From an optimization exercise on the open Yosys and OpenROAD flow, aimed at small area, a short achievable clock period and few clock cycles per item; shortcuts taken in it are not production practice.
At most, simulation tests tie the RTL to the original design; equivalence was not proved.
Not every run is shown, and edits may drop behaviour that the tests do not exercise.
The RTL of runs 6 to 8 was laid out without a check of its function.

Figure 1. Cell classes on the final placement (run 1).
Scale bar: 50 um. Fill, decap, tap and diode cells in grey.
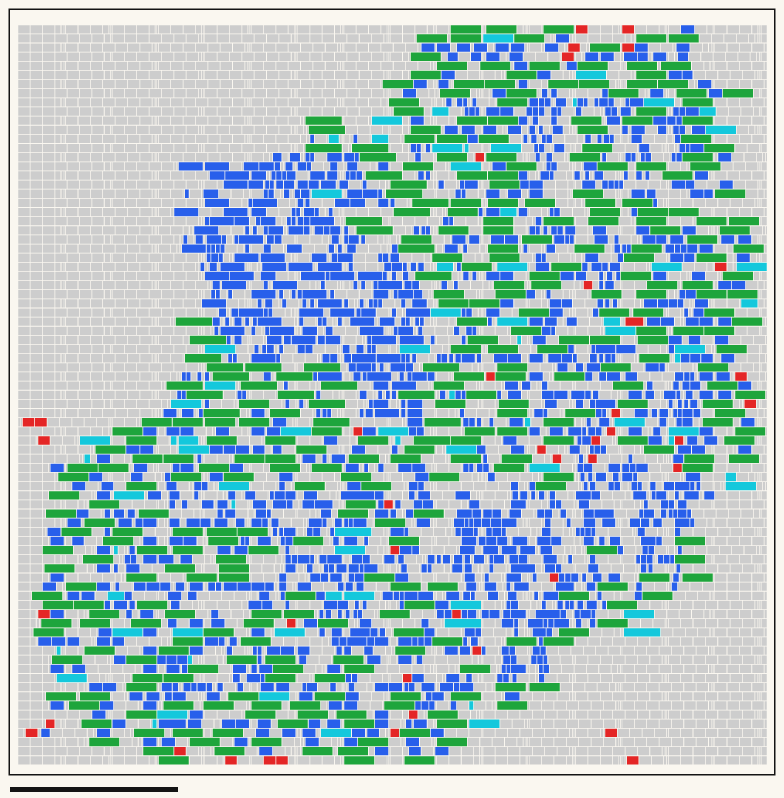
Figure 2. Metal 3 (run 1).
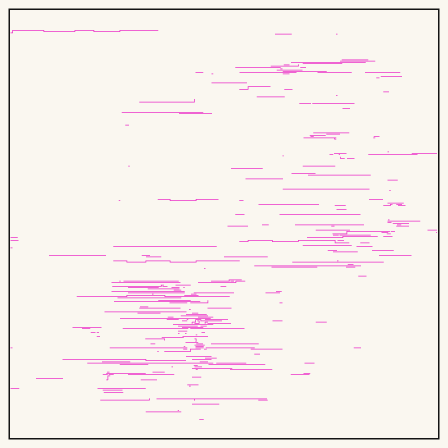
Figure 3. Signal wires on met1 (run 1).
Scale bar: 50 um.
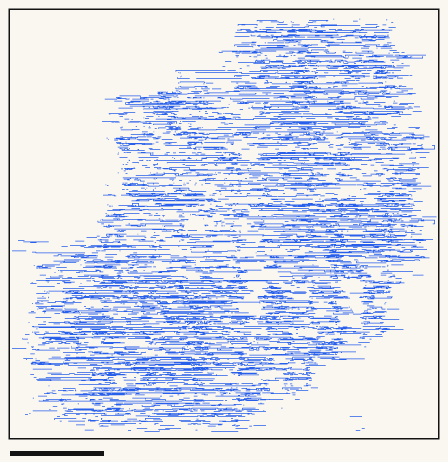
Figure 4. Sequential cells grouped by signal name (run 1).
Scale bar: 50 um. Other sequential cells in the stronger grey, the rest of the logic in the fainter grey.
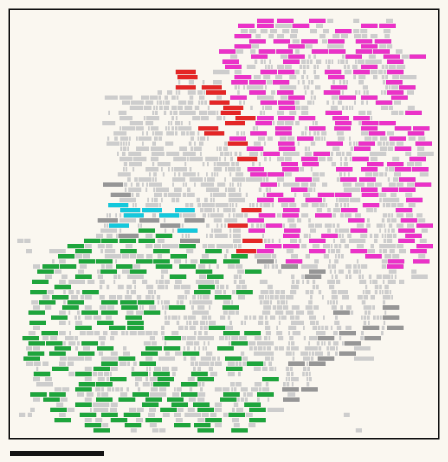
==> design/flow/design.v <==
`timescale 1ns / 1ps
module Adder(input[17:0] a, input[17:0] b, output reg[17:0] out);
   always @(a or b)
    begin
      out = a + b;
     end
endmodule
`timescale 1ns / 1ps
(*ram_style ="block"*)
module Memory18  (input clk, input rst, input[17:0] data_in,input[4:0] addr,input memWrite,input memRead, output reg[17:0] out);
 reg [17:0] dataMem [8:0];    
 integer i;
 always@(posedge clk, posedge rst)
  begin
    if(rst)
      begin
        for(i = 0; i< 9 ; i = i + 1)
          dataMem[i] <= 18'd0;
      end
   else if(memWrite) begin
      dataMem[addr] <= data_in;
      end 
  end
 always@ (*)
  begin
    if(memRead && addr <= 5'd8)
      out = dataMem[addr];
		else
		begin out = 18'd0; end
  end
endmodule
`timescale 1ns / 1ps
(*ram_style ="block"*)
module Memory8 (input clk, input rst, input[7:0] data_in,input[4:0] addr,
                 input memWrite,input memRead, output reg[7:0] out);
 reg [7:0] dataMem [17:0];    
 integer i;
 always@(posedge clk, posedge rst)
  begin
    if(rst)
      begin
        for(i = 0; i< 18 ; i = i + 1)
          dataMem[i] <= 8'd0;
      end
    else if(memWrite)
      dataMem[addr] <= data_in;
  end
 always@ (*)
  begin
    if(memRead) begin
      out = dataMem[addr];
      end
		else
		begin out = 8'd0; end
  end
endmodule
`timescale 1ns / 1ps
module MultOperand(input clk, input rst, input[7:0] data_in, input Write, output[7:0] out);
   reg[7:0] data;
   always@(posedge clk)
    begin
      if(rst)
        data <= 8'd0;
      if(Write)
        data <= data_in;
    end
  assign out = data;
endmodule
module Multiplier(input [7:0] a, input [7:0] b, output [17:0] out);
  assign out = a * b;
endmodule
`timescale 1ns / 1ps
module Res(input clk, input rst,input clearRes, input[17:0] data_in, input Reswrite, output[17:0] res_out);
  reg[17:0] data;
   always@(posedge clk)
    begin
      if(rst)
        data<= 18'd0;
      if(clearRes)
	data <= 18'd0;
      if(Reswrite)
        data <= data_in;
     end
  assign res_out = data;
endmodule
`timescale 1ns / 1ps
module controller(input st,rst,clk,output reg memin_read,memin_write,Awrite,Bwrite,Reswrite,memout_read,
                  memout_write,clearRes,done , output reg[4:0]addr , output reg[4:0]addr18 ,output reg[1:0]part);
reg [3:0] ps;
reg [3:0] ns;
reg [4:0] count18;
wire c18 = (count18 == 5'd17);
reg [1:0] count3;
wire c3 = (count3 == 2'd2);
reg [3:0] count9;
wire c9 = (count9 == 4'd8);
reg [4:0] count27;
wire c27 = (count27 == 5'd26);
always@( * ) begin
  ns = 4'd0;
  case(ps)
  4'b0000: ns = (st)? 4'b0001 : 4'b0000;
  4'b0001: ns = (~st)? 4'b0010 : 4'b0001;
  4'b0010: ns = (c18)? 4'b0011 : 4'b0010;
  4'b0011: ns = 4'b0100;
  4'b0100: ns = 4'b0101;
  4'b0101: ns = 4'b0110;
  4'b0110: ns = (c3) ? 4'b0111 : 4'b0011;
  4'b0111: ns=4'b1000;
  4'b1000: ns = (c9)?4'b1001 : 4'b0011;
  4'b1001: ns = 4'b1010;
  4'b1010: ns = (c27)? 4'b0000 : 4'b1010;
  default: ns = 4'b0000;
  endcase
end
always@( * ) begin
  memin_read=0;
  memin_write=0;
  Awrite=0;
  Bwrite=0;
  Reswrite=0;
  memout_read=0;
  memout_write=0;
  clearRes=0;
  done=0;
  addr = 5'd0; addr18 = 5'd0; part = 2'd0;
  case(ps)
  4'b0000: begin clearRes = 1; end
  4'b0010: begin
           memin_write = 1;
           addr = count18;
           end
  4'b0011: begin
           memin_read = 1;
           Awrite = 1;
           if ( count9 < 4'd3)
          	 addr = {3'd0, count3};
	   else if ( count9 < 4'd6 )
	  	 addr = 5'd3 + count3;
	   else
	  	 addr = 5'd6 + count3;
           end
  4'b0100: begin
           memin_read = 1;
           Bwrite = 1;
	   if ( count9 < 4'd3)
	   	addr = (count3*3) + count9 + 9;
	   else if ( count9 < 4'd6 )
		addr = (count3*3) + count9 + 6;
	   else
		addr = (count3*3) + count9 + 3;
          end
  4'b0110: begin
           Reswrite = 1;
           end
  4'b0111: begin memout_write = 1; addr18 = {1'b0, count9}; end
  4'b1000: begin
          clearRes = 1;
          end
  4'b1001: begin done = 1; end
  4'b1010: begin
          memout_read =1;
          if( count27 < 5'd3)
            addr18 = 5'd0;
          else if  ( count27 < 5'd6)
            addr18 = 5'd1;
          else if  ( count27 < 5'd9)
            addr18 = 5'd2;
          else if  ( count27 < 5'd12)
            addr18 = 5'd3;
          else if  ( count27 < 5'd15)
            addr18 = 5'd4;
          else if  ( count27 < 5'd18)
            addr18 = 5'd5;
          else if  ( count27 < 5'd21)
            addr18 = 5'd6;
          else if  ( count27 < 5'd24)
            addr18 = 5'd7;
          else
            addr18 = 5'd8;
           part = count27-(addr18*3);
       end
  default: ;
  endcase
end
always@(posedge clk , posedge rst) begin
  if(rst) begin
    count18 <= 5'd0; count3 <= 2'd0; count9 <= 4'd0; count27 <= 5'd0;
  end
  else begin
    case(ps)
    4'b0000: begin count18 <= 5'd0; count3 <= 2'd0; count9 <= 4'd0; count27 <= 5'd0; end
    4'b0010: count18 <= (c18) ? 5'd0 : count18 + 5'd1;
    4'b0110: count3 <= (c3) ? 2'd0 : count3 + 2'd1;
    4'b1000: count9 <= (c9) ? 4'd0 : count9 + 4'd1;
    4'b1010: count27 <= (c27) ? 5'd0 : count27 + 5'd1;
    default: ;
    endcase
  end
end
always@(posedge clk , posedge rst) begin
  if(rst) ps<= 4'b0;
  else ps <= ns;
end
endmodule
`timescale 1ns / 1ps
module dp  (input clk, input rst, input memin_read,input memin_write,
            input memout_read, input memout_write,
            input Reswrite, input Awrite, input Bwrite, input clearRes,
            input[4:0] addr, input[7:0] data_in , input[4:0]memout_addr,input[1:0]part,
	    output [7:0]Dataout
    );
    wire[17:0] add_res, res_out, memout_out, mult_res;
    wire [7:0] memin_out, A_out, B_out;
    Adder add(res_out, mult_res, add_res);
    Res result(clk, rst, clearRes, add_res, Reswrite, res_out);
    MultOperand A(clk, rst, memin_out, Awrite,A_out);
    Multiplier mult (A_out, B_out, mult_res);
    Memory8 memin(clk, rst, data_in, addr, memin_write, memin_read, memin_out);
    Memory18 memout(clk, rst, res_out, memout_addr, memout_write, memout_read, memout_out);
    MultOperand B(clk, rst, memin_out, Bwrite, B_out);
 assign Dataout = part[0]? memout_out[15:8]:
						part[1]? {6'd0,memout_out[17:16]}:
						(~(part[0]||part[1]))? memout_out[7:0]:
						8'b0;
endmodule
`timescale 1ns / 1ps
module matrixMultiplier(input st,rst,clk  , input[7:0] data_in   , output  done ,output [7:0]dataout);
    wire Reswrite,Awrite,Bwrite,memin_read,memin_write,memout_read,memout_write;
    wire clearRes;
    wire[4:0]addr;
    wire[4:0]addr18;
     wire[1:0] part;
   dp  datapath(clk,rst,memin_read,memin_write,memout_read,memout_write,Reswrite,Awrite,Bwrite,clearRes,addr,data_in,addr18, part,dataout);
   controller control(st,rst,clk,memin_read,memin_write,Awrite,Bwrite,Reswrite,memout_read,memout_write,clearRes,done,addr,addr18 , part);
endmodule
==> design/flow/run.sh <==
#!/bin/bash
# synth_recipe.tcl (not shown) runs the flow's synth.tcl, then flattens the netlist and writes it again
# the make line also repeats each setting of config.mk as NAME=value (left out here)
make -C /OpenROAD-flow-scripts/flow DESIGN_CONFIG=/design/flow/config.mk WORK_HOME=/design/flow/orfs CLKGATE_MAP_FILE= SYNTH_SCRIPT=/design/flow/synth_recipe.tcl finish
==> design/flow/config.mk <==
export PLATFORM = sky130hd
export DESIGN_NAME = matrixMultiplier
export DESIGN_NICKNAME = matrixMultiplier
export VERILOG_FILES = /design/flow/design.v
export SDC_FILE = /design/flow/constraint.sdc
export NUM_CORES = 4
export LEC_CHECK = 0
export CAP_MARGIN = 20
export CORE_MARGIN = 2
export CORE_UTILIZATION = 40
export SLEW_MARGIN = 20
==> design/flow/constraint.sdc <==
create_clock -name core_clock -period 10.0 [get_ports {clk}]
set_input_delay 2.0000 -clock core_clock [delete_from_list [all_inputs] [get_ports {clk}]]
set_output_delay 2.0000 -clock core_clock [all_outputs]
set_load 0.01 [all_outputs]
==> run_results.csv, run 1 <==
group,metric,value,unit
floorplan,die_w,227,um
cts,clk_pin_slew,0.06,ns
synth,synth-seq-cells,360,
placed_design,place.gp.congestion,0.885,
cts,clkSinkCount,360,
synth,synthDistinctLibCells,88,
synth,synthFlopType,"dfrtp_1",
global_routing,gr-usage-all-layers,0.211,
cts,tritoncts,"done",
synth,ys_async_sr_fraction,0.906,
routing,wl_per_cell,21.6,um
worst_setup_path,reg2reg_depth,12,
routing,met2WireLength,25000,um
sta,hold_viol,0,
routing,met1_length,23600,um
synth,syn_area_per_cell,11.2,um2
sta,fin_tns_setup,0,ns
floorplan,initial_utilization,0.406,
cts,h-tree-depth,2,
synth,synth_area_leaders,"dfrtp_1 (41%), mux2_2 (16%), fa_1 (5.2%)",
synth,synth_top_area_share,0.409,
routing,firstDrtPassIters,7,
placed_design,portBuffers,19,
worst_setup_path,crit_path_top_delay_cell,"nor4bb_2",
min_path,holdPathStages,2,
routing,top_layer,"met4",
routing,ant_nets,0,
placed_design,place_area,20800,um2
global_routing,grt_start_max_net_pins,75,
synth,ys_warn_count,8,
global_routing,grt_pass1_vias,14500,
floorplan,die_area,51700,um2
cts,numCtsBuffers,42,
cts,root_buffer,"clkbuf_16",
placed_design,post-place-cells,2388,
synth,post-synth-top-count-cell,"dfrtp_1",
synth,synth_nets,1907,
final_layout,n_antenna_cell,0,
final_layout,fillers,4534,
routing,vias_per_cell,5.74,
final_layout,instances_no_fill,2464,
status,status,"no timing/DRC/antenna violations",
sta,setup_viol,0,
worst_setup_path,start_kind,"flip-flop",
floorplan,coreArea,49200,um2
floorplan,fp.dieH,227,um
sta,timing.fmax,0.133,GHz
Testbench counts for the RTL of run 1, summed over its fixed seeds: cycles 27,840, items 160.
Back to the opening pictures, Figure 1:
legend:
  all other logic:
    colour: blue
    cells: 1324
    share_of_their_area: 49%
  clock drivers and dummy loads:
    colour: cyan
    cells: 74
    share_of_their_area: 6.5%
  flip-flops:
    colour: green
    cells: 360
    share_of_their_area: 43%
  other buffers and delay cells:
    colour: red
    cells: 42
    share_of_their_area: 1.7%
Placement Rows: 81
sequential share of cell area: 0.414

Back to the opening pictures, Figure 2:
wire length on this layer: 3310 um
main direction: horizontal
longest straight run: 66.7 um
share of all routed wire: 6.2%
nets with wire on the layer: 152
GR Layer Usage met3: 0.0385
DR vias: 14.1k

Back to the opening pictures, Figure 3:
share of all routed wire: 44%
wire length on this layer: 23.6 mm
longest straight run: 60.5 um
main direction: horizontal
nets with wire on the layer: 1792
Total Routed Length: 53200 um
met1 Usage GRT: 0.283

Back to the opening pictures, Figure 4:
legend:
  datapath.B.data:
    colour: cyan
    flops: 8
  datapath.memin.dataMem:
    colour: green
    flops: 144
  datapath.result.data:
    colour: red
    flops: 18
  datapath.memout.dataMem:
    colour: magenta
    flops: 162
not coloured: 28
fin util: 0.451
FF+latch area: 9180 um2

[run 1: state kept, by name, indices dropped and copies added, names as in the netlist]
signal                   count
control.count27              5
control.count9               4
control.ps                   4
datapath.B.data              8
control.count3               2
datapath.A.data              8
datapath.memin.dataMem     144
datapath.memout.dataMem    162
control.count18              5
datapath.result.data        18
[run 1: critical path, delay by kind of cell (launching register included)]
kind / cells / cell delay [ns]
AOI/OAI and AO/OA: 3 / 1.00
DFF: 1 / 0.73
buffers and inverters: 1 / 0.62
and+or+nand+nor: 5 / 2.59
[run 1: cells in the final DEF (no fill, tap or decap), types with 34 or more instances in the layout]
master / netlist / final
and2_1: 48 / 48
ha_1: 64 / 64
mux2_2: 282 / 282
fa_1: 52 / 52
dfrtp_1: 326 / 326
inv_1: 91 / 90
a21oi_1: 45 / 45
a22oi_1: 35 / 35
nand3_1: 77 / 77
nor2_1: 70 / 69
nand2_1: 167 / 167
o21ai_0: 92 / 92
edfxtp_1: 34 / 34
clkbuf_16: 0 / 43
[run 1: layout make-up]
cell class / instances / area share
inverters: 92 / 0.0157
multi-input cells: 1232 / 0.453
flip-flops and latches: 360 / 0.414
repair buffers: 42 / 0.0167
clock inverters: 15 / 0.00751
clock buffers: 59 / 0.0553
well taps: 664 / 0.0375
[run 1: path summary, 6_finish.rpt]
path,end,slack (ns)
min in group asynchronous,datapath.memin.dataMem[15][1],2.02
min reg2reg,datapath.memout.dataMem[3][7],0.49
max reg2reg,datapath.memin.dataMem[9][5],4.44
max,dataout[5],2.48
max in group asynchronous,datapath.memout.dataMem[6][11],5.65
min,datapath.memout.dataMem[3][7],0.49
[run 1: kinds of logic after synthesis]
group / Yosys count / synth area share
adders and majority gates: 117 / 0.0927
buffers and inverters: 188 / 0.0392
AOI/OAI and AO/OA: 321 / 0.112
muxes: 301 / 0.169
and+or+nand+nor: 470 / 0.117
xor gates and xnor gates: 23 / 0.0101
DFF: 360 / 0.460
[run 1: through the flow]
| stage | worst slack [ns] | hold slack, ns |
|---|---|---|
| 2_1_floorplan | 0.887 | 0.445 |
| 3_3_place_gp | 3.33 | 0.462 |
| 3_5_place_dp | 3.18 | 0.471 |
| 4_1_cts | 2.54 | 0.484 |
| 5_1_grt | 2.17 | 0.500 |
| 6_report | 2.48 | 0.485 |
[run 1: routing by layer]
| layer | vias to the layer above | global-route usage |
|---|---|---|
| met5 | - | 0 |
| met4 | 0 | 0.0603 |
| met3 | 91 | 0.0385 |
| met2 | 465 | 0.348 |
| met1 | 7197 | 0.283 |
| li1 | 6379 | - |
Figure 5. Full-chip view from the flow's report step (run 1).
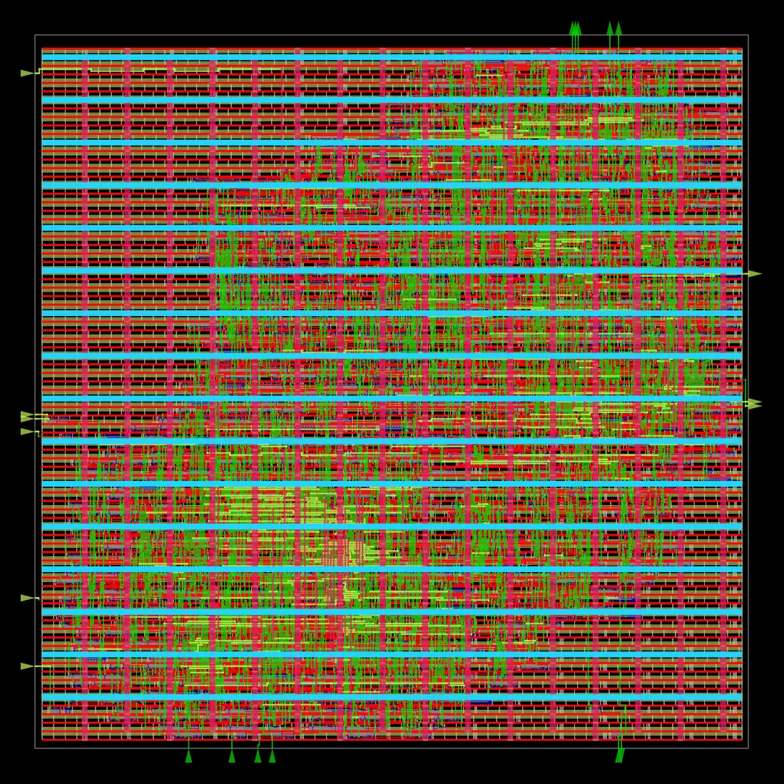

==> run 2, diff against run 1 <==
==> design/flow/design.v (replaced) <==
module matrixMultiplier(input st, rst, clk, input [7:0] data_in, output done, output [7:0] dataout);
  reg run, wt, done_r;
  reg [5:0] t;             
  reg [1:0] ph;            
  wire start = wt & ~st;
  always @(posedge clk or posedge rst)
    if (rst) begin run <= 1'b0; wt <= 1'b0; done_r <= 1'b0; end
    else begin
      wt <= wt ? st : (~run & st);
      run <= start | (run & (t != 6'd45));
      done_r <= run & (t == 6'd17);
    end
  assign done = done_r;
  always @(posedge clk) begin
    t <= start ? 6'd0 : t + 6'd1;
    ph <= (start | ph == 2'd2) ? 2'd0 : ph + 2'd1;
  end
  reg [7:0] ra0,ra1,ra2,ra3,ra4,ra5,ra6,ra7,ra8;
  reg [7:0] rb0,rb1,rb2,rb3,rb4,rb5,rb6,rb7,rb8;
  wire lda = (t < 6'd9);
  wire ldb = (t >= 6'd9) & (t < 6'd18);
  always @(posedge clk) begin
    ra0 <= lda ? data_in : ra8;
    {ra8,ra7,ra6,ra5,ra4,ra3,ra2,ra1} <= {ra7,ra6,ra5,ra4,ra3,ra2,ra1,ra0};
    rb0 <= ldb ? data_in : rb8;
    {rb8,rb7,rb6,rb5,rb4,rb3,rb2,rb1} <= {rb7,rb6,rb5,rb4,rb3,rb2,rb1,rb0};
  end
  reg [7:0] a, b;
  always @(*) begin
    case (t)
      6'd0: begin a = ra3; b = rb2; end
      6'd1: begin a = ra6; b = rb8; end
      6'd2: begin a = ra6; b = rb6; end
      6'd3: begin a = ra6; b = rb4; end
      6'd4: begin a = ra0; b = rb1; end
      6'd5: begin a = ra0; b = rb8; end
      6'd6: begin a = ra0; b = rb6; end
      6'd7: begin a = ra0; b = rb6; end
      6'd8: begin a = ra0; b = rb4; end
      6'd9: begin a = ra0; b = rb2; end
      6'd10: begin a = ra3; b = rb8; end
      6'd11: begin a = ra3; b = rb6; end
      6'd12: begin a = ra3; b = rb4; end
      6'd13: begin a = ra6; b = rb1; end
      6'd14: begin a = ra6; b = rb8; end
      6'd15: begin a = ra6; b = rb6; end
      6'd16: begin a = ra6; b = rb6; end
      6'd17: begin a = ra6; b = rb4; end
      6'd18: begin a = ra6; b = rb2; end
      6'd19: begin a = ra0; b = rb8; end
      6'd20: begin a = ra0; b = rb6; end
      6'd21: begin a = ra0; b = rb4; end
      6'd22: begin a = ra3; b = rb1; end
      6'd23: begin a = ra3; b = rb8; end
      6'd24: begin a = ra3; b = rb6; end
      6'd25: begin a = ra3; b = rb6; end
      6'd26: begin a = ra3; b = rb4; end
      6'd27: begin a = ra3; b = rb2; end
      6'd28: begin a = ra6; b = rb8; end
      6'd29: begin a = ra6; b = rb6; end
      6'd30: begin a = ra6; b = rb4; end
      6'd31: begin a = ra0; b = rb1; end
      6'd32: begin a = ra0; b = rb8; end
      6'd33: begin a = ra0; b = rb6; end
      6'd34: begin a = ra0; b = rb6; end
      6'd35: begin a = ra0; b = rb4; end
      6'd36: begin a = ra0; b = rb2; end
      6'd37: begin a = ra3; b = rb8; end
      6'd38: begin a = ra3; b = rb6; end
      6'd39: begin a = ra3; b = rb4; end
      6'd40: begin a = ra6; b = rb1; end
      6'd41: begin a = ra6; b = rb8; end
      6'd42: begin a = ra6; b = rb6; end
      6'd43: begin a = ra6; b = rb6; end
      6'd44: begin a = ra6; b = rb4; end
      6'd45: begin a = ra6; b = rb2; end
      6'd46: begin a = ra0; b = rb8; end
      6'd47: begin a = ra0; b = rb6; end
      6'd48: begin a = ra0; b = rb4; end
      6'd49: begin a = ra3; b = rb1; end
      6'd50: begin a = ra3; b = rb8; end
      6'd51: begin a = ra3; b = rb6; end
      6'd52: begin a = ra3; b = rb6; end
      6'd53: begin a = ra3; b = rb4; end
      6'd54: begin a = ra3; b = rb2; end
      6'd55: begin a = ra6; b = rb8; end
      6'd56: begin a = ra6; b = rb6; end
      6'd57: begin a = ra6; b = rb4; end
      6'd58: begin a = ra0; b = rb1; end
      6'd59: begin a = ra0; b = rb8; end
      6'd60: begin a = ra0; b = rb6; end
      6'd61: begin a = ra0; b = rb6; end
      6'd62: begin a = ra0; b = rb4; end
      6'd63: begin a = ra0; b = rb2; end
      default: begin a = 8'd0; b = 8'd0; end
    endcase
  end
  wire [15:0] mul = a * b;
  wire [15:0] p = mul;
  reg [16:0] acc;
  reg [17:0] res;
  wire [17:0] sum = (ph == 2'd1 ? 17'd0 : acc) + p;
  always @(posedge clk) begin
    acc <= sum[16:0];
    res <= (ph == 2'd0) ? sum : {8'd0, res[17:8]};
  end
  assign dataout = res[7:0];
endmodule
--- a/design/flow/config.mk
+++ b/design/flow/config.mk
@@ -6,6 +6,8 @@
 export NUM_CORES = 4
 export LEC_CHECK = 0
+export ABC_CLOCK_PERIOD_IN_PS = 3000
 export CAP_MARGIN = 20
 export CORE_MARGIN = 2
 export CORE_UTILIZATION = 40
+export SETUP_SLACK_MARGIN = 5
 export SLEW_MARGIN = 20
Figure 6. Full-chip view from the flow's report step (run 2).
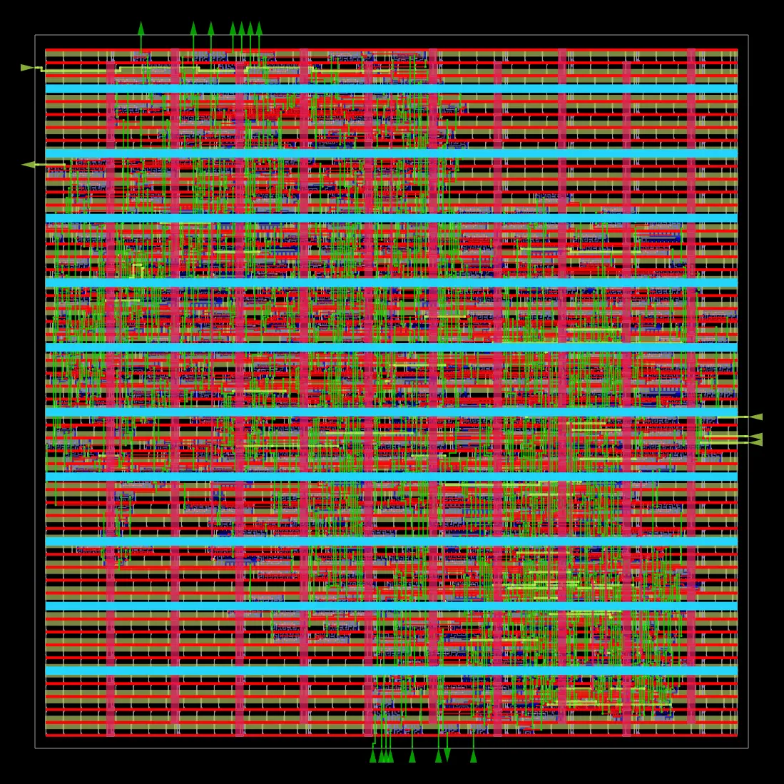
die height: 150 um
Placement Rows: 53

Figure 7. Sequential cells grouped by signal name (run 2).
Scale bar: 50 um. Other sequential cells in the stronger grey, the rest of the logic in the fainter grey.
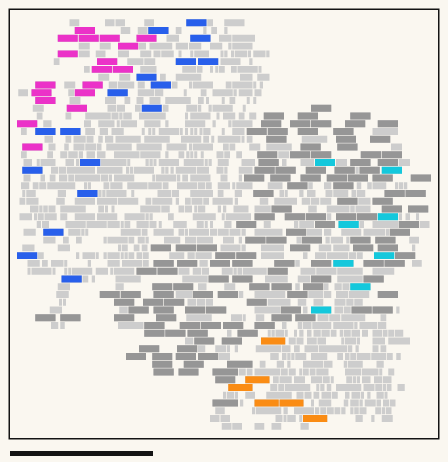
legend:
  acc:
    colour: blue
    flops: 17
  t:
    colour: orange
    flops: 6
    where: bottom centre
  res:
    colour: magenta
    flops: 18
    where: upper left
  rb6:
    colour: cyan
    flops: 8
    where: middle right
not coloured: 141
sequential share of cell area: 0.351
FF+latch area: 3840 um2

Figure 8. Worst path highlighted (run 2).
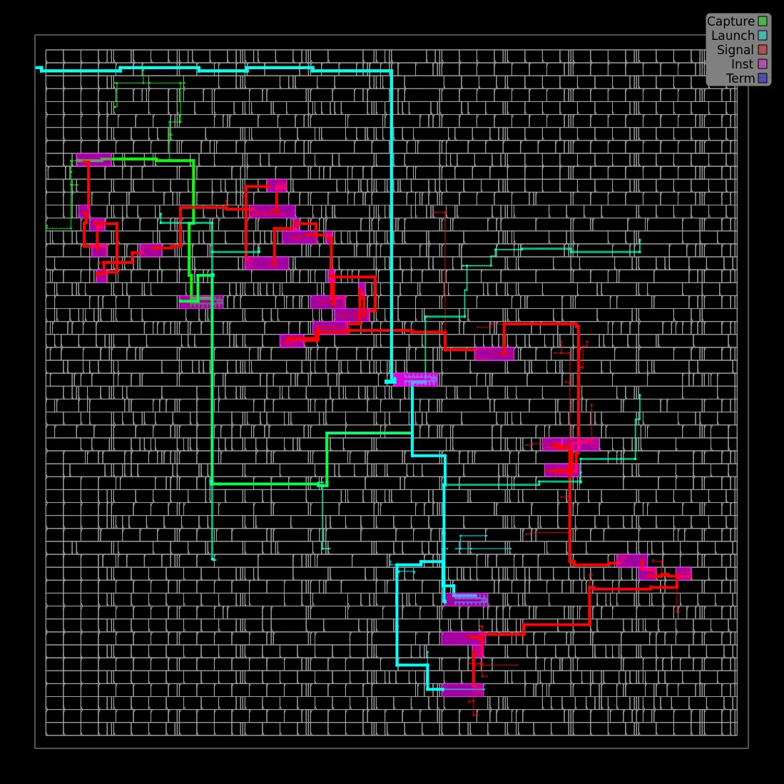
setup TNS: 0 ns
final worst slack: 3.75 ns
fin crit period: 6.25 ns
fin util: 0.522
Final Non-Filler Cells: 1156

Figure 9. Metal 3 (run 2).
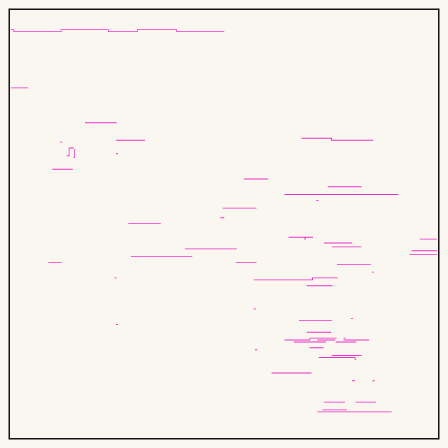
longest straight run: 39.6 um
share of all routed wire: 2.9%
wire length on this layer: 545 um
main direction: horizontal
DR vias: 5561
GR Layer Usage met3: 0.0323

==> run 2 against run 1 <==
Utilization up 7.1 points; largest cell class unchanged; area after synthesis down 57%.
==> run_results.csv, run 2 <==
group,metric,value,unit
status,status,"no timing/DRC/antenna violations",
synth,post-synth-top-count-cell,"dfxtp_1",
synth,syn_area_per_cell,10.8,um2
floorplan,die_area,22500,um2
synth,synthFlopType,"dfxtp_1",
cts,tritoncts,"done",
final_layout,mostFrequentLayoutCell,"dfxtp_1",
final_layout,n_antenna_cell,0,
final_layout,largest_reg_flops,18,
sta,fin_skew,0.00978,ns
job,cap_viol_max_count,0,
sta,setup_viol,0,
routing,vias_per_cell,4.81,
final_layout,fin_area,10900,um2
final_layout,top_regs,"res: 18 flops, acc: 17 flops",
worst_setup_path,end_kind,"flip-flop",
worst_setup_path,critPathBufInv,6,
synth,ys_warn_count,1,
cts,clk_pin_slew,0.07,ns
global_routing,grt_pass1_vias,5695,
routing,wl_per_cell,16.1,um
worst_setup_path,cp_common_cell,"fa_1",
worst_setup_path,path_max_fanout,7,
cts,clkSinkCount,190,
sta,slew_headroom,0.460,
cts,root_buffer,"clkbuf_16",
placed_design,place_area,9190,um2
synth,synth_area,8530,um2
placed_design,dp_hpwl,12200,um
sta,timing.fmax,0.160,GHz
synth,synth_area_leaders,"dfxtp_1 (44%), fa_1 (12%), ha_1 (7.0%)",
sta,rsz0062_at_grt,"true",
final_layout,area_delta_synth_final,28.3,%
synth,synthDistinctLibCells,72,
synth,synth_nets,897,
worst_setup_path,start_kind,"flip-flop",
cts,h-tree-depth,4,
sta,drv_slew,0,
synth,ys_async_sr_fraction,0.0158,
worst_setup_path,cp_top_family,"adder cells",
routing,ant_nets,0,
sta,fin_hold_ws,0.324,ns
floorplan,initial_utilization,0.407,
synth,ys_top_cells_by_count,"dfxtp_1 (187), inv_1 (100), fa_1 (50), ha_1 (48), nor2_1 (43)",
floorplan,die_w,150,um
global_routing,antenna_found_initial,0,
synth,synth-seq-cells,190,
routing,firstDrtPassIters,5,
sta,hold_viol,0,
final_layout,fin_nets,977,
final_layout,final_cell_mix,"dfxtp_1 (181), inv_1 (91), buf_4 (48), fa_1 (45)",
placed_design,place.gp.congestion,0.814,
floorplan,coreArea,21000,um2
final_layout,largest-register,"res",
placed_design,portBuffers,19,
synth,ys_seq_area_frac,0.448,
routing,finalWirelength,18600,um
routing,drc_errors,0,
worst_setup_path,crit_path_top_delay_cell,"fa_1",
global_routing,gr-usage-all-layers,0.175,
synth,synth_top_area_share,0.439,
synth,synth_edf_count,0,
global_routing,grt_start_max_net_pins,35,
cts,numCtsBuffers,17,
Testbench counts for the RTL of run 2, summed over its fixed seeds: cycles 7,680, items 160.
run 2: cell types whose count changed after synthesis, sizes merged, moves of 58 or more:
cell	change
nand2	-137
mux2	-262
nand3	-68
dfxtp	+187
dfrtp	-323
o21ai	-58
run 2: final timing paths:
check	endpoint	slack, ns	depth (start not counted)	from
max	res[14]	3.75	26	t[0]
min	ra3[6]	0.32	0	ra2[6]
max reg2reg	res[14]	3.75	26	t[0]
min reg2reg	ra3[6]	0.32	0	ra2[6]
max in group asynchronous	done_r	8.14	2	rst
min in group asynchronous	wt	1.73	2	rst
run 2: worst reg2reg max path: cells and delay by family, from the launching register on:
family                   cells  cell delay [ns]
AO/OA/AOI/OAI                5             1.30
XOR/XNOR                     1             0.09
adder cells (fa/ha/maj)      6             2.50
buffers and inverters        6             0.43
flip-flops                   1             0.40
multiplexers                 1             0.28
AND/OR/NAND/NOR              7             1.15
run 2: final cells by class:
class                   count  area, um2
clock buffers              19        453
clock inverters            13        148
fillers                  1815      10000
inverters                 100        380
multi-input cells         469       4910
flip-flops and latches    190       3840
well taps                 275        344
repair buffers             90        862
run 2: per-layer routing:
metal,GRT usage,part of all wire
met5,0,0
met4,0.0594,0.020
met2,0.285,0.48
met3,0.0323,0.029
met1,0.235,0.47
run 2: cell families (layout without fill, tap and decap cells):
family / after synthesis / in the layout / synth area share
fa+ha+maj: 98 / 98 / 0.188
mux: 27 / 27 / 0.0433
buf+inv: 132 / 222 / 0.0669
xor+xnor: 16 / 16 / 0.0164
compound gates: 124 / 124 / 0.101
flops: 190 / 190 / 0.448
simple gates: 201 / 204 / 0.137
run 2: repair_timing:
item	in CTS	in global routing
resized for setup	74	46
hold buffers	0	0
cloned	2	1
hold endpoints to repair	0	0
setup buffers	52	15
setup endpoints to repair	29	27
pin swaps	24	27
run 2: stage by stage:
step | std cells | util | setup slack (ns)
global placement | 1054 | 0.439 | 3.01
detailed placement | 1054 | 0.439 | 2.92
floorplan | 788 | - | 4.07
global route | 1156 | 0.522 | 3.51
finish | 1156 | 0.522 | 3.75
CTS | 1140 | 0.507 | 3.81
Figure 10. Signal wires on met1 (run 2).
Scale bar: 50 um.
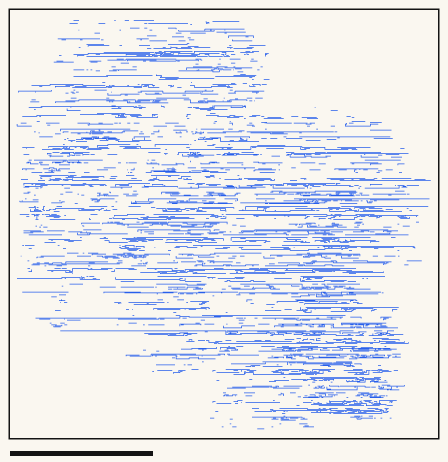

==> run 3, diff against run 2 <==
--- a/design/flow/config.mk
+++ b/design/flow/config.mk
@@ -6,8 +6,6 @@
 export NUM_CORES = 4
 export LEC_CHECK = 0
-export ABC_CLOCK_PERIOD_IN_PS = 3000
 export CAP_MARGIN = 20
 export CORE_MARGIN = 2
 export CORE_UTILIZATION = 40
-export SETUP_SLACK_MARGIN = 5
 export SLEW_MARGIN = 20
Figure 11. Signal wires on met1 (run 3).
Scale bar: 50 um.
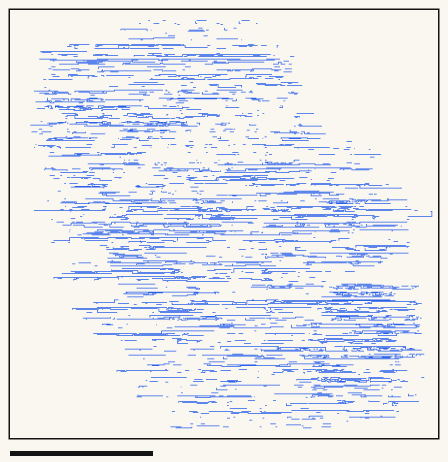
nets with wire on the layer: 856
longest straight run: 39.8 um
share of all routed wire: 48%
wire length on this layer: 7900 um
main direction: horizontal
DR vias: 5207
met1 Usage GRT: 0.213
Total Routed Length: 16500 um

Figure 12. Worst path highlighted (run 3).
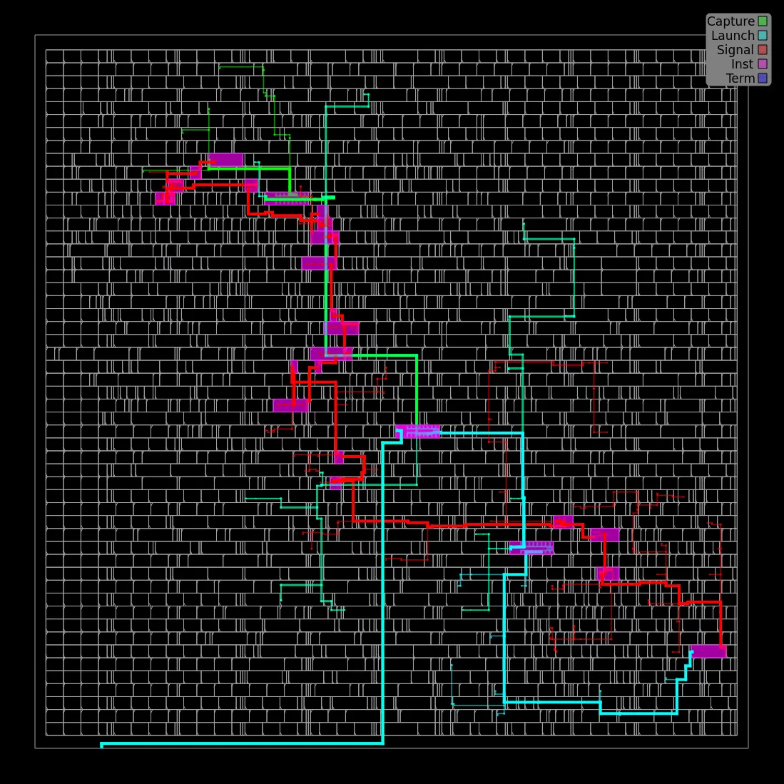
Final Non-Filler Cells: 1086
fin util: 0.456
fin crit period: 7.69 ns
final worst slack: 2.31 ns

==> run 3 against run 2 <==
Via count shrank 6.4%; sequential share of layout area increased by 4.9 points; flip-flop and latch count stayed put; synthesized cell count did not move; register-to-register slack lost 1.4 ns; still clean; critical endpoint unchanged; global-route usage shrank 1.6 points.
==> run_results.csv, run 3 <==
group,metric,value,unit
status,status,"no timing/DRC/antenna violations",
min_path,holdPathStages,0,
routing,met1_length,7900,um
synth,synth_nets,897,
synth,post-synth-top-count-cell,"dfxtp_1",
final_layout,fillers,2012,
final_layout,fin_nets,907,
synth,synth_top_area_share,0.439,
final_layout,n_antenna_cell,0,
worst_setup_path,end_kind,"flip-flop",
final_layout,top_regs,"res: 18 flops, acc: 17 flops",
cts,clkSinkCount,190,
routing,wl_per_cell,15.2,um
cts,cts_resized,0,
min_path,min_to,"ra8[7]",
cts,post_cts_buffers,0,
floorplan,initial_utilization,0.407,
placed_design,post-place-cells,1054,
synth,synthDistinctLibCells,72,
placed_design,dp_hpwl,12300,um
synth,synth-seq-cells,190,
sta,fin_tns_setup,0,ns
final_layout,largest-register,"res",
placed_design,place.gp.congestion,0.812,
synth,ys_warn_count,1,
routing,met3_length,374,um
routing,top_layer,"met4",
routing,vias_per_cell,4.79,
final_layout,mostFrequentLayoutCell,"dfxtp_1",
worst_setup_path,ff2ff_setup_slack,2.31,ns
synth,ys_async_sr_fraction,0.0158,
sta,setup_viol,0,
final_layout,multi_input_area,4150,um2
worst_setup_path,start_kind,"flip-flop",
min_path,worstHoldStart,"ra7[7]",
routing,met2WireLength,7930,um
sta,hold_viol,0,
synth,synthFlopType,"dfxtp_1",
synth,ys_seq_area_frac,0.448,
worst_setup_path,rr_startpoint,"t[5]",
global_routing,gr-usage-all-layers,0.159,
final_layout,final_cell_mix,"dfxtp_1 (187), inv_1 (100), fa_1 (50), ha_1 (48), nor2_1 (43)",
cts,numCtsBuffers,17,
sta,rsz0062_at_grt,"false",
synth,ys_top_cells_by_count,"dfxtp_1 (187), inv_1 (100), fa_1 (50), ha_1 (48), nor2_1 (43)",
floorplan,rows,53,
worst_setup_path,r2r-end,"res[14]",
synth,synth_edf_count,0,
sta,drv_slew,0,
sta,slew_headroom,0.398,
synth,synth_area_leaders,"dfxtp_1 (44%), fa_1 (12%), ha_1 (7.0%)",
cts,cts_hold_buf,0,
final_layout,largest_reg_flops,18,
synth,synth_area,8530,um2
placed_design,portBuffers,19,
sta,fin_skew,0.0110,ns
synth,syn_area_per_cell,10.8,um2
worst_setup_path,path_max_fanout,28,
cts,clk_pin_slew,0.08,ns
final_layout,area_delta_synth_final,11.9,%
final_layout,register_area,3820,um2
cts,tritoncts,"done",
routing,ant_nets,0,
cts,h-tree-depth,4,
routing,drc_errors,0,
sta,timing.fmax,0.130,GHz
Figure 13. Cell classes on the final placement (run 3).
Scale bar: 50 um. Fill, decap, tap and diode cells in grey.
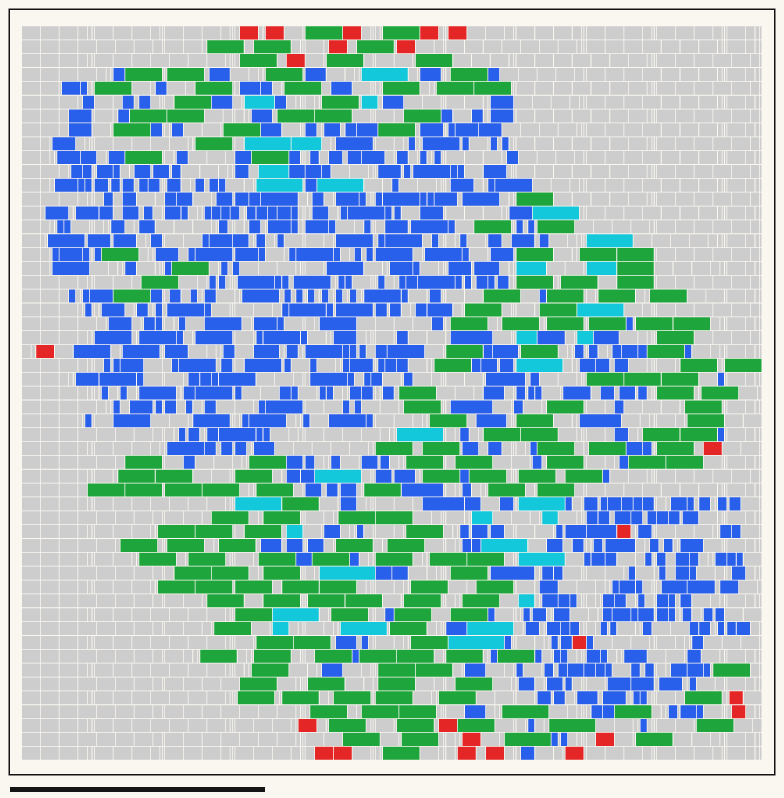
legend:
  clock drivers and dummy loads:
    colour: cyan
    cells: 32
    share_of_their_area: 7.0%
  other buffers and delay cells:
    colour: red
    cells: 23
    share_of_their_area: 2.4%
  all other logic:
    colour: blue
    cells: 566
    share_of_their_area: 49%
  flip-flops:
    colour: green
    cells: 190
    share_of_their_area: 42%
sequential share of cell area: 0.400
core area: 21000 um2
fin area: 9550 um2

Figure 14. Full-chip view from the flow's report step (run 3).
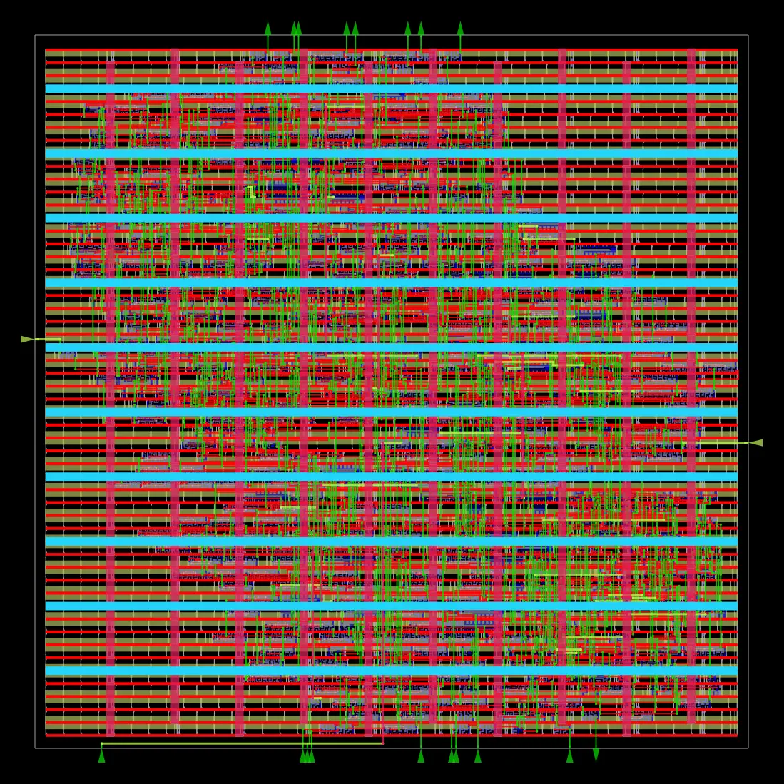
# IOs: 20
area of the die: 22500 um2
Die X: 150 um

-- run 3: metal layers --
layer | up-vias | GRT usage
met5 | - | 0
met4 | 0 | 0.0547
met3 | 17 | 0.0293
met2 | 57 | 0.258
met1 | 2528 | 0.213
li1 | 2605 | -
-- run 3: through the flow --
stage	area [um2]	utilization	setup slack [ns]	hold slack [ns]
global route	9550	0.456	1.61	0.330
floorplan	8530	-	3.33	0.310
detailed placement	8900	0.425	2.34	0.312
global placement	8900	0.425	2.55	0.309
CTS	9550	0.456	2.32	0.326
finish	9550	0.456	2.31	0.322
-- run 3: cells by family after synthesis --
logic type	after synthesis	share of synthesized area
multiplexers	27	0.0433
AND/OR/NAND/NOR	201	0.137
XOR/XNOR	16	0.0164
flip-flops	190	0.448
adder cells (fa/ha/maj)	98	0.188
AO/OA/AOI/OAI	124	0.101
buffers and inverters	132	0.0669
-- run 3: critical path: stages (launching register included) --
cell	delay (ns)
dfxtp_1	0.90
nand2_1	0.15
a2bb2oi_1	0.19
o32ai_2	0.75
nand4bb_1	0.50
nor2_2	0.19
a21oi_1	0.52
nor2_1	0.14
fa_1	0.56
inv_1	0.05
fa_1	0.47
inv_1	0.05
fa_1	0.53
inv_1	0.06
fa_1	0.53
inv_1	0.04
ha_1	0.34
and3_1	0.17
a221oi_1	0.42
a211oi_1	0.19
or3_1	0.37
a21oi_1	0.19
xnor2_1	0.10
and2_1	0.16
-- run 3: layout make-up --
cell class	count	share of cell area
Timing Repair Buffer	23	0.0231
Clock buffer	17	0.0446
Tap cell	275	0.0360
Multi-Input combinational cell	466	0.434
Sequential cell	190	0.400
Clock inverter	15	0.0227
Inverter	100	0.0393
-- run 3: how the worst max path moves through the flow --
| stage | from | endpoint | cells past startpoint |
|---|---|---|---|
| 3_3_place_gp | t[5] | res[14] | 23 |
| 5_1_grt | t[5] | res[14] | 23 |
| 3_5_place_dp | t[5] | res[14] | 23 |
| 6_report | t[5] | res[14] | 23 |
| 4_1_cts | t[5] | res[14] | 23 |
| 2_1_floorplan | t[0] | res[14] | 26 |
Figure 15. Metal 3 (run 3).
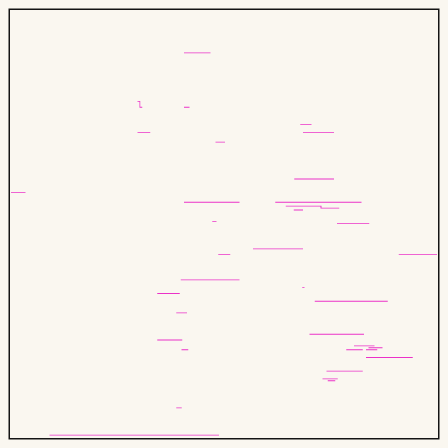

==> run 4, diff against run 3 <==
==> design/flow/design.v (replaced) <==
module matrixMultiplier(input st, rst, clk, input [7:0] data_in, output done, output [7:0] dataout);
  reg run, wt, done_r;
  reg [5:0] t;             
  reg [1:0] ph;            
  wire start = wt & ~st;
  always @(posedge clk or posedge rst)
    if (rst) begin run <= 1'b0; wt <= 1'b0; done_r <= 1'b0; end
    else begin
      wt <= wt ? st : (~run & st);
      run <= start | (run & (t != 6'd45));
      done_r <= run & (t == 6'd17);
    end
  assign done = done_r;
  always @(posedge clk) begin
    t <= start ? 6'd0 : t + 6'd1;
    ph <= (start | ph == 2'd2) ? 2'd0 : ph + 2'd1;
  end
  reg [7:0] ra0,ra1,ra2,ra3,ra4,ra5,ra6,ra7,ra8;
  reg [7:0] rb0,rb1,rb2,rb3,rb4,rb5,rb6,rb7,rb8;
  wire lda = (t < 6'd9);
  wire ldb = (t >= 6'd9) & (t < 6'd18);
  always @(posedge clk) begin
    ra0 <= lda ? data_in : ra8;
    {ra8,ra7,ra6,ra5,ra4,ra3,ra2,ra1} <= {ra7,ra6,ra5,ra4,ra3,ra2,ra1,ra0};
    rb0 <= ldb ? data_in : rb8;
    {rb8,rb7,rb6,rb5,rb4,rb3,rb2,rb1} <= {rb7,rb6,rb5,rb4,rb3,rb2,rb1,rb0};
  end
  reg [7:0] a, b;
  always @(*) begin
    case (t)
      6'd0: begin a = ra5; b = rb7; end
      6'd1: begin a = ra5; b = rb5; end
      6'd2: begin a = ra5; b = rb3; end
      6'd3: begin a = ra8; b = rb0; end
      6'd4: begin a = ra8; b = rb7; end
      6'd5: begin a = ra8; b = rb5; end
      6'd6: begin a = ra8; b = rb5; end
      6'd7: begin a = ra8; b = rb3; end
      6'd8: begin a = ra8; b = rb1; end
      6'd9: begin a = ra2; b = rb7; end
      6'd10: begin a = ra2; b = rb5; end
      6'd11: begin a = ra2; b = rb3; end
      6'd12: begin a = ra5; b = rb0; end
      6'd13: begin a = ra5; b = rb7; end
      6'd14: begin a = ra5; b = rb5; end
      6'd15: begin a = ra5; b = rb5; end
      6'd16: begin a = ra5; b = rb3; end
      6'd17: begin a = ra5; b = rb1; end
      6'd18: begin a = ra8; b = rb7; end
      6'd19: begin a = ra8; b = rb5; end
      6'd20: begin a = ra8; b = rb3; end
      6'd21: begin a = ra2; b = rb0; end
      6'd22: begin a = ra2; b = rb7; end
      6'd23: begin a = ra2; b = rb5; end
      6'd24: begin a = ra2; b = rb5; end
      6'd25: begin a = ra2; b = rb3; end
      6'd26: begin a = ra2; b = rb1; end
      6'd27: begin a = ra5; b = rb7; end
      6'd28: begin a = ra5; b = rb5; end
      6'd29: begin a = ra5; b = rb3; end
      6'd30: begin a = ra8; b = rb0; end
      6'd31: begin a = ra8; b = rb7; end
      6'd32: begin a = ra8; b = rb5; end
      6'd33: begin a = ra8; b = rb5; end
      6'd34: begin a = ra8; b = rb3; end
      6'd35: begin a = ra8; b = rb1; end
      6'd36: begin a = ra2; b = rb7; end
      6'd37: begin a = ra2; b = rb5; end
      6'd38: begin a = ra2; b = rb3; end
      6'd39: begin a = ra5; b = rb0; end
      6'd40: begin a = ra5; b = rb7; end
      6'd41: begin a = ra5; b = rb5; end
      6'd42: begin a = ra5; b = rb5; end
      6'd43: begin a = ra5; b = rb3; end
      6'd44: begin a = ra5; b = rb1; end
      6'd45: begin a = ra8; b = rb7; end
      6'd46: begin a = ra8; b = rb5; end
      6'd47: begin a = ra8; b = rb3; end
      6'd48: begin a = ra2; b = rb0; end
      6'd49: begin a = ra2; b = rb7; end
      6'd50: begin a = ra2; b = rb5; end
      6'd51: begin a = ra2; b = rb5; end
      6'd52: begin a = ra2; b = rb3; end
      6'd53: begin a = ra2; b = rb1; end
      6'd54: begin a = ra5; b = rb7; end
      6'd55: begin a = ra5; b = rb5; end
      6'd56: begin a = ra5; b = rb3; end
      6'd57: begin a = ra8; b = rb0; end
      6'd58: begin a = ra8; b = rb7; end
      6'd59: begin a = ra8; b = rb5; end
      6'd60: begin a = ra8; b = rb5; end
      6'd61: begin a = ra8; b = rb3; end
      6'd62: begin a = ra8; b = rb1; end
      6'd63: begin a = ra2; b = rb7; end
      default: begin a = 8'd0; b = 8'd0; end
    endcase
  end
  wire [15:0] mul = a * b;
  reg [15:0] p;
  always @(posedge clk) p <= mul;
  reg [16:0] acc;
  reg [17:0] res;
  wire [17:0] sum = (ph == 2'd1 ? 17'd0 : acc) + p;
  always @(posedge clk) begin
    acc <= sum[16:0];
    res <= (ph == 2'd0) ? sum : {8'd0, res[17:8]};
  end
  assign dataout = res[7:0];
endmodule
--- a/design/flow/config.mk
+++ b/design/flow/config.mk
@@ -6,6 +6,8 @@
 export NUM_CORES = 4
 export LEC_CHECK = 0
+export ABC_CLOCK_PERIOD_IN_PS = 3000
 export CAP_MARGIN = 20
 export CORE_MARGIN = 2
 export CORE_UTILIZATION = 40
+export SETUP_SLACK_MARGIN = 5
 export SLEW_MARGIN = 20
Figure 16. Metal 3 (run 4).
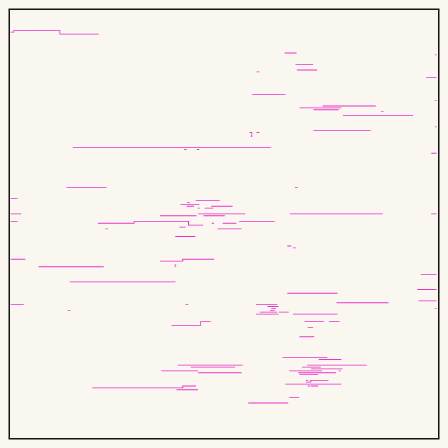
DR vias: 6098
Total Routed Length: 19600 um
GR Layer Usage met3: 0.0256

Figure 17. Sequential cells grouped by signal name (run 4).
Scale bar: 50 um. Other sequential cells in the stronger grey, the rest of the logic in the fainter grey.
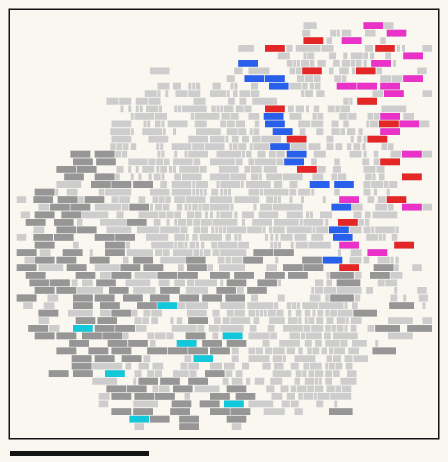
legend:
  acc:
    colour: red
    flops: 17
  rb6:
    colour: cyan
    flops: 8
  res:
    colour: magenta
    flops: 18
    where: upper right
  p:
    colour: blue
    flops: 16
not coloured: 147
FF+latch area: 4160 um2
fin util: 0.525
sequential share of cell area: 0.361

Figure 18. Cell classes on the final placement (run 4).
Scale bar: 50 um. Fill, decap, tap and diode cells in grey.
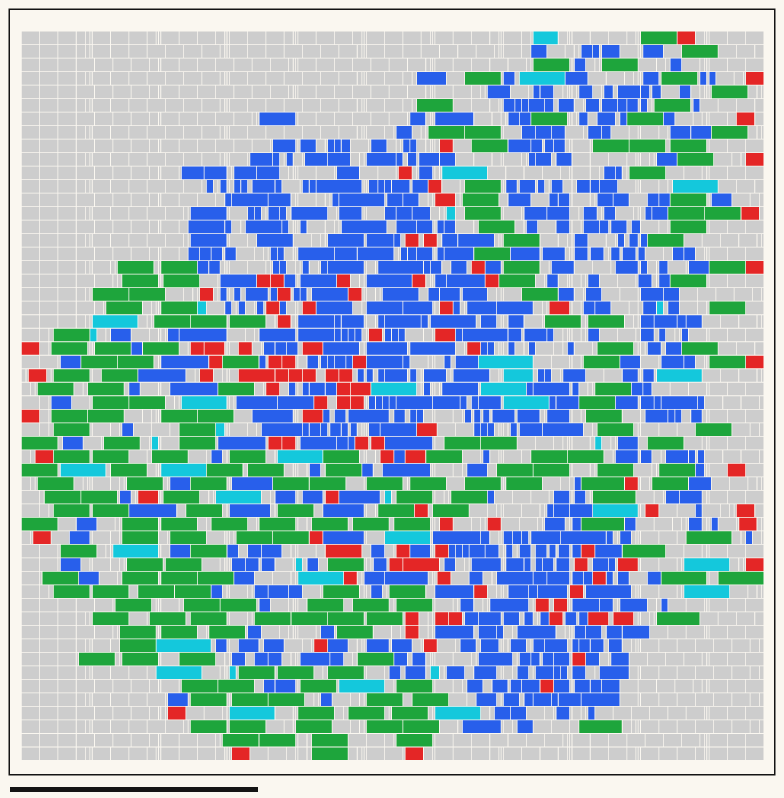
legend:
  flip-flops:
    colour: green
    cells: 206
    share_of_their_area: 37%
  other buffers and delay cells:
    colour: red
    cells: 105
    share_of_their_area: 8.3%
  clock drivers and dummy loads:
    colour: cyan
    cells: 38
    share_of_their_area: 6.4%
  all other logic:
    colour: blue
    cells: 586
    share_of_their_area: 48%
core area: 22000 um2
fin area: 11500 um2
Placement Rows: 54

Figure 19. Signal wires on met1 (run 4).
Scale bar: 50 um.
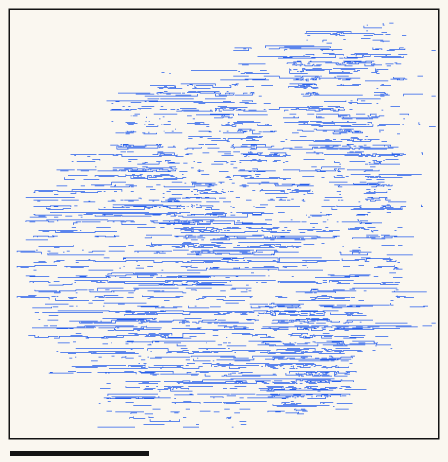
share of all routed wire: 47%
longest straight run: 40.9 um
wire length on this layer: 9210 um
nets with wire on the layer: 969
met1 Usage GRT: 0.227

==> run 4 against run 3 <==
Flip-flop and latch count increased by 16; fmax grew 29%; area after synthesis increased by 5.3%; synthesized cell count grew 3.9%; global-route usage is 0.59 points higher; cell area up 21%; first-iteration DRC count increased by 11%; via count increased by 17%; die area rose by 5.2%.
==> run_results.csv, run 4 <==
group,metric,value,unit
status,status,"no timing/DRC/antenna violations",
synth,synth_area_leaders,"dfxtp_1 (45%), ha_1 (8.6%), fa_1 (8.2%)",
sta,fin_tns_setup,0,ns
routing,met1_length,9210,um
synth,synth_nets,929,
worst_setup_path,start_kind,"flip-flop",
routing,vias_per_cell,5.01,
sta,fin_hold_ws,0.322,ns
synth,post-synth-top-count-cell,"dfxtp_1",
floorplan,io_pins,20,
sta,worst_pin_slew,0.764,ns
final_layout,fillers,1862,
worst_setup_path,cp.arrival,6.40,ns
synth,ys_async_sr_fraction,0.0146,
synth,syn_area_per_cell,11.0,um2
worst_setup_path,path_max_fanout,8,
worst_setup_path,end_kind,"flip-flop",
sta,timing.fmax,0.167,GHz
floorplan,die_area,23700,um2
final_layout,largest-register,"res",
sta,hold_viol,0,
synth,synth_area,8980,um2
placed_design,post-place-cells,1092,
routing,firstDrtPassIters,5,
global_routing,gr-usage-all-layers,0.165,
worst_setup_path,rr_startpoint,"t[0]",
cts,numCtsBuffers,22,
synth,synth_top_area_share,0.452,
synth,ys_seq_area_frac,0.461,
min_path,min_to,"rb7[1]",
worst_setup_path,r2r-end,"p[15]",
sta,rsz0062_at_grt,"true",
final_layout,top_regs,"res: 18 flops, acc: 17 flops, p: 16 flops",
final_layout,fin_nets,1031,
sta,setup_viol,0,
final_layout,instances_no_fill,1216,
routing,top_layer,"met4",
sta,fin_skew,0.00916,ns
worst_setup_path,ff2ff_setup_slack,4.03,ns
placed_design,post-place-ws,2.68,ns
min_path,holdPathStages,0,
routing,met3_length,906,um
synth,ys_top_cells_by_count,"dfxtp_1 (203), nor2_1 (77), inv_1 (71), ha_1 (62), fa_1 (37)",
routing,wl_per_cell,16.1,um
routing,met2WireLength,8980,um
cts,clk_pin_slew,0.06,ns
placed_design,place.gp.congestion,0.836,
final_layout,area_delta_synth_final,28.3,%
final_layout,mostFrequentLayoutCell,"dfxtp_1",
final_layout,largest_reg_flops,18,
synth,synthFlopType,"dfxtp_1",
placed_design,portBuffers,19,
floorplan,die_w,154,um
cts,clkSinkCount,206,
synth,synthDistinctLibCells,68,
sta,slew_headroom,0.491,
routing,drc_errors,0,
cts,h-tree-depth,1,
cts,tritoncts,"done",
synth,synth-seq-cells,206,
cts,cts_hold_buf,0,
sta,drv_slew,0,
final_layout,final_cell_mix,"dfxtp_1 (197), buf_4 (70), nor2_1 (69), inv_1 (63), ha_1 (46)",
sta,finalCriticalPeriod,5.97,ns
floorplan,initial_utilization,0.409,
Testbench counts for the RTL of run 4, summed over its fixed seeds: cycles 7,680, items 160.
-- run 4: changes by cell type in the layout (fill, tap and decap cells not counted), moves of 11 or more --
| cell | before | now |
|---|---|---|
| a21boi_0 | 1 | 19 |
| and2_1 | 8 | 23 |
| buf_4 | 4 | 70 |
| buf_6 | 0 | 13 |
| fa_1 | 50 | 34 |
| inv_1 | 100 | 63 |
| nand2_1 | 30 | 14 |
| nand2b_1 | 32 | 11 |
| nor2_1 | 43 | 69 |
| o21ai_0 | 35 | 4 |
| xnor2_1 | 11 | 22 |
-- run 4: how the worst max path moves through the flow --
| stage | startpoint | to | slack (ns) | cells past startpoint |
|---|---|---|---|---|
| after global routing | t[0] | p[15] | 3.80 | 28 |
| after global placement | t[4] | p[15] | 2.71 | 19 |
| after CTS | t[0] | p[15] | 4.04 | 24 |
| final | t[0] | p[15] | 4.03 | 25 |
| after floorplan | t[0] | p[15] | 3.85 | 23 |
| after detailed placement | t[4] | p[15] | 2.68 | 19 |
-- run 4: cell type report --
cell class / instances / area (um2) / area share
Antenna cell: 1 / 2.50 / 0.000217
Clock buffer: 31 / 616 / 0.0534
Clock inverter: 7 / 96.3 / 0.00836
Inverter: 71 / 274 / 0.0238
Multi-Input combinational cell: 515 / 5100 / 0.443
Sequential cell: 206 / 4160 / 0.361
Tap cell: 280 / 350 / 0.0304
Timing Repair Buffer: 105 / 922 / 0.0800
-- run 4: what timing repair did --
item / 4_1_cts / 5_1_grt
resized for setup: 76 / 42
pin swaps: 54 / 40
gates cloned: 0 / 1
buffers inserted: 60 / 24
endpoints found under the setup margin: 13 / 12
-- run 4: logic make-up (layout without fill, tap and decap cells) --
logic type / after synthesis / count (layout) / share of synthesized area
and+or+nand+nor: 228 / 229 / 0.139
DFF: 206 / 206 / 0.461
AOI/OAI and AO/OA: 122 / 122 / 0.110
adders and majority gates: 99 / 99 / 0.169
buffers and inverters: 99 / 214 / 0.0488
muxes: 38 / 38 / 0.0457
xor gates and xnor gates: 27 / 27 / 0.0263
other: 0 / 1 / 0
-- run 4: through the flow --
step,instance area [um2],utilization
4_1_cts,11100,0.507
6_report,11500,0.525
5_1_grt,11500,0.525
3_3_place_gp,9560,0.435
2_1_floorplan,9180,-
3_5_place_dp,9560,0.435
-- run 4: worst max-delay path, cell delays in order (launching register included) --
cell	delay, ns
dfxtp_4	0.39
inv_4	0.06
ha_4	0.18
buf_6	0.13
and4b_1	0.20
o31ai_4	0.26
a21boi_4	0.27
nand4_1	0.19
nor3_4	0.21
buf_12	0.19
mux2i_4	0.32
buf_6	0.14
nor2_2	0.04
fa_1	0.52
inv_1	0.05
fa_1	0.48
inv_1	0.05
fa_1	0.49
fa_1	0.45
ha_4	0.28
inv_4	0.06
a21oi_4	0.03
o41a_1	0.33
a41o_1	0.21
o41ai_2	0.23
xnor2_1	0.15
-- run 4: routing by layer --
layer,vias to the layer above,track usage
li1,2993,-
met2,156,0.269
met3,40,0.0256
met1,2909,0.227
met4,0,0.0503
met5,-,0
Figure 20. Worst path highlighted (run 4).
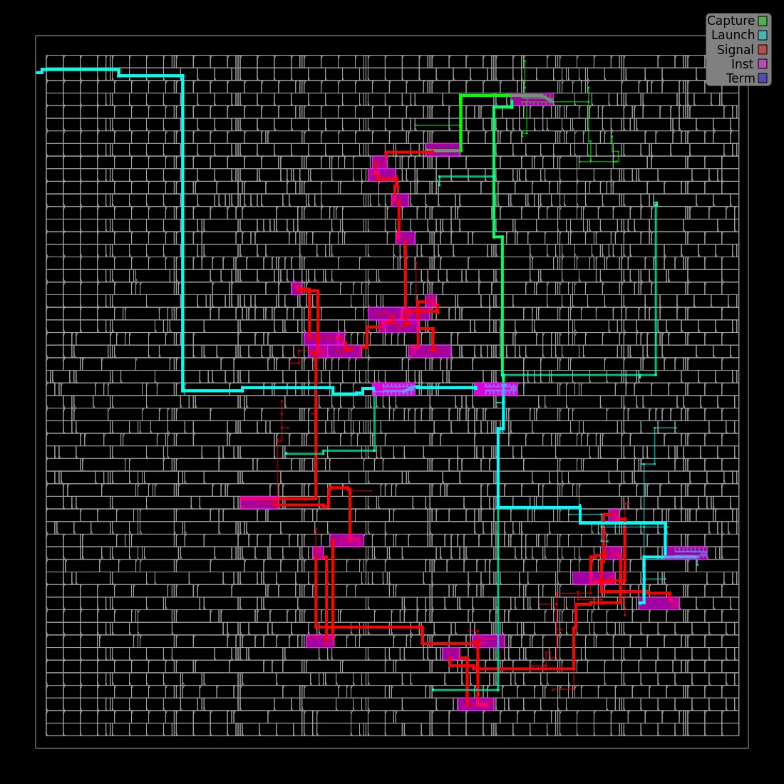

==> run 5, diff against run 4 <==
--- a/design/flow/config.mk
+++ b/design/flow/config.mk
@@ -6,8 +6,6 @@
 export NUM_CORES = 4
 export LEC_CHECK = 0
-export ABC_CLOCK_PERIOD_IN_PS = 3000
 export CAP_MARGIN = 20
 export CORE_MARGIN = 2
 export CORE_UTILIZATION = 40
-export SETUP_SLACK_MARGIN = 5
 export SLEW_MARGIN = 20
Figure 21. Worst path highlighted (run 5).
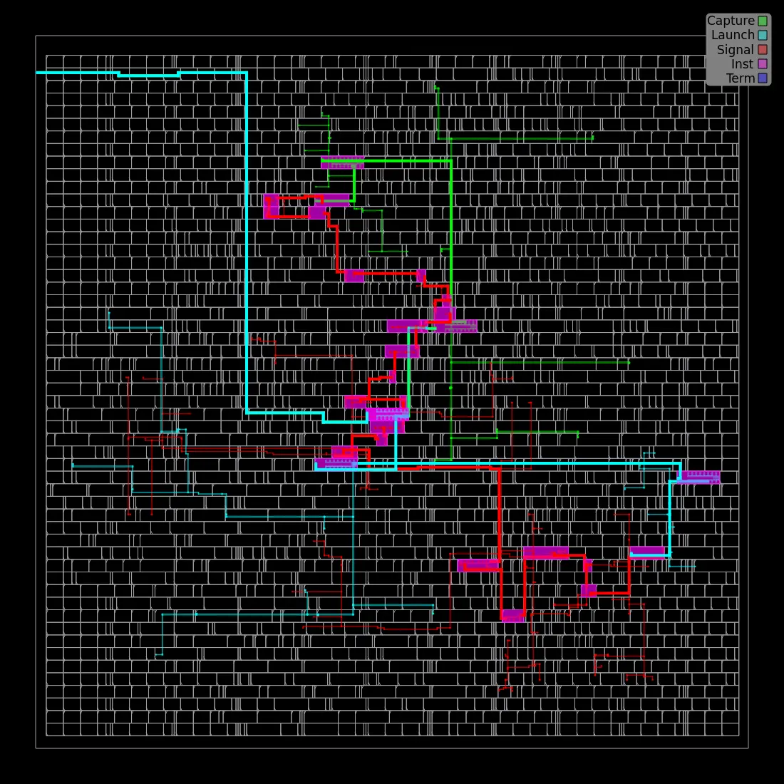
fin util: 0.466
fin crit period: 7.68 ns
Final Non-Filler Cells: 1135
final worst slack: 2.32 ns

Figure 22. Sequential cells grouped by signal name (run 5).
Scale bar: 50 um. Other sequential cells in the stronger grey, the rest of the logic in the fainter grey.
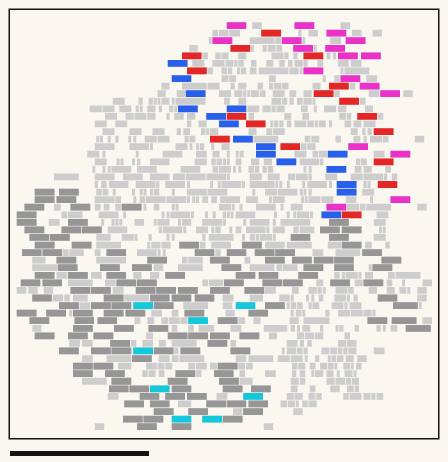
sequential share of cell area: 0.405

Figure 23. Cell classes on the final placement (run 5).
Scale bar: 50 um. Fill, decap, tap and diode cells in grey.
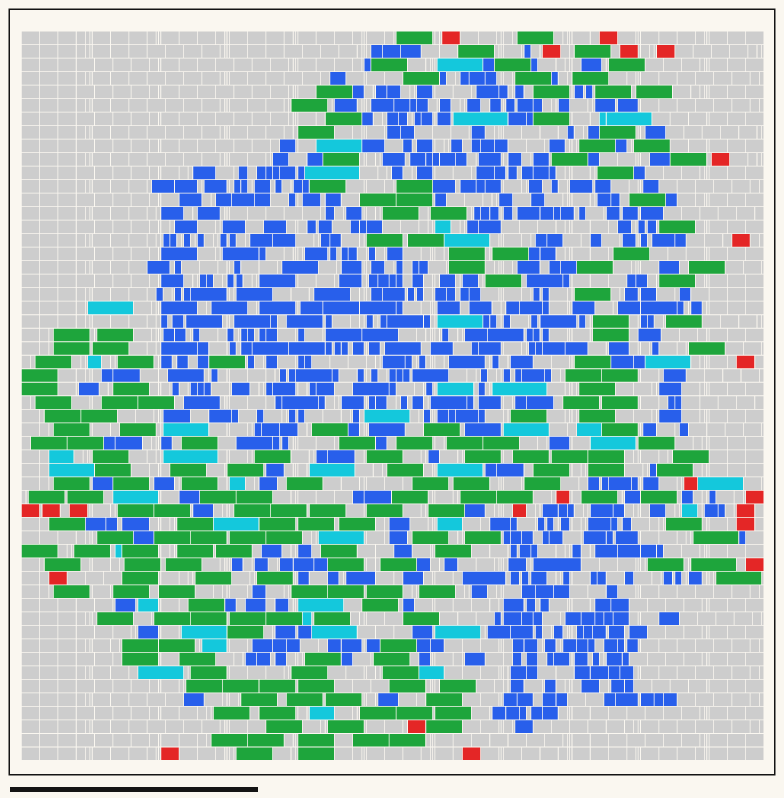
fin area: 10200 um2

Figure 24. Full-chip view from the flow's report step (run 5).
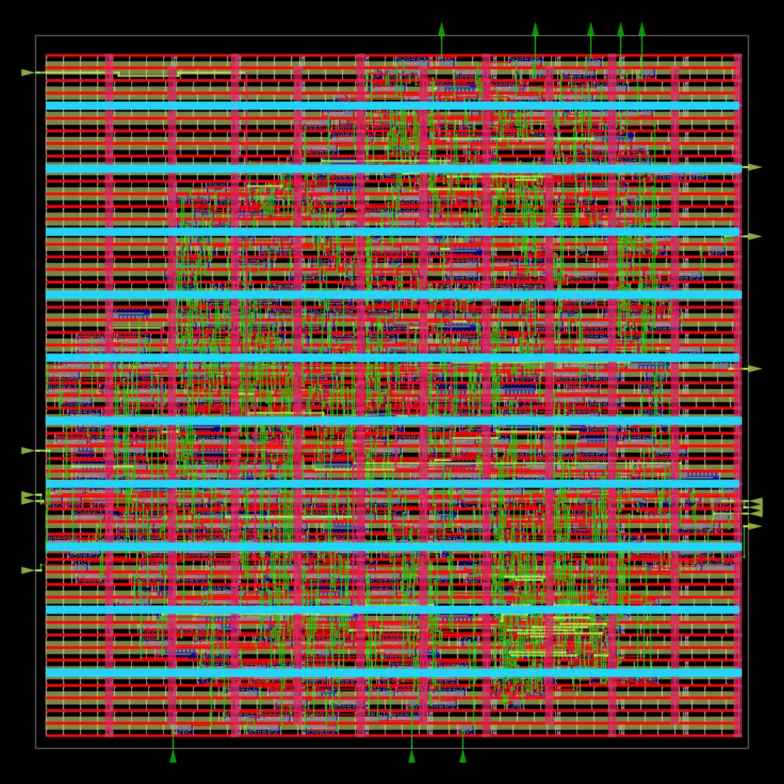
area of the die: 23700 um2
Die X: 154 um
Total Routed Length: 17000 um
die height: 154 um

==> run 5 against run 4 <==
Clock skew up 0.010 ns; synthesized cell count unchanged; critical path depth down 4; cell area down 11%; largest cell class unchanged; wire length down 13%; fmax down 22%.
==> run_results.csv, run 5 <==
group,metric,value,unit
routing,firstDrtPassIters,4,
cts,tritoncts,"done",
placed_design,post-place-ws,2.32,ns
sta,hold_viol,0,
synth,ys_seq_area_frac,0.461,
synth,synth-seq-cells,206,
status,status,"no timing/DRC/antenna violations",
worst_setup_path,r2r-end,"p[15]",
cts,h-tree-depth,1,
worst_setup_path,end_kind,"flip-flop",
final_layout,area_delta_synth_final,13.9,%
synth,synth_top_area_share,0.452,
cts,numCtsBuffers,23,
floorplan,io_pins,20,
synth,ys_async_sr_fraction,0.0146,
min_path,min_to,"ra1[1]",
synth,ys_top_cells_by_count,"dfxtp_1 (203), nor2_1 (77), inv_1 (71), ha_1 (62), fa_1 (37)",
synth,synth_area_leaders,"dfxtp_1 (45%), ha_1 (8.6%), fa_1 (8.2%)",
synth,synthFlopType,"dfxtp_1",
placed_design,place.gp.congestion,0.829,
synth,synth_area,8980,um2
sta,fin_tns_setup,0,ns
sta,setup_viol,0,
synth,synth_nets,929,
sta,fin_hold_ws,0.321,ns
floorplan,rows,54,
cts,cts_resized,0,
cts,clk_pin_slew,0.06,ns
routing,vias,5605,
global_routing,gr-usage-all-layers,0.147,
worst_setup_path,rr_startpoint,"t[2]",
sta,worst_pin_slew,0.986,ns
placed_design,portBuffers,19,
cts,cts_hold_buf,0,
sta,slew_headroom,0.342,
min_path,holdPathStages,0,
cts,post_cts_buffers,0,
sta,rsz0062_at_grt,"false",
floorplan,initial_utilization,0.409,
run 5: through the flow:
stage | util | instances | cell area, um2
floorplan | - | 819 | 8980
global placement | 0.427 | 1093 | 9370
detailed placement | 0.427 | 1093 | 9370
CTS | 0.466 | 1135 | 10200
global route | 0.466 | 1135 | 10200
finish | 0.466 | 1135 | 10200
run 5: how the worst max path moves through the flow:
stage,start,endpoint,slack (ns)
finish,t[2],p[15],2.32
global route,t[2],p[15],1.87
CTS,t[2],p[15],2.26
detailed placement,t[2],p[15],2.32
global placement,t[2],p[15],2.43
floorplan,t[0],p[15],3.58
run 5: area by class of cell:
class / instances / area [um2]
multi-input combinational: 514 / 4400
fill: 1969 / 11700
clock buffer: 31 / 666
tap: 280 / 350
timing repair buffer: 22 / 213
clock inverter: 11 / 190
inverter: 71 / 267
sequential: 206 / 4140
run 5: worst max-delay path, stage by stage (launching register included):
cell and delay [ns]:
dfxtp_1 0.97, or3b_2 0.30, a21oi_1 0.11, a311oi_4 0.56, nand4_2 0.46, nor4b_4 0.91
a221oi_2 0.29, or2_1 0.32, fa_1 0.53, inv_1 0.05, ha_1 0.28, inv_1 0.06
fa_1 0.50, fa_1 0.54, inv_1 0.04, ha_1 0.31, o21ai_0 0.11, a21oi_1 0.14
o41a_1 0.35, a41o_1 0.27, o41ai_1 0.31, xnor2_1 0.17
run 5: cell families (layout without fill, tap and decap cells):
family | count (synthesis) | count (layout) | share of synthesized area
simple gates | 228 | 228 | 0.139
flops | 206 | 206 | 0.461
compound gates | 122 | 122 | 0.110
fa+ha+maj | 99 | 99 | 0.169
buf+inv | 99 | 135 | 0.0488
mux | 38 | 38 | 0.0457
xor+xnor | 27 | 27 | 0.0263
run 5: layer usage:
metal	global-route usage	up-vias	wire (um)
met5	0	-	0
met4	0.0356	0	281
li1	-	2824	-
met1	0.207	2676	8470
met2	0.238	81	7570
met3	0.0259	24	654
Figure 25. Signal wires on met1 (run 5).
Scale bar: 50 um.
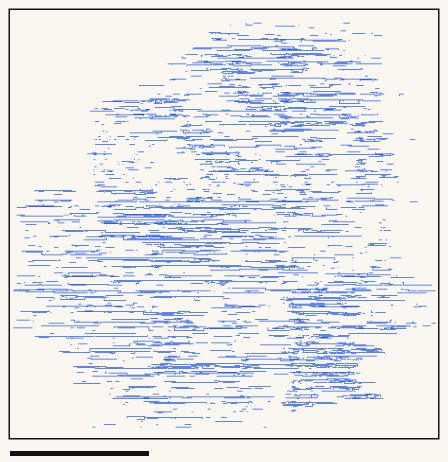

## Run 6: files that changed since run 5, shown whole
==> design/flow/design.v <==
module matrixMultiplier(input st, rst, clk, input [7:0] data_in, output done, output [7:0] dataout);
  reg run, wt, done_r;
  reg [5:0] t;             
  reg [2:0] ph;            
  wire start = wt & ~st;
  always @(posedge clk or posedge rst)
    if (rst) begin run <= 1'b0; wt <= 1'b0; done_r <= 1'b0; end
    else begin
      wt <= wt ? st : (~run & st);
      run <= start | (run & (t != 6'd45));
      done_r <= run & (t == 6'd17);
    end
  assign done = done_r;
  always @(posedge clk) begin
    t <= start ? 6'd0 : t + 6'd1;
    ph <= start ? 3'b001 : {ph[1:0], ph[2]};    
  end
  reg [7:0] ra0,ra1,ra2,ra3,ra4,ra5,ra6,ra7,ra8;
  reg [7:0] rb0,rb1,rb2,rb3,rb4,rb5,rb6,rb7,rb8;
  wire lda = (t < 6'd9);
  wire ldb = (t >= 6'd9) & (t < 6'd18);
  always @(posedge clk) begin
    ra0 <= lda ? data_in : ra8;
    {ra8,ra7,ra6,ra5,ra4,ra3,ra2,ra1} <= {ra7,ra6,ra5,ra4,ra3,ra2,ra1,ra0};
    rb0 <= ldb ? data_in : rb8;
    {rb8,rb7,rb6,rb5,rb4,rb3,rb2,rb1} <= {rb7,rb6,rb5,rb4,rb3,rb2,rb1,rb0};
  end
  reg [2:0] sa;
  reg [4:0] sb;
  always @(posedge clk)
    case (t)
      6'd0: begin sa <= 3'd4; sb <= 5'd16; end
      6'd1: begin sa <= 3'd4; sb <= 5'd8; end
      6'd2: begin sa <= 3'd4; sb <= 5'd4; end
      6'd3: begin sa <= 3'd1; sb <= 5'd1; end
      6'd4: begin sa <= 3'd1; sb <= 5'd16; end
      6'd5: begin sa <= 3'd1; sb <= 5'd8; end
      6'd6: begin sa <= 3'd1; sb <= 5'd8; end
      6'd7: begin sa <= 3'd1; sb <= 5'd4; end
      6'd8: begin sa <= 3'd1; sb <= 5'd2; end
      6'd9: begin sa <= 3'd2; sb <= 5'd16; end
      6'd10: begin sa <= 3'd2; sb <= 5'd8; end
      6'd11: begin sa <= 3'd2; sb <= 5'd4; end
      6'd12: begin sa <= 3'd4; sb <= 5'd1; end
      6'd13: begin sa <= 3'd4; sb <= 5'd16; end
      6'd14: begin sa <= 3'd4; sb <= 5'd8; end
      6'd15: begin sa <= 3'd4; sb <= 5'd8; end
      6'd16: begin sa <= 3'd4; sb <= 5'd4; end
      6'd17: begin sa <= 3'd4; sb <= 5'd2; end
      6'd18: begin sa <= 3'd1; sb <= 5'd16; end
      6'd19: begin sa <= 3'd1; sb <= 5'd8; end
      6'd20: begin sa <= 3'd1; sb <= 5'd4; end
      6'd21: begin sa <= 3'd2; sb <= 5'd1; end
      6'd22: begin sa <= 3'd2; sb <= 5'd16; end
      6'd23: begin sa <= 3'd2; sb <= 5'd8; end
      6'd24: begin sa <= 3'd2; sb <= 5'd8; end
      6'd25: begin sa <= 3'd2; sb <= 5'd4; end
      6'd26: begin sa <= 3'd2; sb <= 5'd2; end
      6'd27: begin sa <= 3'd4; sb <= 5'd16; end
      6'd28: begin sa <= 3'd4; sb <= 5'd8; end
      6'd29: begin sa <= 3'd4; sb <= 5'd4; end
      6'd30: begin sa <= 3'd1; sb <= 5'd1; end
      6'd31: begin sa <= 3'd1; sb <= 5'd16; end
      6'd32: begin sa <= 3'd1; sb <= 5'd8; end
      6'd33: begin sa <= 3'd1; sb <= 5'd8; end
      6'd34: begin sa <= 3'd1; sb <= 5'd4; end
      6'd35: begin sa <= 3'd1; sb <= 5'd2; end
      6'd36: begin sa <= 3'd2; sb <= 5'd16; end
      6'd37: begin sa <= 3'd2; sb <= 5'd8; end
      6'd38: begin sa <= 3'd2; sb <= 5'd4; end
      6'd39: begin sa <= 3'd4; sb <= 5'd1; end
      6'd40: begin sa <= 3'd4; sb <= 5'd16; end
      6'd41: begin sa <= 3'd4; sb <= 5'd8; end
      6'd42: begin sa <= 3'd4; sb <= 5'd8; end
      6'd43: begin sa <= 3'd4; sb <= 5'd4; end
      6'd44: begin sa <= 3'd4; sb <= 5'd2; end
      6'd45: begin sa <= 3'd1; sb <= 5'd16; end
      6'd46: begin sa <= 3'd1; sb <= 5'd8; end
      6'd47: begin sa <= 3'd1; sb <= 5'd4; end
      6'd48: begin sa <= 3'd2; sb <= 5'd1; end
      6'd49: begin sa <= 3'd2; sb <= 5'd16; end
      6'd50: begin sa <= 3'd2; sb <= 5'd8; end
      6'd51: begin sa <= 3'd2; sb <= 5'd8; end
      6'd52: begin sa <= 3'd2; sb <= 5'd4; end
      6'd53: begin sa <= 3'd2; sb <= 5'd2; end
      6'd54: begin sa <= 3'd4; sb <= 5'd16; end
      6'd55: begin sa <= 3'd4; sb <= 5'd8; end
      6'd56: begin sa <= 3'd4; sb <= 5'd4; end
      6'd57: begin sa <= 3'd1; sb <= 5'd1; end
      6'd58: begin sa <= 3'd1; sb <= 5'd16; end
      6'd59: begin sa <= 3'd1; sb <= 5'd8; end
      6'd60: begin sa <= 3'd1; sb <= 5'd8; end
      6'd61: begin sa <= 3'd1; sb <= 5'd4; end
      6'd62: begin sa <= 3'd1; sb <= 5'd2; end
      6'd63: begin sa <= 3'd2; sb <= 5'd2; end
    endcase
  wire [7:0] a = ({8{sa[0]}} & ra0) | ({8{sa[1]}} & ra3) | ({8{sa[2]}} & ra6);
  wire [7:0] b = ({8{sb[0]}} & rb1) | ({8{sb[1]}} & rb2) | ({8{sb[2]}} & rb4) | ({8{sb[3]}} & rb6) | ({8{sb[4]}} & rb8);
  reg [16:0] acc;
  reg [17:0] res;
  wire first = ph[1], last = ph[0];    
  wire [17:0] sum = (first ? 17'd0 : acc) + a * b;
  always @(posedge clk) begin
    acc <= sum[16:0];
    res <= last ? sum : {8'd0, res[17:8]};
  end
  assign dataout = res[7:0];
endmodule
==> design/flow/config.mk <==
export PLATFORM = sky130hd
export DESIGN_NAME = matrixMultiplier
export DESIGN_NICKNAME = matrixMultiplier
export VERILOG_FILES = /design/flow/design.v
export SDC_FILE = /design/flow/constraint.sdc
export NUM_CORES = 4
export LEC_CHECK = 0
export ABC_CLOCK_PERIOD_IN_PS = 3000
export CAP_MARGIN = 20
export CORE_MARGIN = 2
export CORE_UTILIZATION = 40
export SETUP_SLACK_MARGIN = 5
export SLEW_MARGIN = 20
Figure 26. Signal wires on met1 (run 6).
Scale bar: 50 um.
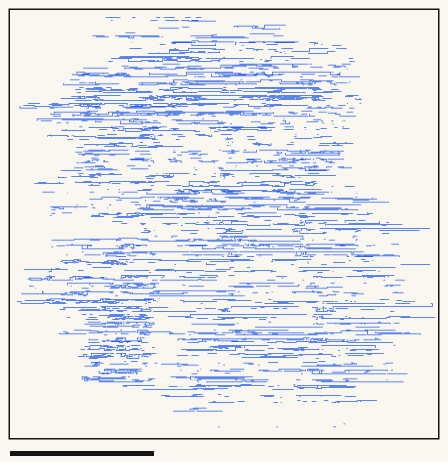
met1 Usage GRT: 0.230
DR vias: 5325
Total Routed Length: 16900 um

Figure 27. Cell classes on the final placement (run 6).
Scale bar: 50 um. Fill, decap, tap and diode cells in grey.
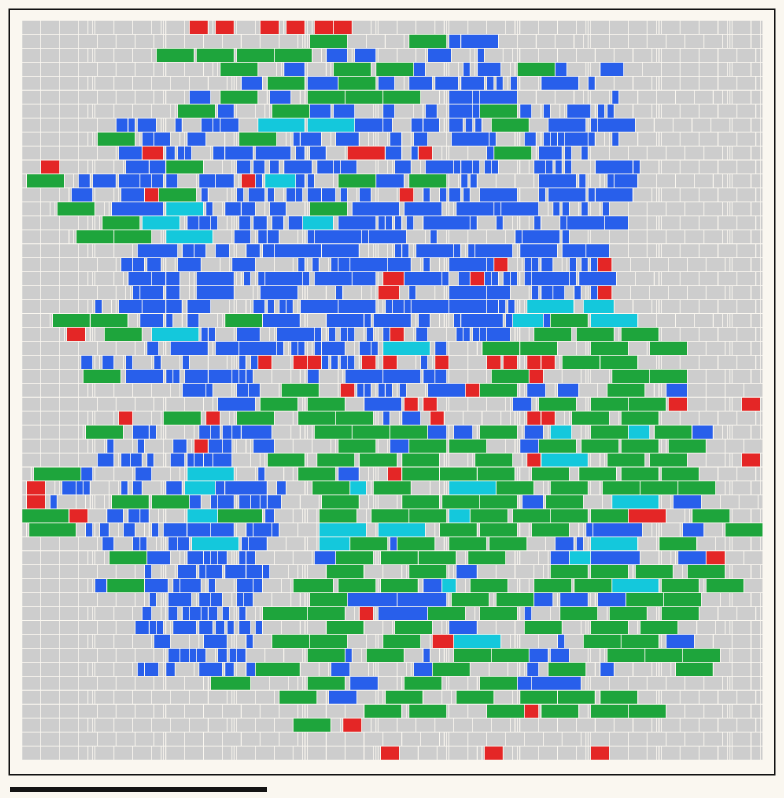
legend:
  flip-flops:
    colour: green
    cells: 199
    share_of_their_area: 42%
  all other logic:
    colour: blue
    cells: 535
    share_of_their_area: 46%
  other buffers and delay cells:
    colour: red
    cells: 59
    share_of_their_area: 5.5%
  clock drivers and dummy loads:
    colour: cyan
    cells: 32
    share_of_their_area: 6.6%
fin util: 0.480
fin area: 9990 um2
core area: 20800 um2
Placement Rows: 53

==> run 6 against run 5 <==
Still clean; die area decreased by 6.3%; sequential share of layout area decreased by 0.30 points; non-clock buffer count increased by 37; first-iteration DRC count increased by 47%; area after synthesis decreased by 6.5%; cell count decreased by 3.1%; critical endpoint is now res[15]; highest routed layer unchanged.
==> run_results.csv, run 6 <==
group,metric,value,unit
final_layout,instances_no_fill,1100,
routing,drc_errors,0,
synth,synth_area,8400,um2
final_layout,n_antenna_cell,0,
worst_setup_path,crit_required,10.35,ns
synth,syn_inst,769,
cts,h-tree-depth,4,
final_layout,mostFrequentLayoutCell,"dfxtp_1",
worst_setup_path,slowest_delay,0.51,ns
global_routing,grt_overflow,0,
global_routing,gr-usage-all-layers,0.164,
placed_design,post-place-cells,1034,
sta,setup_viol,0,
routing,drt_iter0_drc,297,
synth,ys_async_sr_fraction,0.0151,
sta,fin_tns_setup,0,ns
sta,rsz0062_at_grt,"true",
cts,root_buffer,"clkbuf_16",
final_layout,top_regs,"res: 18 flops, acc: 17 flops",
sta,fin_ws,5.01,ns
sta,hold_viol,0,
synth,synth.largest_area_cell,"dfxtp_1",
job,cap_viol_max_count,0,
cts,clockBufferDepth,2,
final_layout,fillers,1929,
cts,clkLatencyLatePin,0.44,ns
routing,wl_per_cell,15.4,um
placed_design,place.gp.congestion,0.811,
sta,post-route-period-util,0.499,
routing,ant_nets,0,
worst_setup_path,start_kind,"flip-flop",
synth,synth_top_area_share,0.467,
sta,drv_slew,0,
final_layout,final_cell_mix,"dfxtp_1 (191), inv_1 (103), nor2_1 (63), fa_1 (49), ha_1 (44)",
routing,firstDrtPassIters,5,
cts,clkSinkCount,199,
global_routing,antenna_found_initial,0,
cts,tritoncts,"done",
synth,synth_area_leaders,"dfxtp_1 (47%), fa_1 (12%), ha_1 (7.3%)",
floorplan,initial_utilization,0.403,
final_layout,multi_input_area,4060,um2
sta,timing.fmax,0.201,GHz
synth,syn_area_per_cell,10.9,um2
final_layout,area_delta_synth_final,18.9,%
routing,vias_per_cell,4.84,
worst_setup_path,critPathKind,"flip-flop to flip-flop",
sta,slew_headroom,0.477,
sta,fin_skew,0.0130,ns
final_layout,largest_reg_flops,18,
floorplan,die_area,22200,um2
synth,synthFlopType,"dfxtp_1",
global_routing,grt_pass1_vias,5327,
placed_design,post-place-ws,4.46,ns
synth,synth-seq-cells,199,
worst_setup_path,cp.arrival,5.33,ns
global_routing,grt_start_max_net_pins,34,
placed_design,dp_hpwl,11800,um
synth,post-synth-top-count-cell,"dfxtp_1",
synth,ys_seq_area_frac,0.476,
worst_setup_path,cp_common_cell,"fa_1",
floorplan,io_pins,20,
synth,synth_nets,879,
status,status,"no timing/DRC/antenna violations",
worst_setup_path,end_kind,"flip-flop",
worst_setup_path,crit_path_top_delay_cell,"fa_1",
synth,ys_warn_count,1,
cts,cts_hold_buf,0,
synth,ys_top_cells_by_count,"dfxtp_1 (196), inv_1 (107), nor2_1 (65), fa_1 (50), ha_1 (49)",
placed_design,place_area,8800,um2
sta,finalCriticalPeriod,4.99,ns
cts,numCtsBuffers,17,
final_layout,register_area,4010,um2
worst_setup_path,path_max_fanout,8,
placed_design,portBuffers,19,
synth,synth_edf_count,0,
global_routing,grt_pass1_wl,27900,um
final_layout,drive_gt1_frac,0.181,
final_layout,fin_nets,922,
worst_setup_path,path_cells,"a222oi_1 -> inv_1 -> a221oi_4 -> buf_4 -> or2_1 -> fa_1 -> fa_1 -> inv_2 -> fa_1 -> inv_1 -> fa_1 -> inv_2 -> ha_4 -> a21o_4 -> a21oi_4 -> a21boi_4 -> or2_4 -> a2111oi_4",
min_path,hold_path.class,"flip-flop to flip-flop",
final_layout,largest-register,"res",
worst_setup_path,crit_start,"sb[4]",
synth,synthDistinctLibCells,59,
sta,worst_pin_slew,0.784,ns
cts,clk_pin_slew,0.08,ns
min_path,worstHoldStart,"rb7[6]",
worst_setup_path,rr_startpoint,"sb[4]",
Figure 28. Metal 3 (run 6).
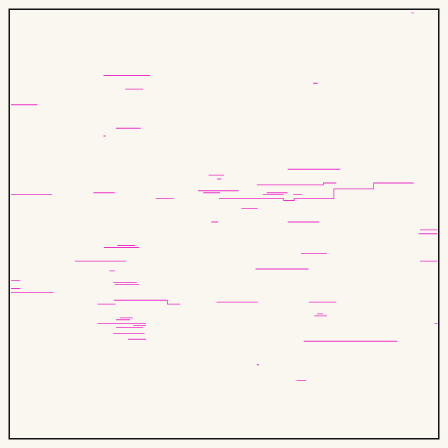
GR Layer Usage met3: 0.0339

Figure 29. PDN straps and rails (run 6).
Pins as bars on the die edge.
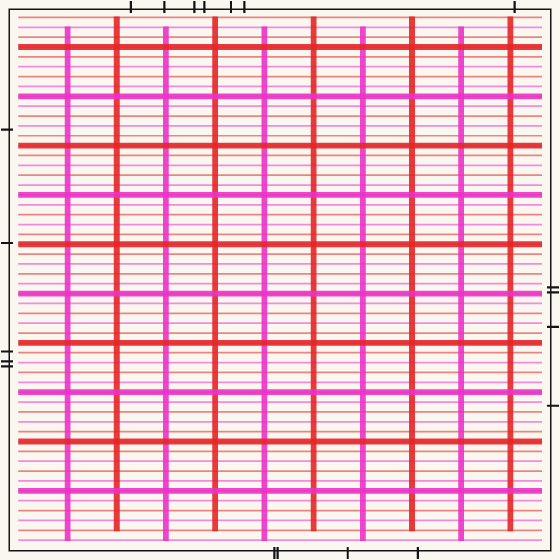
legend:
  VSS:
    colour: magenta
  VDD:
    colour: red
met5 straps: 10
met1 rails: 54
rows: 53
met4 straps: 10
signal pins: 20
Die X: 149 um

-- run 6: changes by cell type in the layout (fill, tap and decap cells not counted), moves of 14 or more --
cell | before | now
ha_1 | 62 | 44
xnor2_1 | 22 | 6
a21boi_0 | 19 | 1
nor2_1 | 77 | 63
nand2_1 | 18 | 35
inv_1 | 71 | 103
and2_1 | 23 | 6
a222oi_1 | 0 | 16
buf_4 | 3 | 34
-- run 6: worst paths after layout --
| kind | to | slack (ns) | depth (start not counted) |
|---|---|---|---|
| hold reg to reg | rb8[6] | 0.32 | 0 |
| setup / recovery | res[15] | 5.01 | 18 |
| min in group asynchronous | done_r | 1.71 | 2 |
| setup reg to reg | res[15] | 5.01 | 18 |
| hold / removal | rb8[6] | 0.32 | 0 |
| max in group asynchronous | wt | 8.17 | 2 |
-- run 6: cell type report --
class	count	area share
clock inverters	15	0.0215
flip-flops and latches	199	0.402
repair buffers	59	0.0531
clock buffers	17	0.0426
inverters	108	0.0406
well taps	275	0.0344
multi-input cells	427	0.406
-- run 6: metal layers --
metal  part of all wire  up-vias  GRT usage
met5                  0        -          0
met4              0.016        0     0.0533
met3              0.031       17     0.0339
met2               0.46       93      0.254
met1               0.50     2603      0.230
li1                   -     2612          -
-- run 6: logic make-up (layout without fill, tap and decap cells) --
kind of cell	Yosys count	count (layout)	share of synthesized area
muxes	35	35	0.0509
xor gates and xnor gates	10	10	0.0104
buffers and inverters	143	199	0.0699
AOI/OAI and AO/OA	102	102	0.0947
and+or+nand+nor	181	181	0.106
DFF	199	199	0.476
adders and majority gates	99	99	0.192
-- run 6: timing repair --
item | CTS | global route
buffers inserted | 29 | 5
setup endpoints to repair | 19 | 16
pin swaps | 26 | 24
resized for setup | 29 | 24
hold endpoints to repair | 0 | 0
-- run 6: through the flow --
step            util  hold slack, ns
2_1_floorplan      -           0.310
3_3_place_gp   0.423           0.310
3_5_place_dp   0.423           0.312
4_1_cts        0.472           0.325
5_1_grt        0.480           0.325
6_report       0.480           0.324
-- run 6: worst max-delay path: cells and delay by family, from the launching register on --
family | cells | cell delay, ns
compound gates | 6 | 1.53
fa+ha+maj | 5 | 2.13
buf+inv | 5 | 0.45
flops | 1 | 0.39
simple gates | 2 | 0.37
Figure 30. Worst path highlighted (run 6).
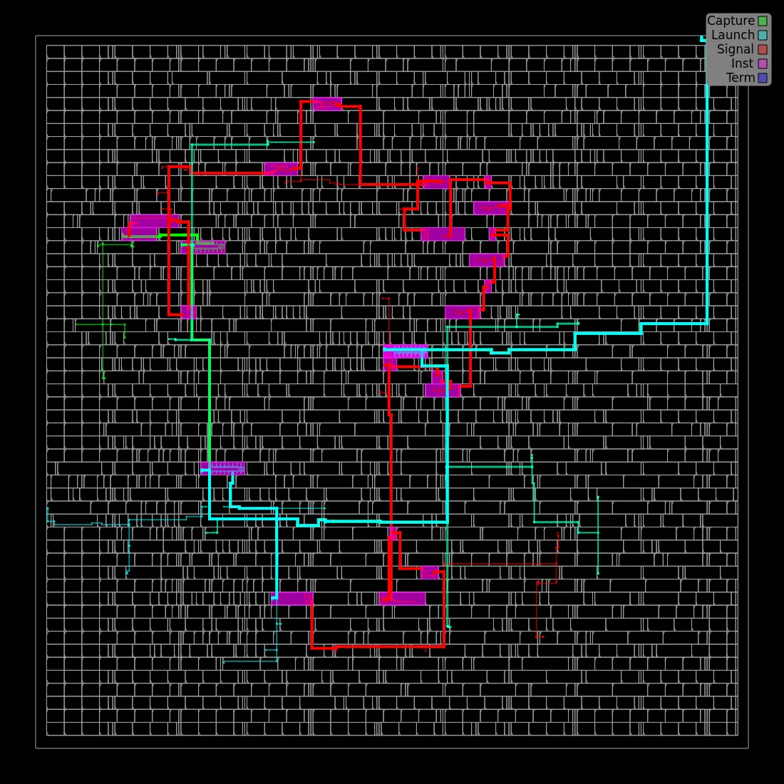

==> run 7, diff against run 6 <==
--- a/design/flow/config.mk
+++ b/design/flow/config.mk
@@ -9,5 +9,6 @@
 export CAP_MARGIN = 20
 export CORE_MARGIN = 2
-export CORE_UTILIZATION = 40
+export CORE_UTILIZATION = 65
+export PLACE_DENSITY = 0.75
 export SETUP_SLACK_MARGIN = 5
 export SLEW_MARGIN = 20
Figure 31. Worst path highlighted (run 7).
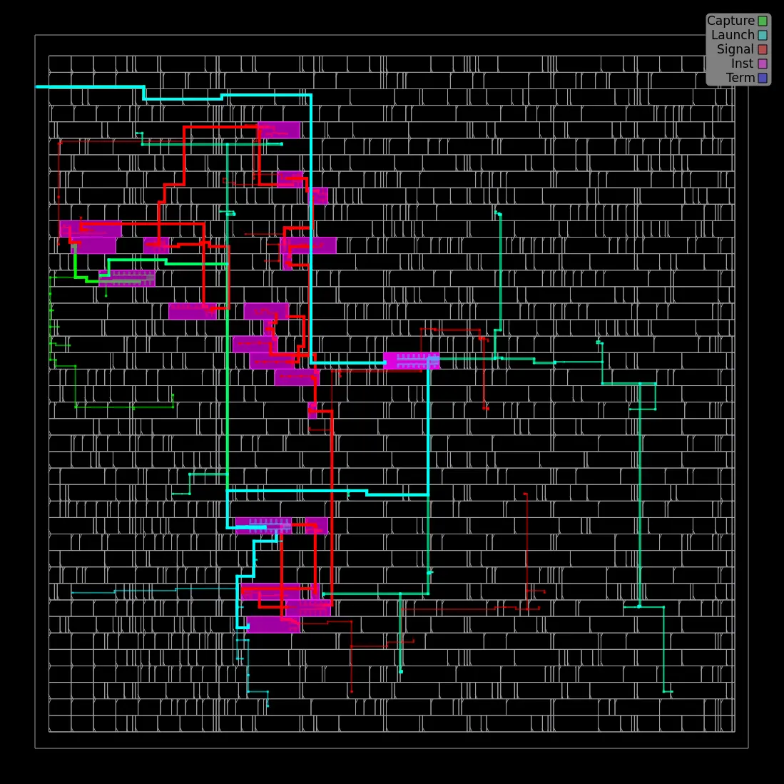
fin crit period: 5.03 ns
final worst slack: 4.97 ns
Final Non-Filler Cells: 998

Figure 32. PDN straps and rails (run 7).
Pins as bars on the die edge.
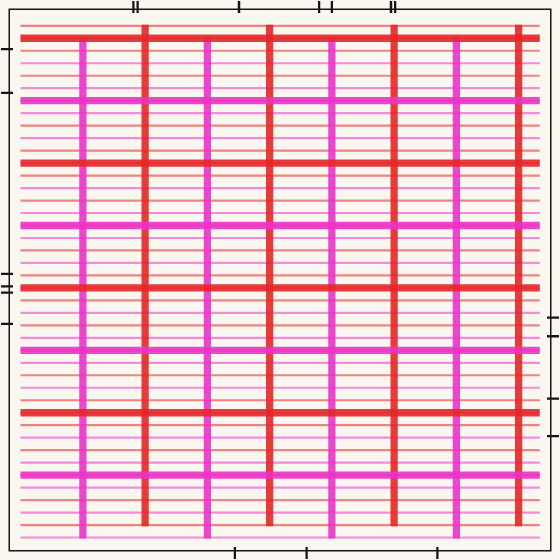
legend:
  VSS:
    colour: magenta
  VDD:
    colour: red
met5 straps: 8
met4 straps: 8
rows: 41
signal pins: 20
die height: 118 um
core area: 12600 um2

==> run 7 against run 6 <==
Critical path depth did not move; flip-flop and latch count did not move; cell count fell by 9.3%; sequential share of layout area rose by 0.53 points; via count rose by 4.0%; hold slack barely moved; utilization rose by 30 points; clock skew fell by 0.0035 ns; first-iteration DRC count rose by 100%; non-clock buffer count rose by 1; global-route usage rose by 11 points; critical path type unchanged; critical endpoint unchanged; largest cell class unchanged.
==> run_results.csv, run 7 <==
group,metric,value,unit
cts,cts_hold_buf,0,
worst_setup_path,end_kind,"flip-flop",
status,status,"no timing/DRC/antenna violations",
cts,clkSinkCount,199,
cts,clk_pin_slew,0.08,ns
synth,synth_mux_area_frac,0.0509,
global_routing,grt_pass1_vias,5737,
global_routing,grt_overflow,0,
final_layout,multi_input_area,4090,um2
final_layout,drive_gt1_frac,0.183,
cts,clockBufferDepth,2,
synth,ys_seq_area_frac,0.476,
cts,tritoncts,"done",
cts,root_buffer,"clkbuf_16",
sta,fin_skew,0.00947,ns
synth,synth_compound_area_frac,0.0947,
cts,h-tree-depth,4,
sta,setup_viol,0,
sta,timing.fmax,0.199,GHz
job,cap_viol_max_count,0,
final_layout,n_antenna_cell,0,
synth,synth_top_area_share,0.467,
synth,synth_area_leaders,"dfxtp_1 (47%), fa_1 (12%), ha_1 (7.3%)",
global_routing,grt_pass1_wl,29400,um
synth,ys_async_sr_fraction,0.0151,
global_routing,antenna_found_initial,0,
final_layout,fin_nets,923,
global_routing,gr-usage-all-layers,0.272,
routing,vias_per_cell,5.55,
synth,ys_warn_count,1,
routing,drc_errors,0,
synth,synth_top_family_by_area,"adder cells",
synth,post-synth-top-count-cell,"dfxtp_1",
final_layout,final_cell_mix,"dfxtp_1 (190), inv_1 (105), nor2_1 (65), fa_1 (50), ha_1 (43)",
worst_setup_path,path_cells,"a222oi_1 -> inv_1 -> a221oi_4 -> buf_12 -> nor2_1 -> fa_1 -> fa_1 -> inv_1 -> fa_1 -> fa_1 -> inv_1 -> ha_4 -> and2_4 -> and3_4 -> a21boi_4 -> buf_6 -> nor4_4 -> a2111oi_4",
placed_design,post-place-cells,925,
final_layout,register_area,4010,um2
final_layout,largest-register,"res",
synth,synth_edf_count,0,
sta,worst_pin_slew,0.962,ns
cts,clkLatencyLatePin,0.45,ns
final_layout,fillers,796,
routing,firstDrtPassIters,5,
final_layout,area_delta_synth_final,17.4,%
synth,synth_area,8400,um2
placed_design,portBuffers,19,
worst_setup_path,crit_path_top_delay_cell,"fa_1",
worst_setup_path,cp_common_cell,"fa_1",
sta,fin_tns_setup,0,ns
worst_setup_path,path_max_fanout,7,
routing,vias,5537,
synth,syn_inst,769,
worst_setup_path,critPathKind,"flip-flop to flip-flop",
synth,synth_nets,879,
routing,wl_per_cell,17.8,um
cts,numCtsBuffers,17,
final_layout,mostFrequentLayoutCell,"dfxtp_1",
global_routing,grt_start_max_net_pins,35,
sta,rsz0062_at_grt,"true",
routing,drt_iter0_drc,605,
min_path,holdPathStages,0,
sta,slew_headroom,0.358,
synth,synthAdderAreaFrac,0.192,
floorplan,initial_utilization,0.666,
routing,ant_nets,0,
sta,post-route-period-util,0.503,
placed_design,dp_hpwl,12000,um
placed_design,place.gp.congestion,0.863,
sta,hold_viol,0,
worst_setup_path,slowest_delay,0.57,ns
min_path,hold_path.class,"flip-flop to flip-flop",
synth,synthFlopType,"dfxtp_1",
floorplan,io_pins,20,
synth,ys_top_cells_by_count,"dfxtp_1 (196), inv_1 (107), nor2_1 (65), fa_1 (50), ha_1 (49)",
final_layout,top_regs,"res: 18 flops, acc: 17 flops",
worst_setup_path,crit_required,10.35,ns
worst_setup_path,start_kind,"flip-flop",
synth,synth.largest_area_cell,"dfxtp_1",
worst_setup_path,cp.arrival,5.38,ns
synth,synth-xor-area-share,0.0104,
worst_setup_path,reg2reg_depth,18,
synth,syn_area_per_cell,10.9,um2
sta,drv_slew,0,
synth,synthDistinctLibCells,59,
synth,synth-seq-cells,199,
Figure 33. Cell classes on the final placement (run 7).
Scale bar: 20 um. Fill, decap, tap and diode cells in grey.
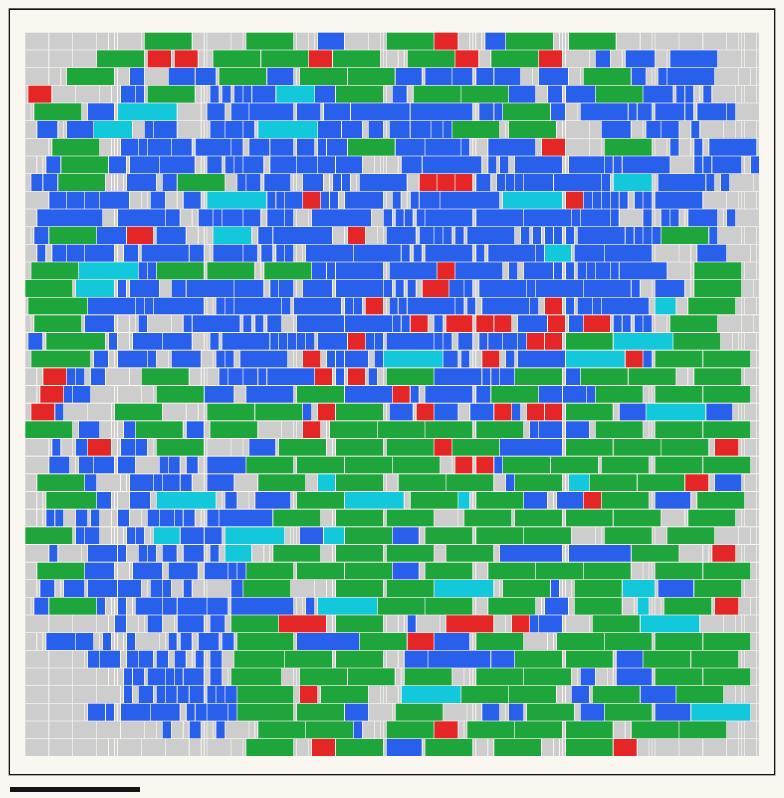
fin util: 0.781
Placement Rows: 41
fin area: 9860 um2
sequential share of cell area: 0.407

Figure 34. Full-chip view from the flow's report step (run 7).
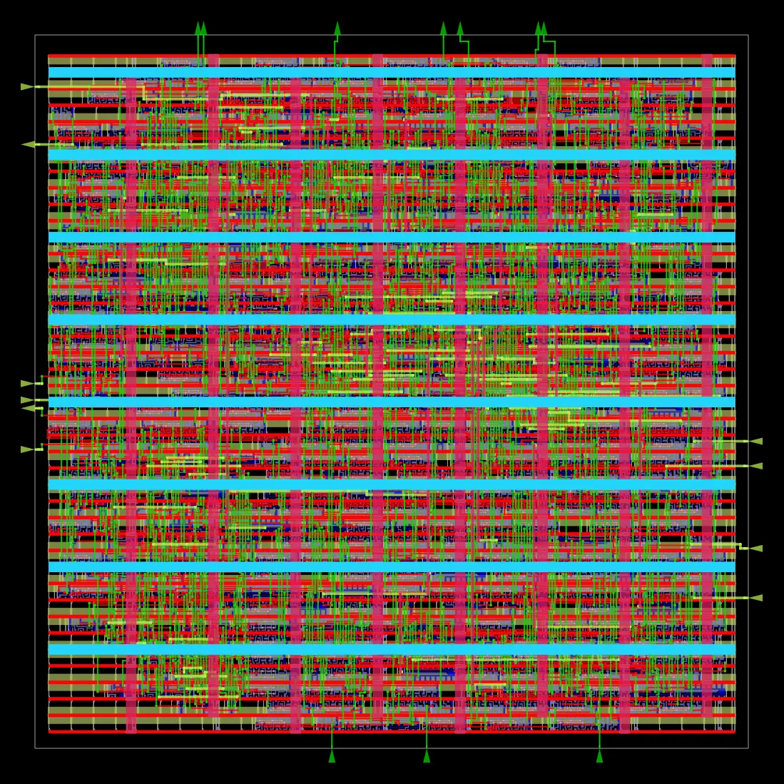
Die X: 118 um
Total Routed Length: 17800 um
area of the die: 13800 um2

[run 7: cell counts after synthesis]
No cell type changed its count.
[run 7: final timing paths]
check | slack (ns) | from | end
hold / removal | 0.32 | rb7[6] | rb8[6]
setup / recovery | 4.97 | sb[1] | res[15]
min in group asynchronous | 1.72 | rst | done_r
max in group asynchronous | 8.16 | rst | wt
setup reg to reg | 4.97 | sb[1] | res[15]
hold reg to reg | 0.32 | rb7[6] | rb8[6]
[run 7: cells by family (layout without fill, tap and decap cells)]
family	Yosys count	after routing
buffers and inverters	143	200
AO/OA/AOI/OAI	102	102
XOR/XNOR	10	10
flip-flops	199	199
AND/OR/NAND/NOR	181	181
multiplexers	35	35
adder cells (fa/ha/maj)	99	99
[run 7: layer usage]
layer,vias up,part of all wire,GRT usage
li1,2610,-,-
met3,40,0.046,0.0494
met2,155,0.49,0.431
met5,-,0,0
met1,2732,0.44,0.371
met4,0,0.027,0.116
[run 7: repair_timing]
item / CTS / global route
pin swaps: 22 / 32
endpoints found under the setup margin: 19 / 18
buffers inserted: 33 / 8
endpoints found under the hold margin: 0 / 0
gates resized for setup: 32 / 23
cloned: 0 / 0
[run 7: area by class of cell]
cell class,count,share of cell area
Multi-Input combinational cell,427,0.414
Sequential cell,199,0.407
Timing Repair Buffer,60,0.0549
Clock buffer,18,0.0445
Inverter,108,0.0411
Tap cell,172,0.0218
Clock inverter,14,0.0161
[run 7: per-stage QoR]
step | setup WS, ns | hold slack [ns] | area (um2)
2_1_floorplan | 5.02 | 0.310 | 8400
3_3_place_gp | 4.62 | 0.310 | 8620
3_5_place_dp | 4.43 | 0.312 | 8620
4_1_cts | 5.00 | 0.325 | 9690
5_1_grt | 4.79 | 0.326 | 9860
6_report | 4.97 | 0.324 | 9860
[run 7: critical path, delay by kind of cell (launching register included)]
family	cells	cell delay, ns
and+or+nand+nor	4	0.45
buffers and inverters	5	0.56
AOI/OAI and AO/OA	4	1.15
DFF	1	0.38
adders and majority gates	5	2.41
Figure 35. Metal 3 (run 7).
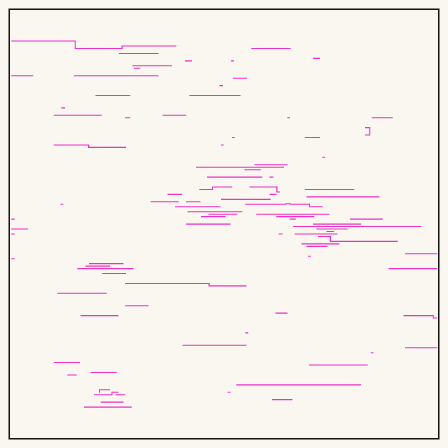

## Run 8: files that changed since run 7, shown whole
==> design/flow/design.v <==
module matrixMultiplier(input st, rst, clk, input [7:0] data_in, output done, output [7:0] dataout);
  reg run, wt, done_r;
  reg [5:0] t;             
  reg [2:0] ph;            
  wire start = wt & ~st;
  always @(posedge clk or posedge rst)
    if (rst) begin run <= 1'b0; wt <= 1'b0; done_r <= 1'b0; end
    else begin
      wt <= wt ? st : (~run & st);
      run <= start | (run & (t != 6'd45));
      done_r <= run & (t == 6'd17);
    end
  assign done = done_r;
  always @(posedge clk) begin
    t <= start ? 6'd0 : t + 6'd1;
    ph <= start ? 3'b001 : {ph[1:0], ph[2]};    
  end
  reg [7:0] ra0,ra1,ra2,ra3,ra4,ra5,ra6,ra7,ra8;
  reg [7:0] rb0,rb1,rb2,rb3,rb4,rb5,rb6,rb7,rb8;
  wire lda = (t < 6'd9);
  wire ldb = (t >= 6'd9) & (t < 6'd18);
  always @(posedge clk) begin
    ra0 <= lda ? data_in : ra8;
    {ra8,ra7,ra6,ra5,ra4,ra3,ra2,ra1} <= {ra7,ra6,ra5,ra4,ra3,ra2,ra1,ra0};
    rb0 <= ldb ? data_in : rb8;
    {rb8,rb7,rb6,rb5,rb4,rb3,rb2,rb1} <= {rb7,rb6,rb5,rb4,rb3,rb2,rb1,rb0};
  end
  reg [2:0] sa;
  reg [4:0] sb;
  always @(posedge clk)
    case (t)
      6'd0: begin sa <= 3'd2; sb <= 5'd8; end
      6'd1: begin sa <= 3'd2; sb <= 5'd4; end
      6'd2: begin sa <= 3'd4; sb <= 5'd1; end
      6'd3: begin sa <= 3'd4; sb <= 5'd16; end
      6'd4: begin sa <= 3'd4; sb <= 5'd8; end
      6'd5: begin sa <= 3'd4; sb <= 5'd8; end
      6'd6: begin sa <= 3'd4; sb <= 5'd4; end
      6'd7: begin sa <= 3'd4; sb <= 5'd2; end
      6'd8: begin sa <= 3'd1; sb <= 5'd16; end
      6'd9: begin sa <= 3'd1; sb <= 5'd8; end
      6'd10: begin sa <= 3'd1; sb <= 5'd4; end
      6'd11: begin sa <= 3'd2; sb <= 5'd1; end
      6'd12: begin sa <= 3'd2; sb <= 5'd16; end
      6'd13: begin sa <= 3'd2; sb <= 5'd8; end
      6'd14: begin sa <= 3'd2; sb <= 5'd8; end
      6'd15: begin sa <= 3'd2; sb <= 5'd4; end
      6'd16: begin sa <= 3'd2; sb <= 5'd2; end
      6'd17: begin sa <= 3'd4; sb <= 5'd16; end
      6'd18: begin sa <= 3'd4; sb <= 5'd8; end
      6'd19: begin sa <= 3'd4; sb <= 5'd4; end
      6'd20: begin sa <= 3'd1; sb <= 5'd1; end
      6'd21: begin sa <= 3'd1; sb <= 5'd16; end
      6'd22: begin sa <= 3'd1; sb <= 5'd8; end
      6'd23: begin sa <= 3'd1; sb <= 5'd8; end
      6'd24: begin sa <= 3'd1; sb <= 5'd4; end
      6'd25: begin sa <= 3'd1; sb <= 5'd2; end
      6'd26: begin sa <= 3'd2; sb <= 5'd16; end
      6'd27: begin sa <= 3'd2; sb <= 5'd8; end
      6'd28: begin sa <= 3'd2; sb <= 5'd4; end
      6'd29: begin sa <= 3'd4; sb <= 5'd1; end
      6'd30: begin sa <= 3'd4; sb <= 5'd16; end
      6'd31: begin sa <= 3'd4; sb <= 5'd8; end
      6'd32: begin sa <= 3'd4; sb <= 5'd8; end
      6'd33: begin sa <= 3'd4; sb <= 5'd4; end
      6'd34: begin sa <= 3'd4; sb <= 5'd2; end
      6'd35: begin sa <= 3'd1; sb <= 5'd16; end
      6'd36: begin sa <= 3'd1; sb <= 5'd8; end
      6'd37: begin sa <= 3'd1; sb <= 5'd4; end
      6'd38: begin sa <= 3'd2; sb <= 5'd1; end
      6'd39: begin sa <= 3'd2; sb <= 5'd16; end
      6'd40: begin sa <= 3'd2; sb <= 5'd8; end
      6'd41: begin sa <= 3'd2; sb <= 5'd8; end
      6'd42: begin sa <= 3'd2; sb <= 5'd4; end
      6'd43: begin sa <= 3'd2; sb <= 5'd2; end
      6'd44: begin sa <= 3'd4; sb <= 5'd16; end
      6'd45: begin sa <= 3'd4; sb <= 5'd8; end
      6'd46: begin sa <= 3'd4; sb <= 5'd4; end
      6'd47: begin sa <= 3'd1; sb <= 5'd1; end
      6'd48: begin sa <= 3'd1; sb <= 5'd16; end
      6'd49: begin sa <= 3'd1; sb <= 5'd8; end
      6'd50: begin sa <= 3'd1; sb <= 5'd8; end
      6'd51: begin sa <= 3'd1; sb <= 5'd4; end
      6'd52: begin sa <= 3'd1; sb <= 5'd2; end
      6'd53: begin sa <= 3'd2; sb <= 5'd16; end
      6'd54: begin sa <= 3'd2; sb <= 5'd8; end
      6'd55: begin sa <= 3'd2; sb <= 5'd4; end
      6'd56: begin sa <= 3'd4; sb <= 5'd1; end
      6'd57: begin sa <= 3'd4; sb <= 5'd16; end
      6'd58: begin sa <= 3'd4; sb <= 5'd8; end
      6'd59: begin sa <= 3'd4; sb <= 5'd8; end
      6'd60: begin sa <= 3'd4; sb <= 5'd4; end
      6'd61: begin sa <= 3'd4; sb <= 5'd2; end
      6'd62: begin sa <= 3'd1; sb <= 5'd16; end
      6'd63: begin sa <= 3'd2; sb <= 5'd16; end
    endcase
  wire [7:0] a = ({8{sa[0]}} & ra2) | ({8{sa[1]}} & ra5) | ({8{sa[2]}} & ra8);
  wire [7:0] b = ({8{sb[0]}} & rb0) | ({8{sb[1]}} & rb1) | ({8{sb[2]}} & rb3) | ({8{sb[3]}} & rb5) | ({8{sb[4]}} & rb7);
  reg [16:0] acc;
  reg [17:0] res;
  wire first = ph[1], last = ph[0];    
  reg [15:0] p;
  always @(posedge clk) p <= a * b;
  wire [17:0] sum = (first ? 17'd0 : acc) + p;
  always @(posedge clk) begin
    acc <= sum[16:0];
    res <= last ? sum : {8'd0, res[17:8]};
  end
  assign dataout = res[7:0];
endmodule
==> design/flow/config.mk <==
export PLATFORM = sky130hd
export DESIGN_NAME = matrixMultiplier
export DESIGN_NICKNAME = matrixMultiplier
export VERILOG_FILES = /design/flow/design.v
export SDC_FILE = /design/flow/constraint.sdc
export NUM_CORES = 4
export LEC_CHECK = 0
export ABC_CLOCK_PERIOD_IN_PS = 3000
export CAP_MARGIN = 20
export CORE_MARGIN = 2
export CORE_UTILIZATION = 40
export SETUP_SLACK_MARGIN = 5
export SLEW_MARGIN = 20
Figure 36. Metal 3 (run 8).
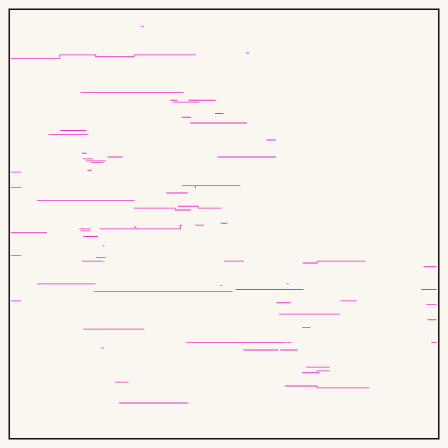
nets with wire on the layer: 43
share of all routed wire: 4.3%
main direction: horizontal
wire length on this layer: 742 um
Total Routed Length: 17400 um
GR Layer Usage met3: 0.0276

Figure 37. Sequential cells grouped by signal name (run 8).
Scale bar: 50 um. Other sequential cells in the stronger grey, the rest of the logic in the fainter grey.
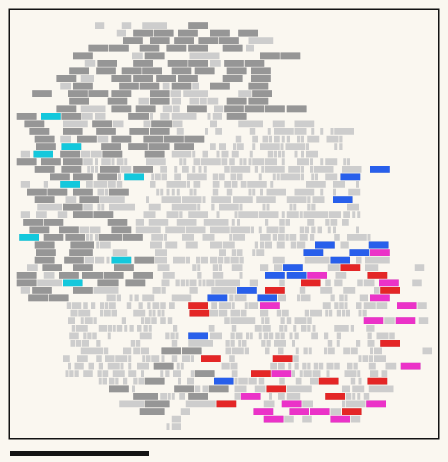
legend:
  rb6:
    colour: cyan
    flops: 8
  p:
    colour: blue
    flops: 16
  res:
    colour: magenta
    flops: 18
  acc:
    colour: red
    flops: 17
not coloured: 156
sequential share of cell area: 0.421
fin util: 0.469

Figure 38. Cell classes on the final placement (run 8).
Scale bar: 50 um. Fill, decap, tap and diode cells in grey.
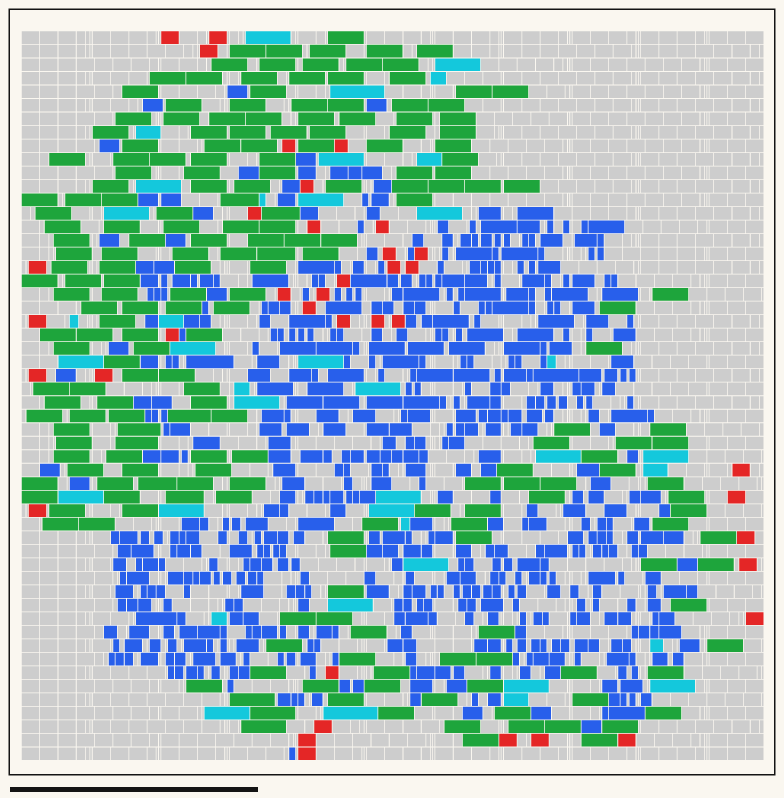
legend:
  clock drivers and dummy loads:
    colour: cyan
    cells: 38
    share_of_their_area: 7.6%
  other buffers and delay cells:
    colour: red
    cells: 38
    share_of_their_area: 3.3%
  all other logic:
    colour: blue
    cells: 601
    share_of_their_area: 45%
  flip-flops:
    colour: green
    cells: 215
    share_of_their_area: 44%
Placement Rows: 54
core area: 22000 um2

Figure 39. Full-chip view from the flow's report step (run 8).
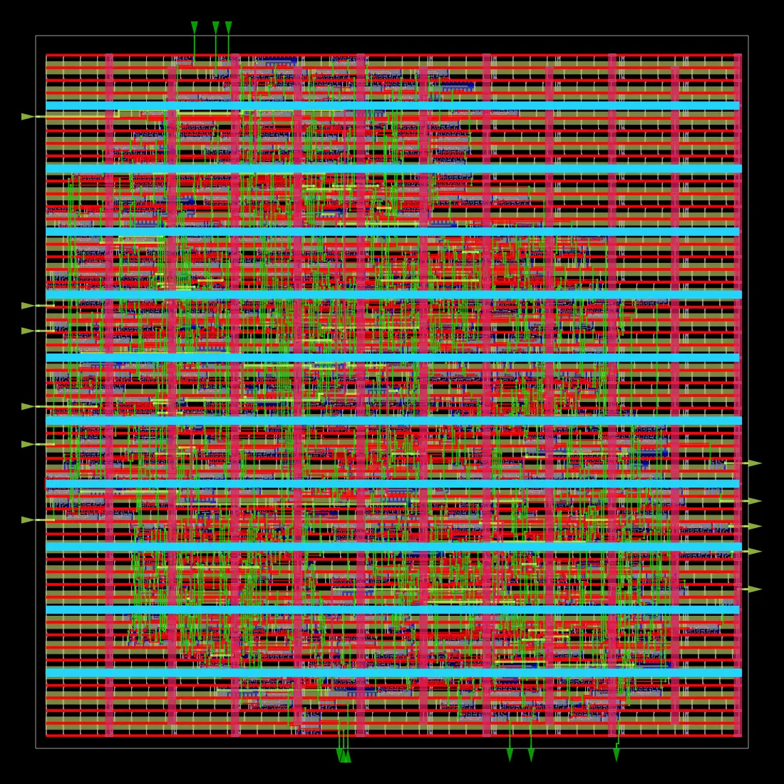
Die X: 154 um
Final Non-Filler Cells: 1172
fin area: 10300 um2
die height: 154 um
area of the die: 23700 um2

==> run 8 against run 7 <==
Area after synthesis grew 6.9%; worst setup slack gained 0.18 ns; utilization shrank 31 points; via count grew 4.7%; non-clock buffer count shrank 22; global-route usage shrank 12 points.
==> run_results.csv, run 8 <==
group,metric,value,unit
worst_setup_path,slowest_delay,0.54,ns
worst_setup_path,rr_startpoint,"sa[2]",
cts,h-tree-depth,1,
synth,synthDistinctLibCells,64,
status,status,"no timing/DRC/antenna violations",
synth,synth_top_area_share,0.473,
synth,synthFlopType,"dfxtp_1",
cts,clkSinkCount,215,
synth,ys_async_sr_fraction,0.0140,
worst_setup_path,crit_start,"sa[2]",
cts,clk_pin_slew,0.06,ns
worst_setup_path,path_depth,16,
worst_setup_path,crit_required,10.43,ns
sta,rsz0062_at_grt,"false",
global_routing,met2_usage,0.236,
synth,ys_warn_count,1,
sta,timing.fmax,0.206,GHz
sta,finalCriticalPeriod,4.85,ns
routing,vias,5795,
sta,drv_slew,0,
global_routing,met1_usage,0.207,
min_path,holdPathStages,0,
sta,worst_pin_slew,0.881,ns
synth,synth_edf_count,0,
cts,numCtsBuffers,22,
placed_design,place.gp.congestion,0.841,
worst_setup_path,end_kind,"flip-flop",
global_routing,antenna_found_initial,0,
sta,fin_skew,0.00699,ns
synth,ys_seq_area_frac,0.481,
synth,syn_inst,855,
synth,syn_area_per_cell,10.5,um2
worst_setup_path,critPathCapture,"p[13]",
synth,synth-seq-cells,215,
cts,root_buffer,"clkbuf_16",
worst_setup_path,cp.arrival,5.27,ns
cts,clkLatencyLatePin,0.49,ns
cts,tritoncts,"done",
floorplan,io_pins,20,
synth,post-synth-top-count-cell,"dfxtp_1",
final_layout,fin_nets,987,
worst_setup_path,cp_top_family,"adder cells",
global_routing,busiest_layer,"met2",
synth,synth.largest_area_cell,"dfxtp_1",
routing,wl_per_cell,14.9,um
placed_design,dp_hpwl,12600,um
worst_setup_path,path_max_fanout,8,
job,cap_viol_max_count,0,
sta,fin_tns_setup,0,ns
worst_setup_path,critPathBufInv,3,
worst_setup_path,reg2reg_depth,16,
routing,vias_per_cell,4.94,
sta,slew_headroom,0.412,
synth,ys_top_cells_by_count,"dfxtp_1 (212), nor2_1 (76), inv_1 (66), ha_1 (61), nand2_1 (53)",
sta,hold_viol,0,
final_layout,top_regs,"res: 18 flops, acc: 17 flops, p: 16 flops",
worst_setup_path,cp_common_cell,"fa_1",
sta,setup_viol,0,
final_layout,mostFrequentLayoutCell,"dfxtp_1",
sta,post-route-period-util,0.485,
worst_setup_path,start_kind,"flip-flop",
cts,clockBufferDepth,3,
worst_setup_path,critPathKind,"flip-flop to flip-flop",
worst_setup_path,r2r-end,"p[13]",
final_layout,drive_gt1_frac,0.111,
floorplan,initial_utilization,0.409,
routing,drt_iter0_drc,391,
global_routing,grt_pass1_wl,28500,um
placed_design,portBuffers,19,
worst_setup_path,crit_path_top_delay_cell,"fa_1",
routing,ant_nets,0,
final_layout,area_delta_synth_final,14.8,%
global_routing,gr-usage-all-layers,0.148,
worst_setup_path,path_cells,"a22oi_1 -> and2_2 -> or2_2 -> fa_1 -> fa_1 -> inv_1 -> fa_1 -> inv_1 -> fa_1 -> inv_1 -> ha_4 -> o21a_1 -> o31a_1 -> o41a_1 -> or4_4 -> o211ai_2",
synth,synth_area,8980,um2
synth,synth_area_leaders,"dfxtp_1 (47%), ha_1 (8.5%), fa_1 (8.2%)",
final_layout,n_antenna_cell,0,
synth,synth_nets,964,
global_routing,grt_start_max_net_pins,42,
routing,drc_errors,0,
worst_setup_path,ff2ff_setup_slack,5.15,ns
final_layout,final_cell_mix,"dfxtp_1 (204), nor2_1 (76), inv_1 (66), ha_1 (60), nand2_1 (53)",
run 8: what timing repair did:
item                                    in CTS  in global routing
endpoints found under the setup margin       4                  4
setup buffers                               11                  5
pin swaps                                    5                 10
resized for setup                           11                 13
hold buffers                                 0                  0
run 8: worst min path at each step:
stage                       from      to  slack, ns
final                     rb6[4]  rb7[4]       0.32
after global routing      rb6[4]  rb7[4]       0.33
after CTS                 ra7[1]  ra8[1]       0.32
after detailed placement  ra4[2]  ra5[2]       0.31
after global placement    ra6[6]  ra7[6]       0.31
after floorplan           ra0[0]  ra1[0]       0.31
run 8: cells by family (layout without fill, tap and decap cells):
family          count (synthesis)  count (layout)  synth area share
buf+inv                       106             143            0.0482
simple gates                  235             235             0.126
fa+ha+maj                      98              98             0.168
flops                         215             215             0.481
compound gates                141             141             0.109
mux                            36              36            0.0452
xor+xnor                       24              24            0.0234
run 8: routing by layer:
| layer | up-vias | share of wire |
|---|---|---|
| met2 | 111 | 0.45 |
| met4 | 0 | 0.018 |
| li1 | 2943 | - |
| met5 | - | 0 |
| met1 | 2712 | 0.49 |
| met3 | 29 | 0.043 |
run 8: stage by stage:
stage	hold slack [ns]	instance area (um2)	instances	worst slack (ns)
2_1_floorplan	0.310	8980	855	5.08
3_3_place_gp	0.310	9360	1118	4.81
3_5_place_dp	0.312	9360	1118	4.71
4_1_cts	0.316	10200	1167	5.03
5_1_grt	0.330	10300	1172	5.00
6_report	0.324	10300	1172	5.15
run 8: layout make-up:
type | count | area, um2
Clock buffer | 29 | 648
Clock inverter | 9 | 109
Fill cell | 1986 | 11700
Inverter | 67 | 251
Multi-Input combinational cell | 534 | 4280
Sequential cell | 215 | 4340
Tap cell | 280 | 350
Timing Repair Buffer | 38 | 333

## static timing again, ports no longer ideal
How much do the figures lean on ideal ports? The routed layouts below were timed once more, with nothing changed but the port constraints.
Step 1 assumes that a clkbuf_16 drives the clock port and a buf_2 every other input.
Step 2 adds t to the input delays and takes it off the output delays; t is the mean of the earliest and latest rising clock arrival at the registers after step 1. Input paths then give back, and output paths get back, about the clock's delay inside the block.
Slacks: no drivers / after step 1 / after step 2; pairs: no drivers / after step 1.
run	t (ns)	setup slack, ns	worst register clock-pin slew, ns	worst slew at a driven data input, ns
run 1	0.605	2.476 / 2.423 / 3.027	0.06 / 0.06	0.03
run 2	0.473	3.747 / 3.747 / 3.747	0.07 / 0.07	0.03
run 3	0.472	2.313 / 2.313 / 2.313	0.08 / 0.08	0.03
run 4	0.542	4.027 / 4.027 / 4.027	0.06 / 0.06	0.03
run 5	0.553	2.323 / 2.323 / 2.323	0.06 / 0.06	0.03
run 6	0.479	5.013 / 5.013 / 5.013	0.09 / 0.09	0.04
run 7	0.482	4.968 / 4.968 / 4.968	0.08 / 0.08	0.03
run 8	0.536	5.152 / 5.152 / 5.152	0.06 / 0.06	0.04
After both steps setup and hold are still met in every run listed.
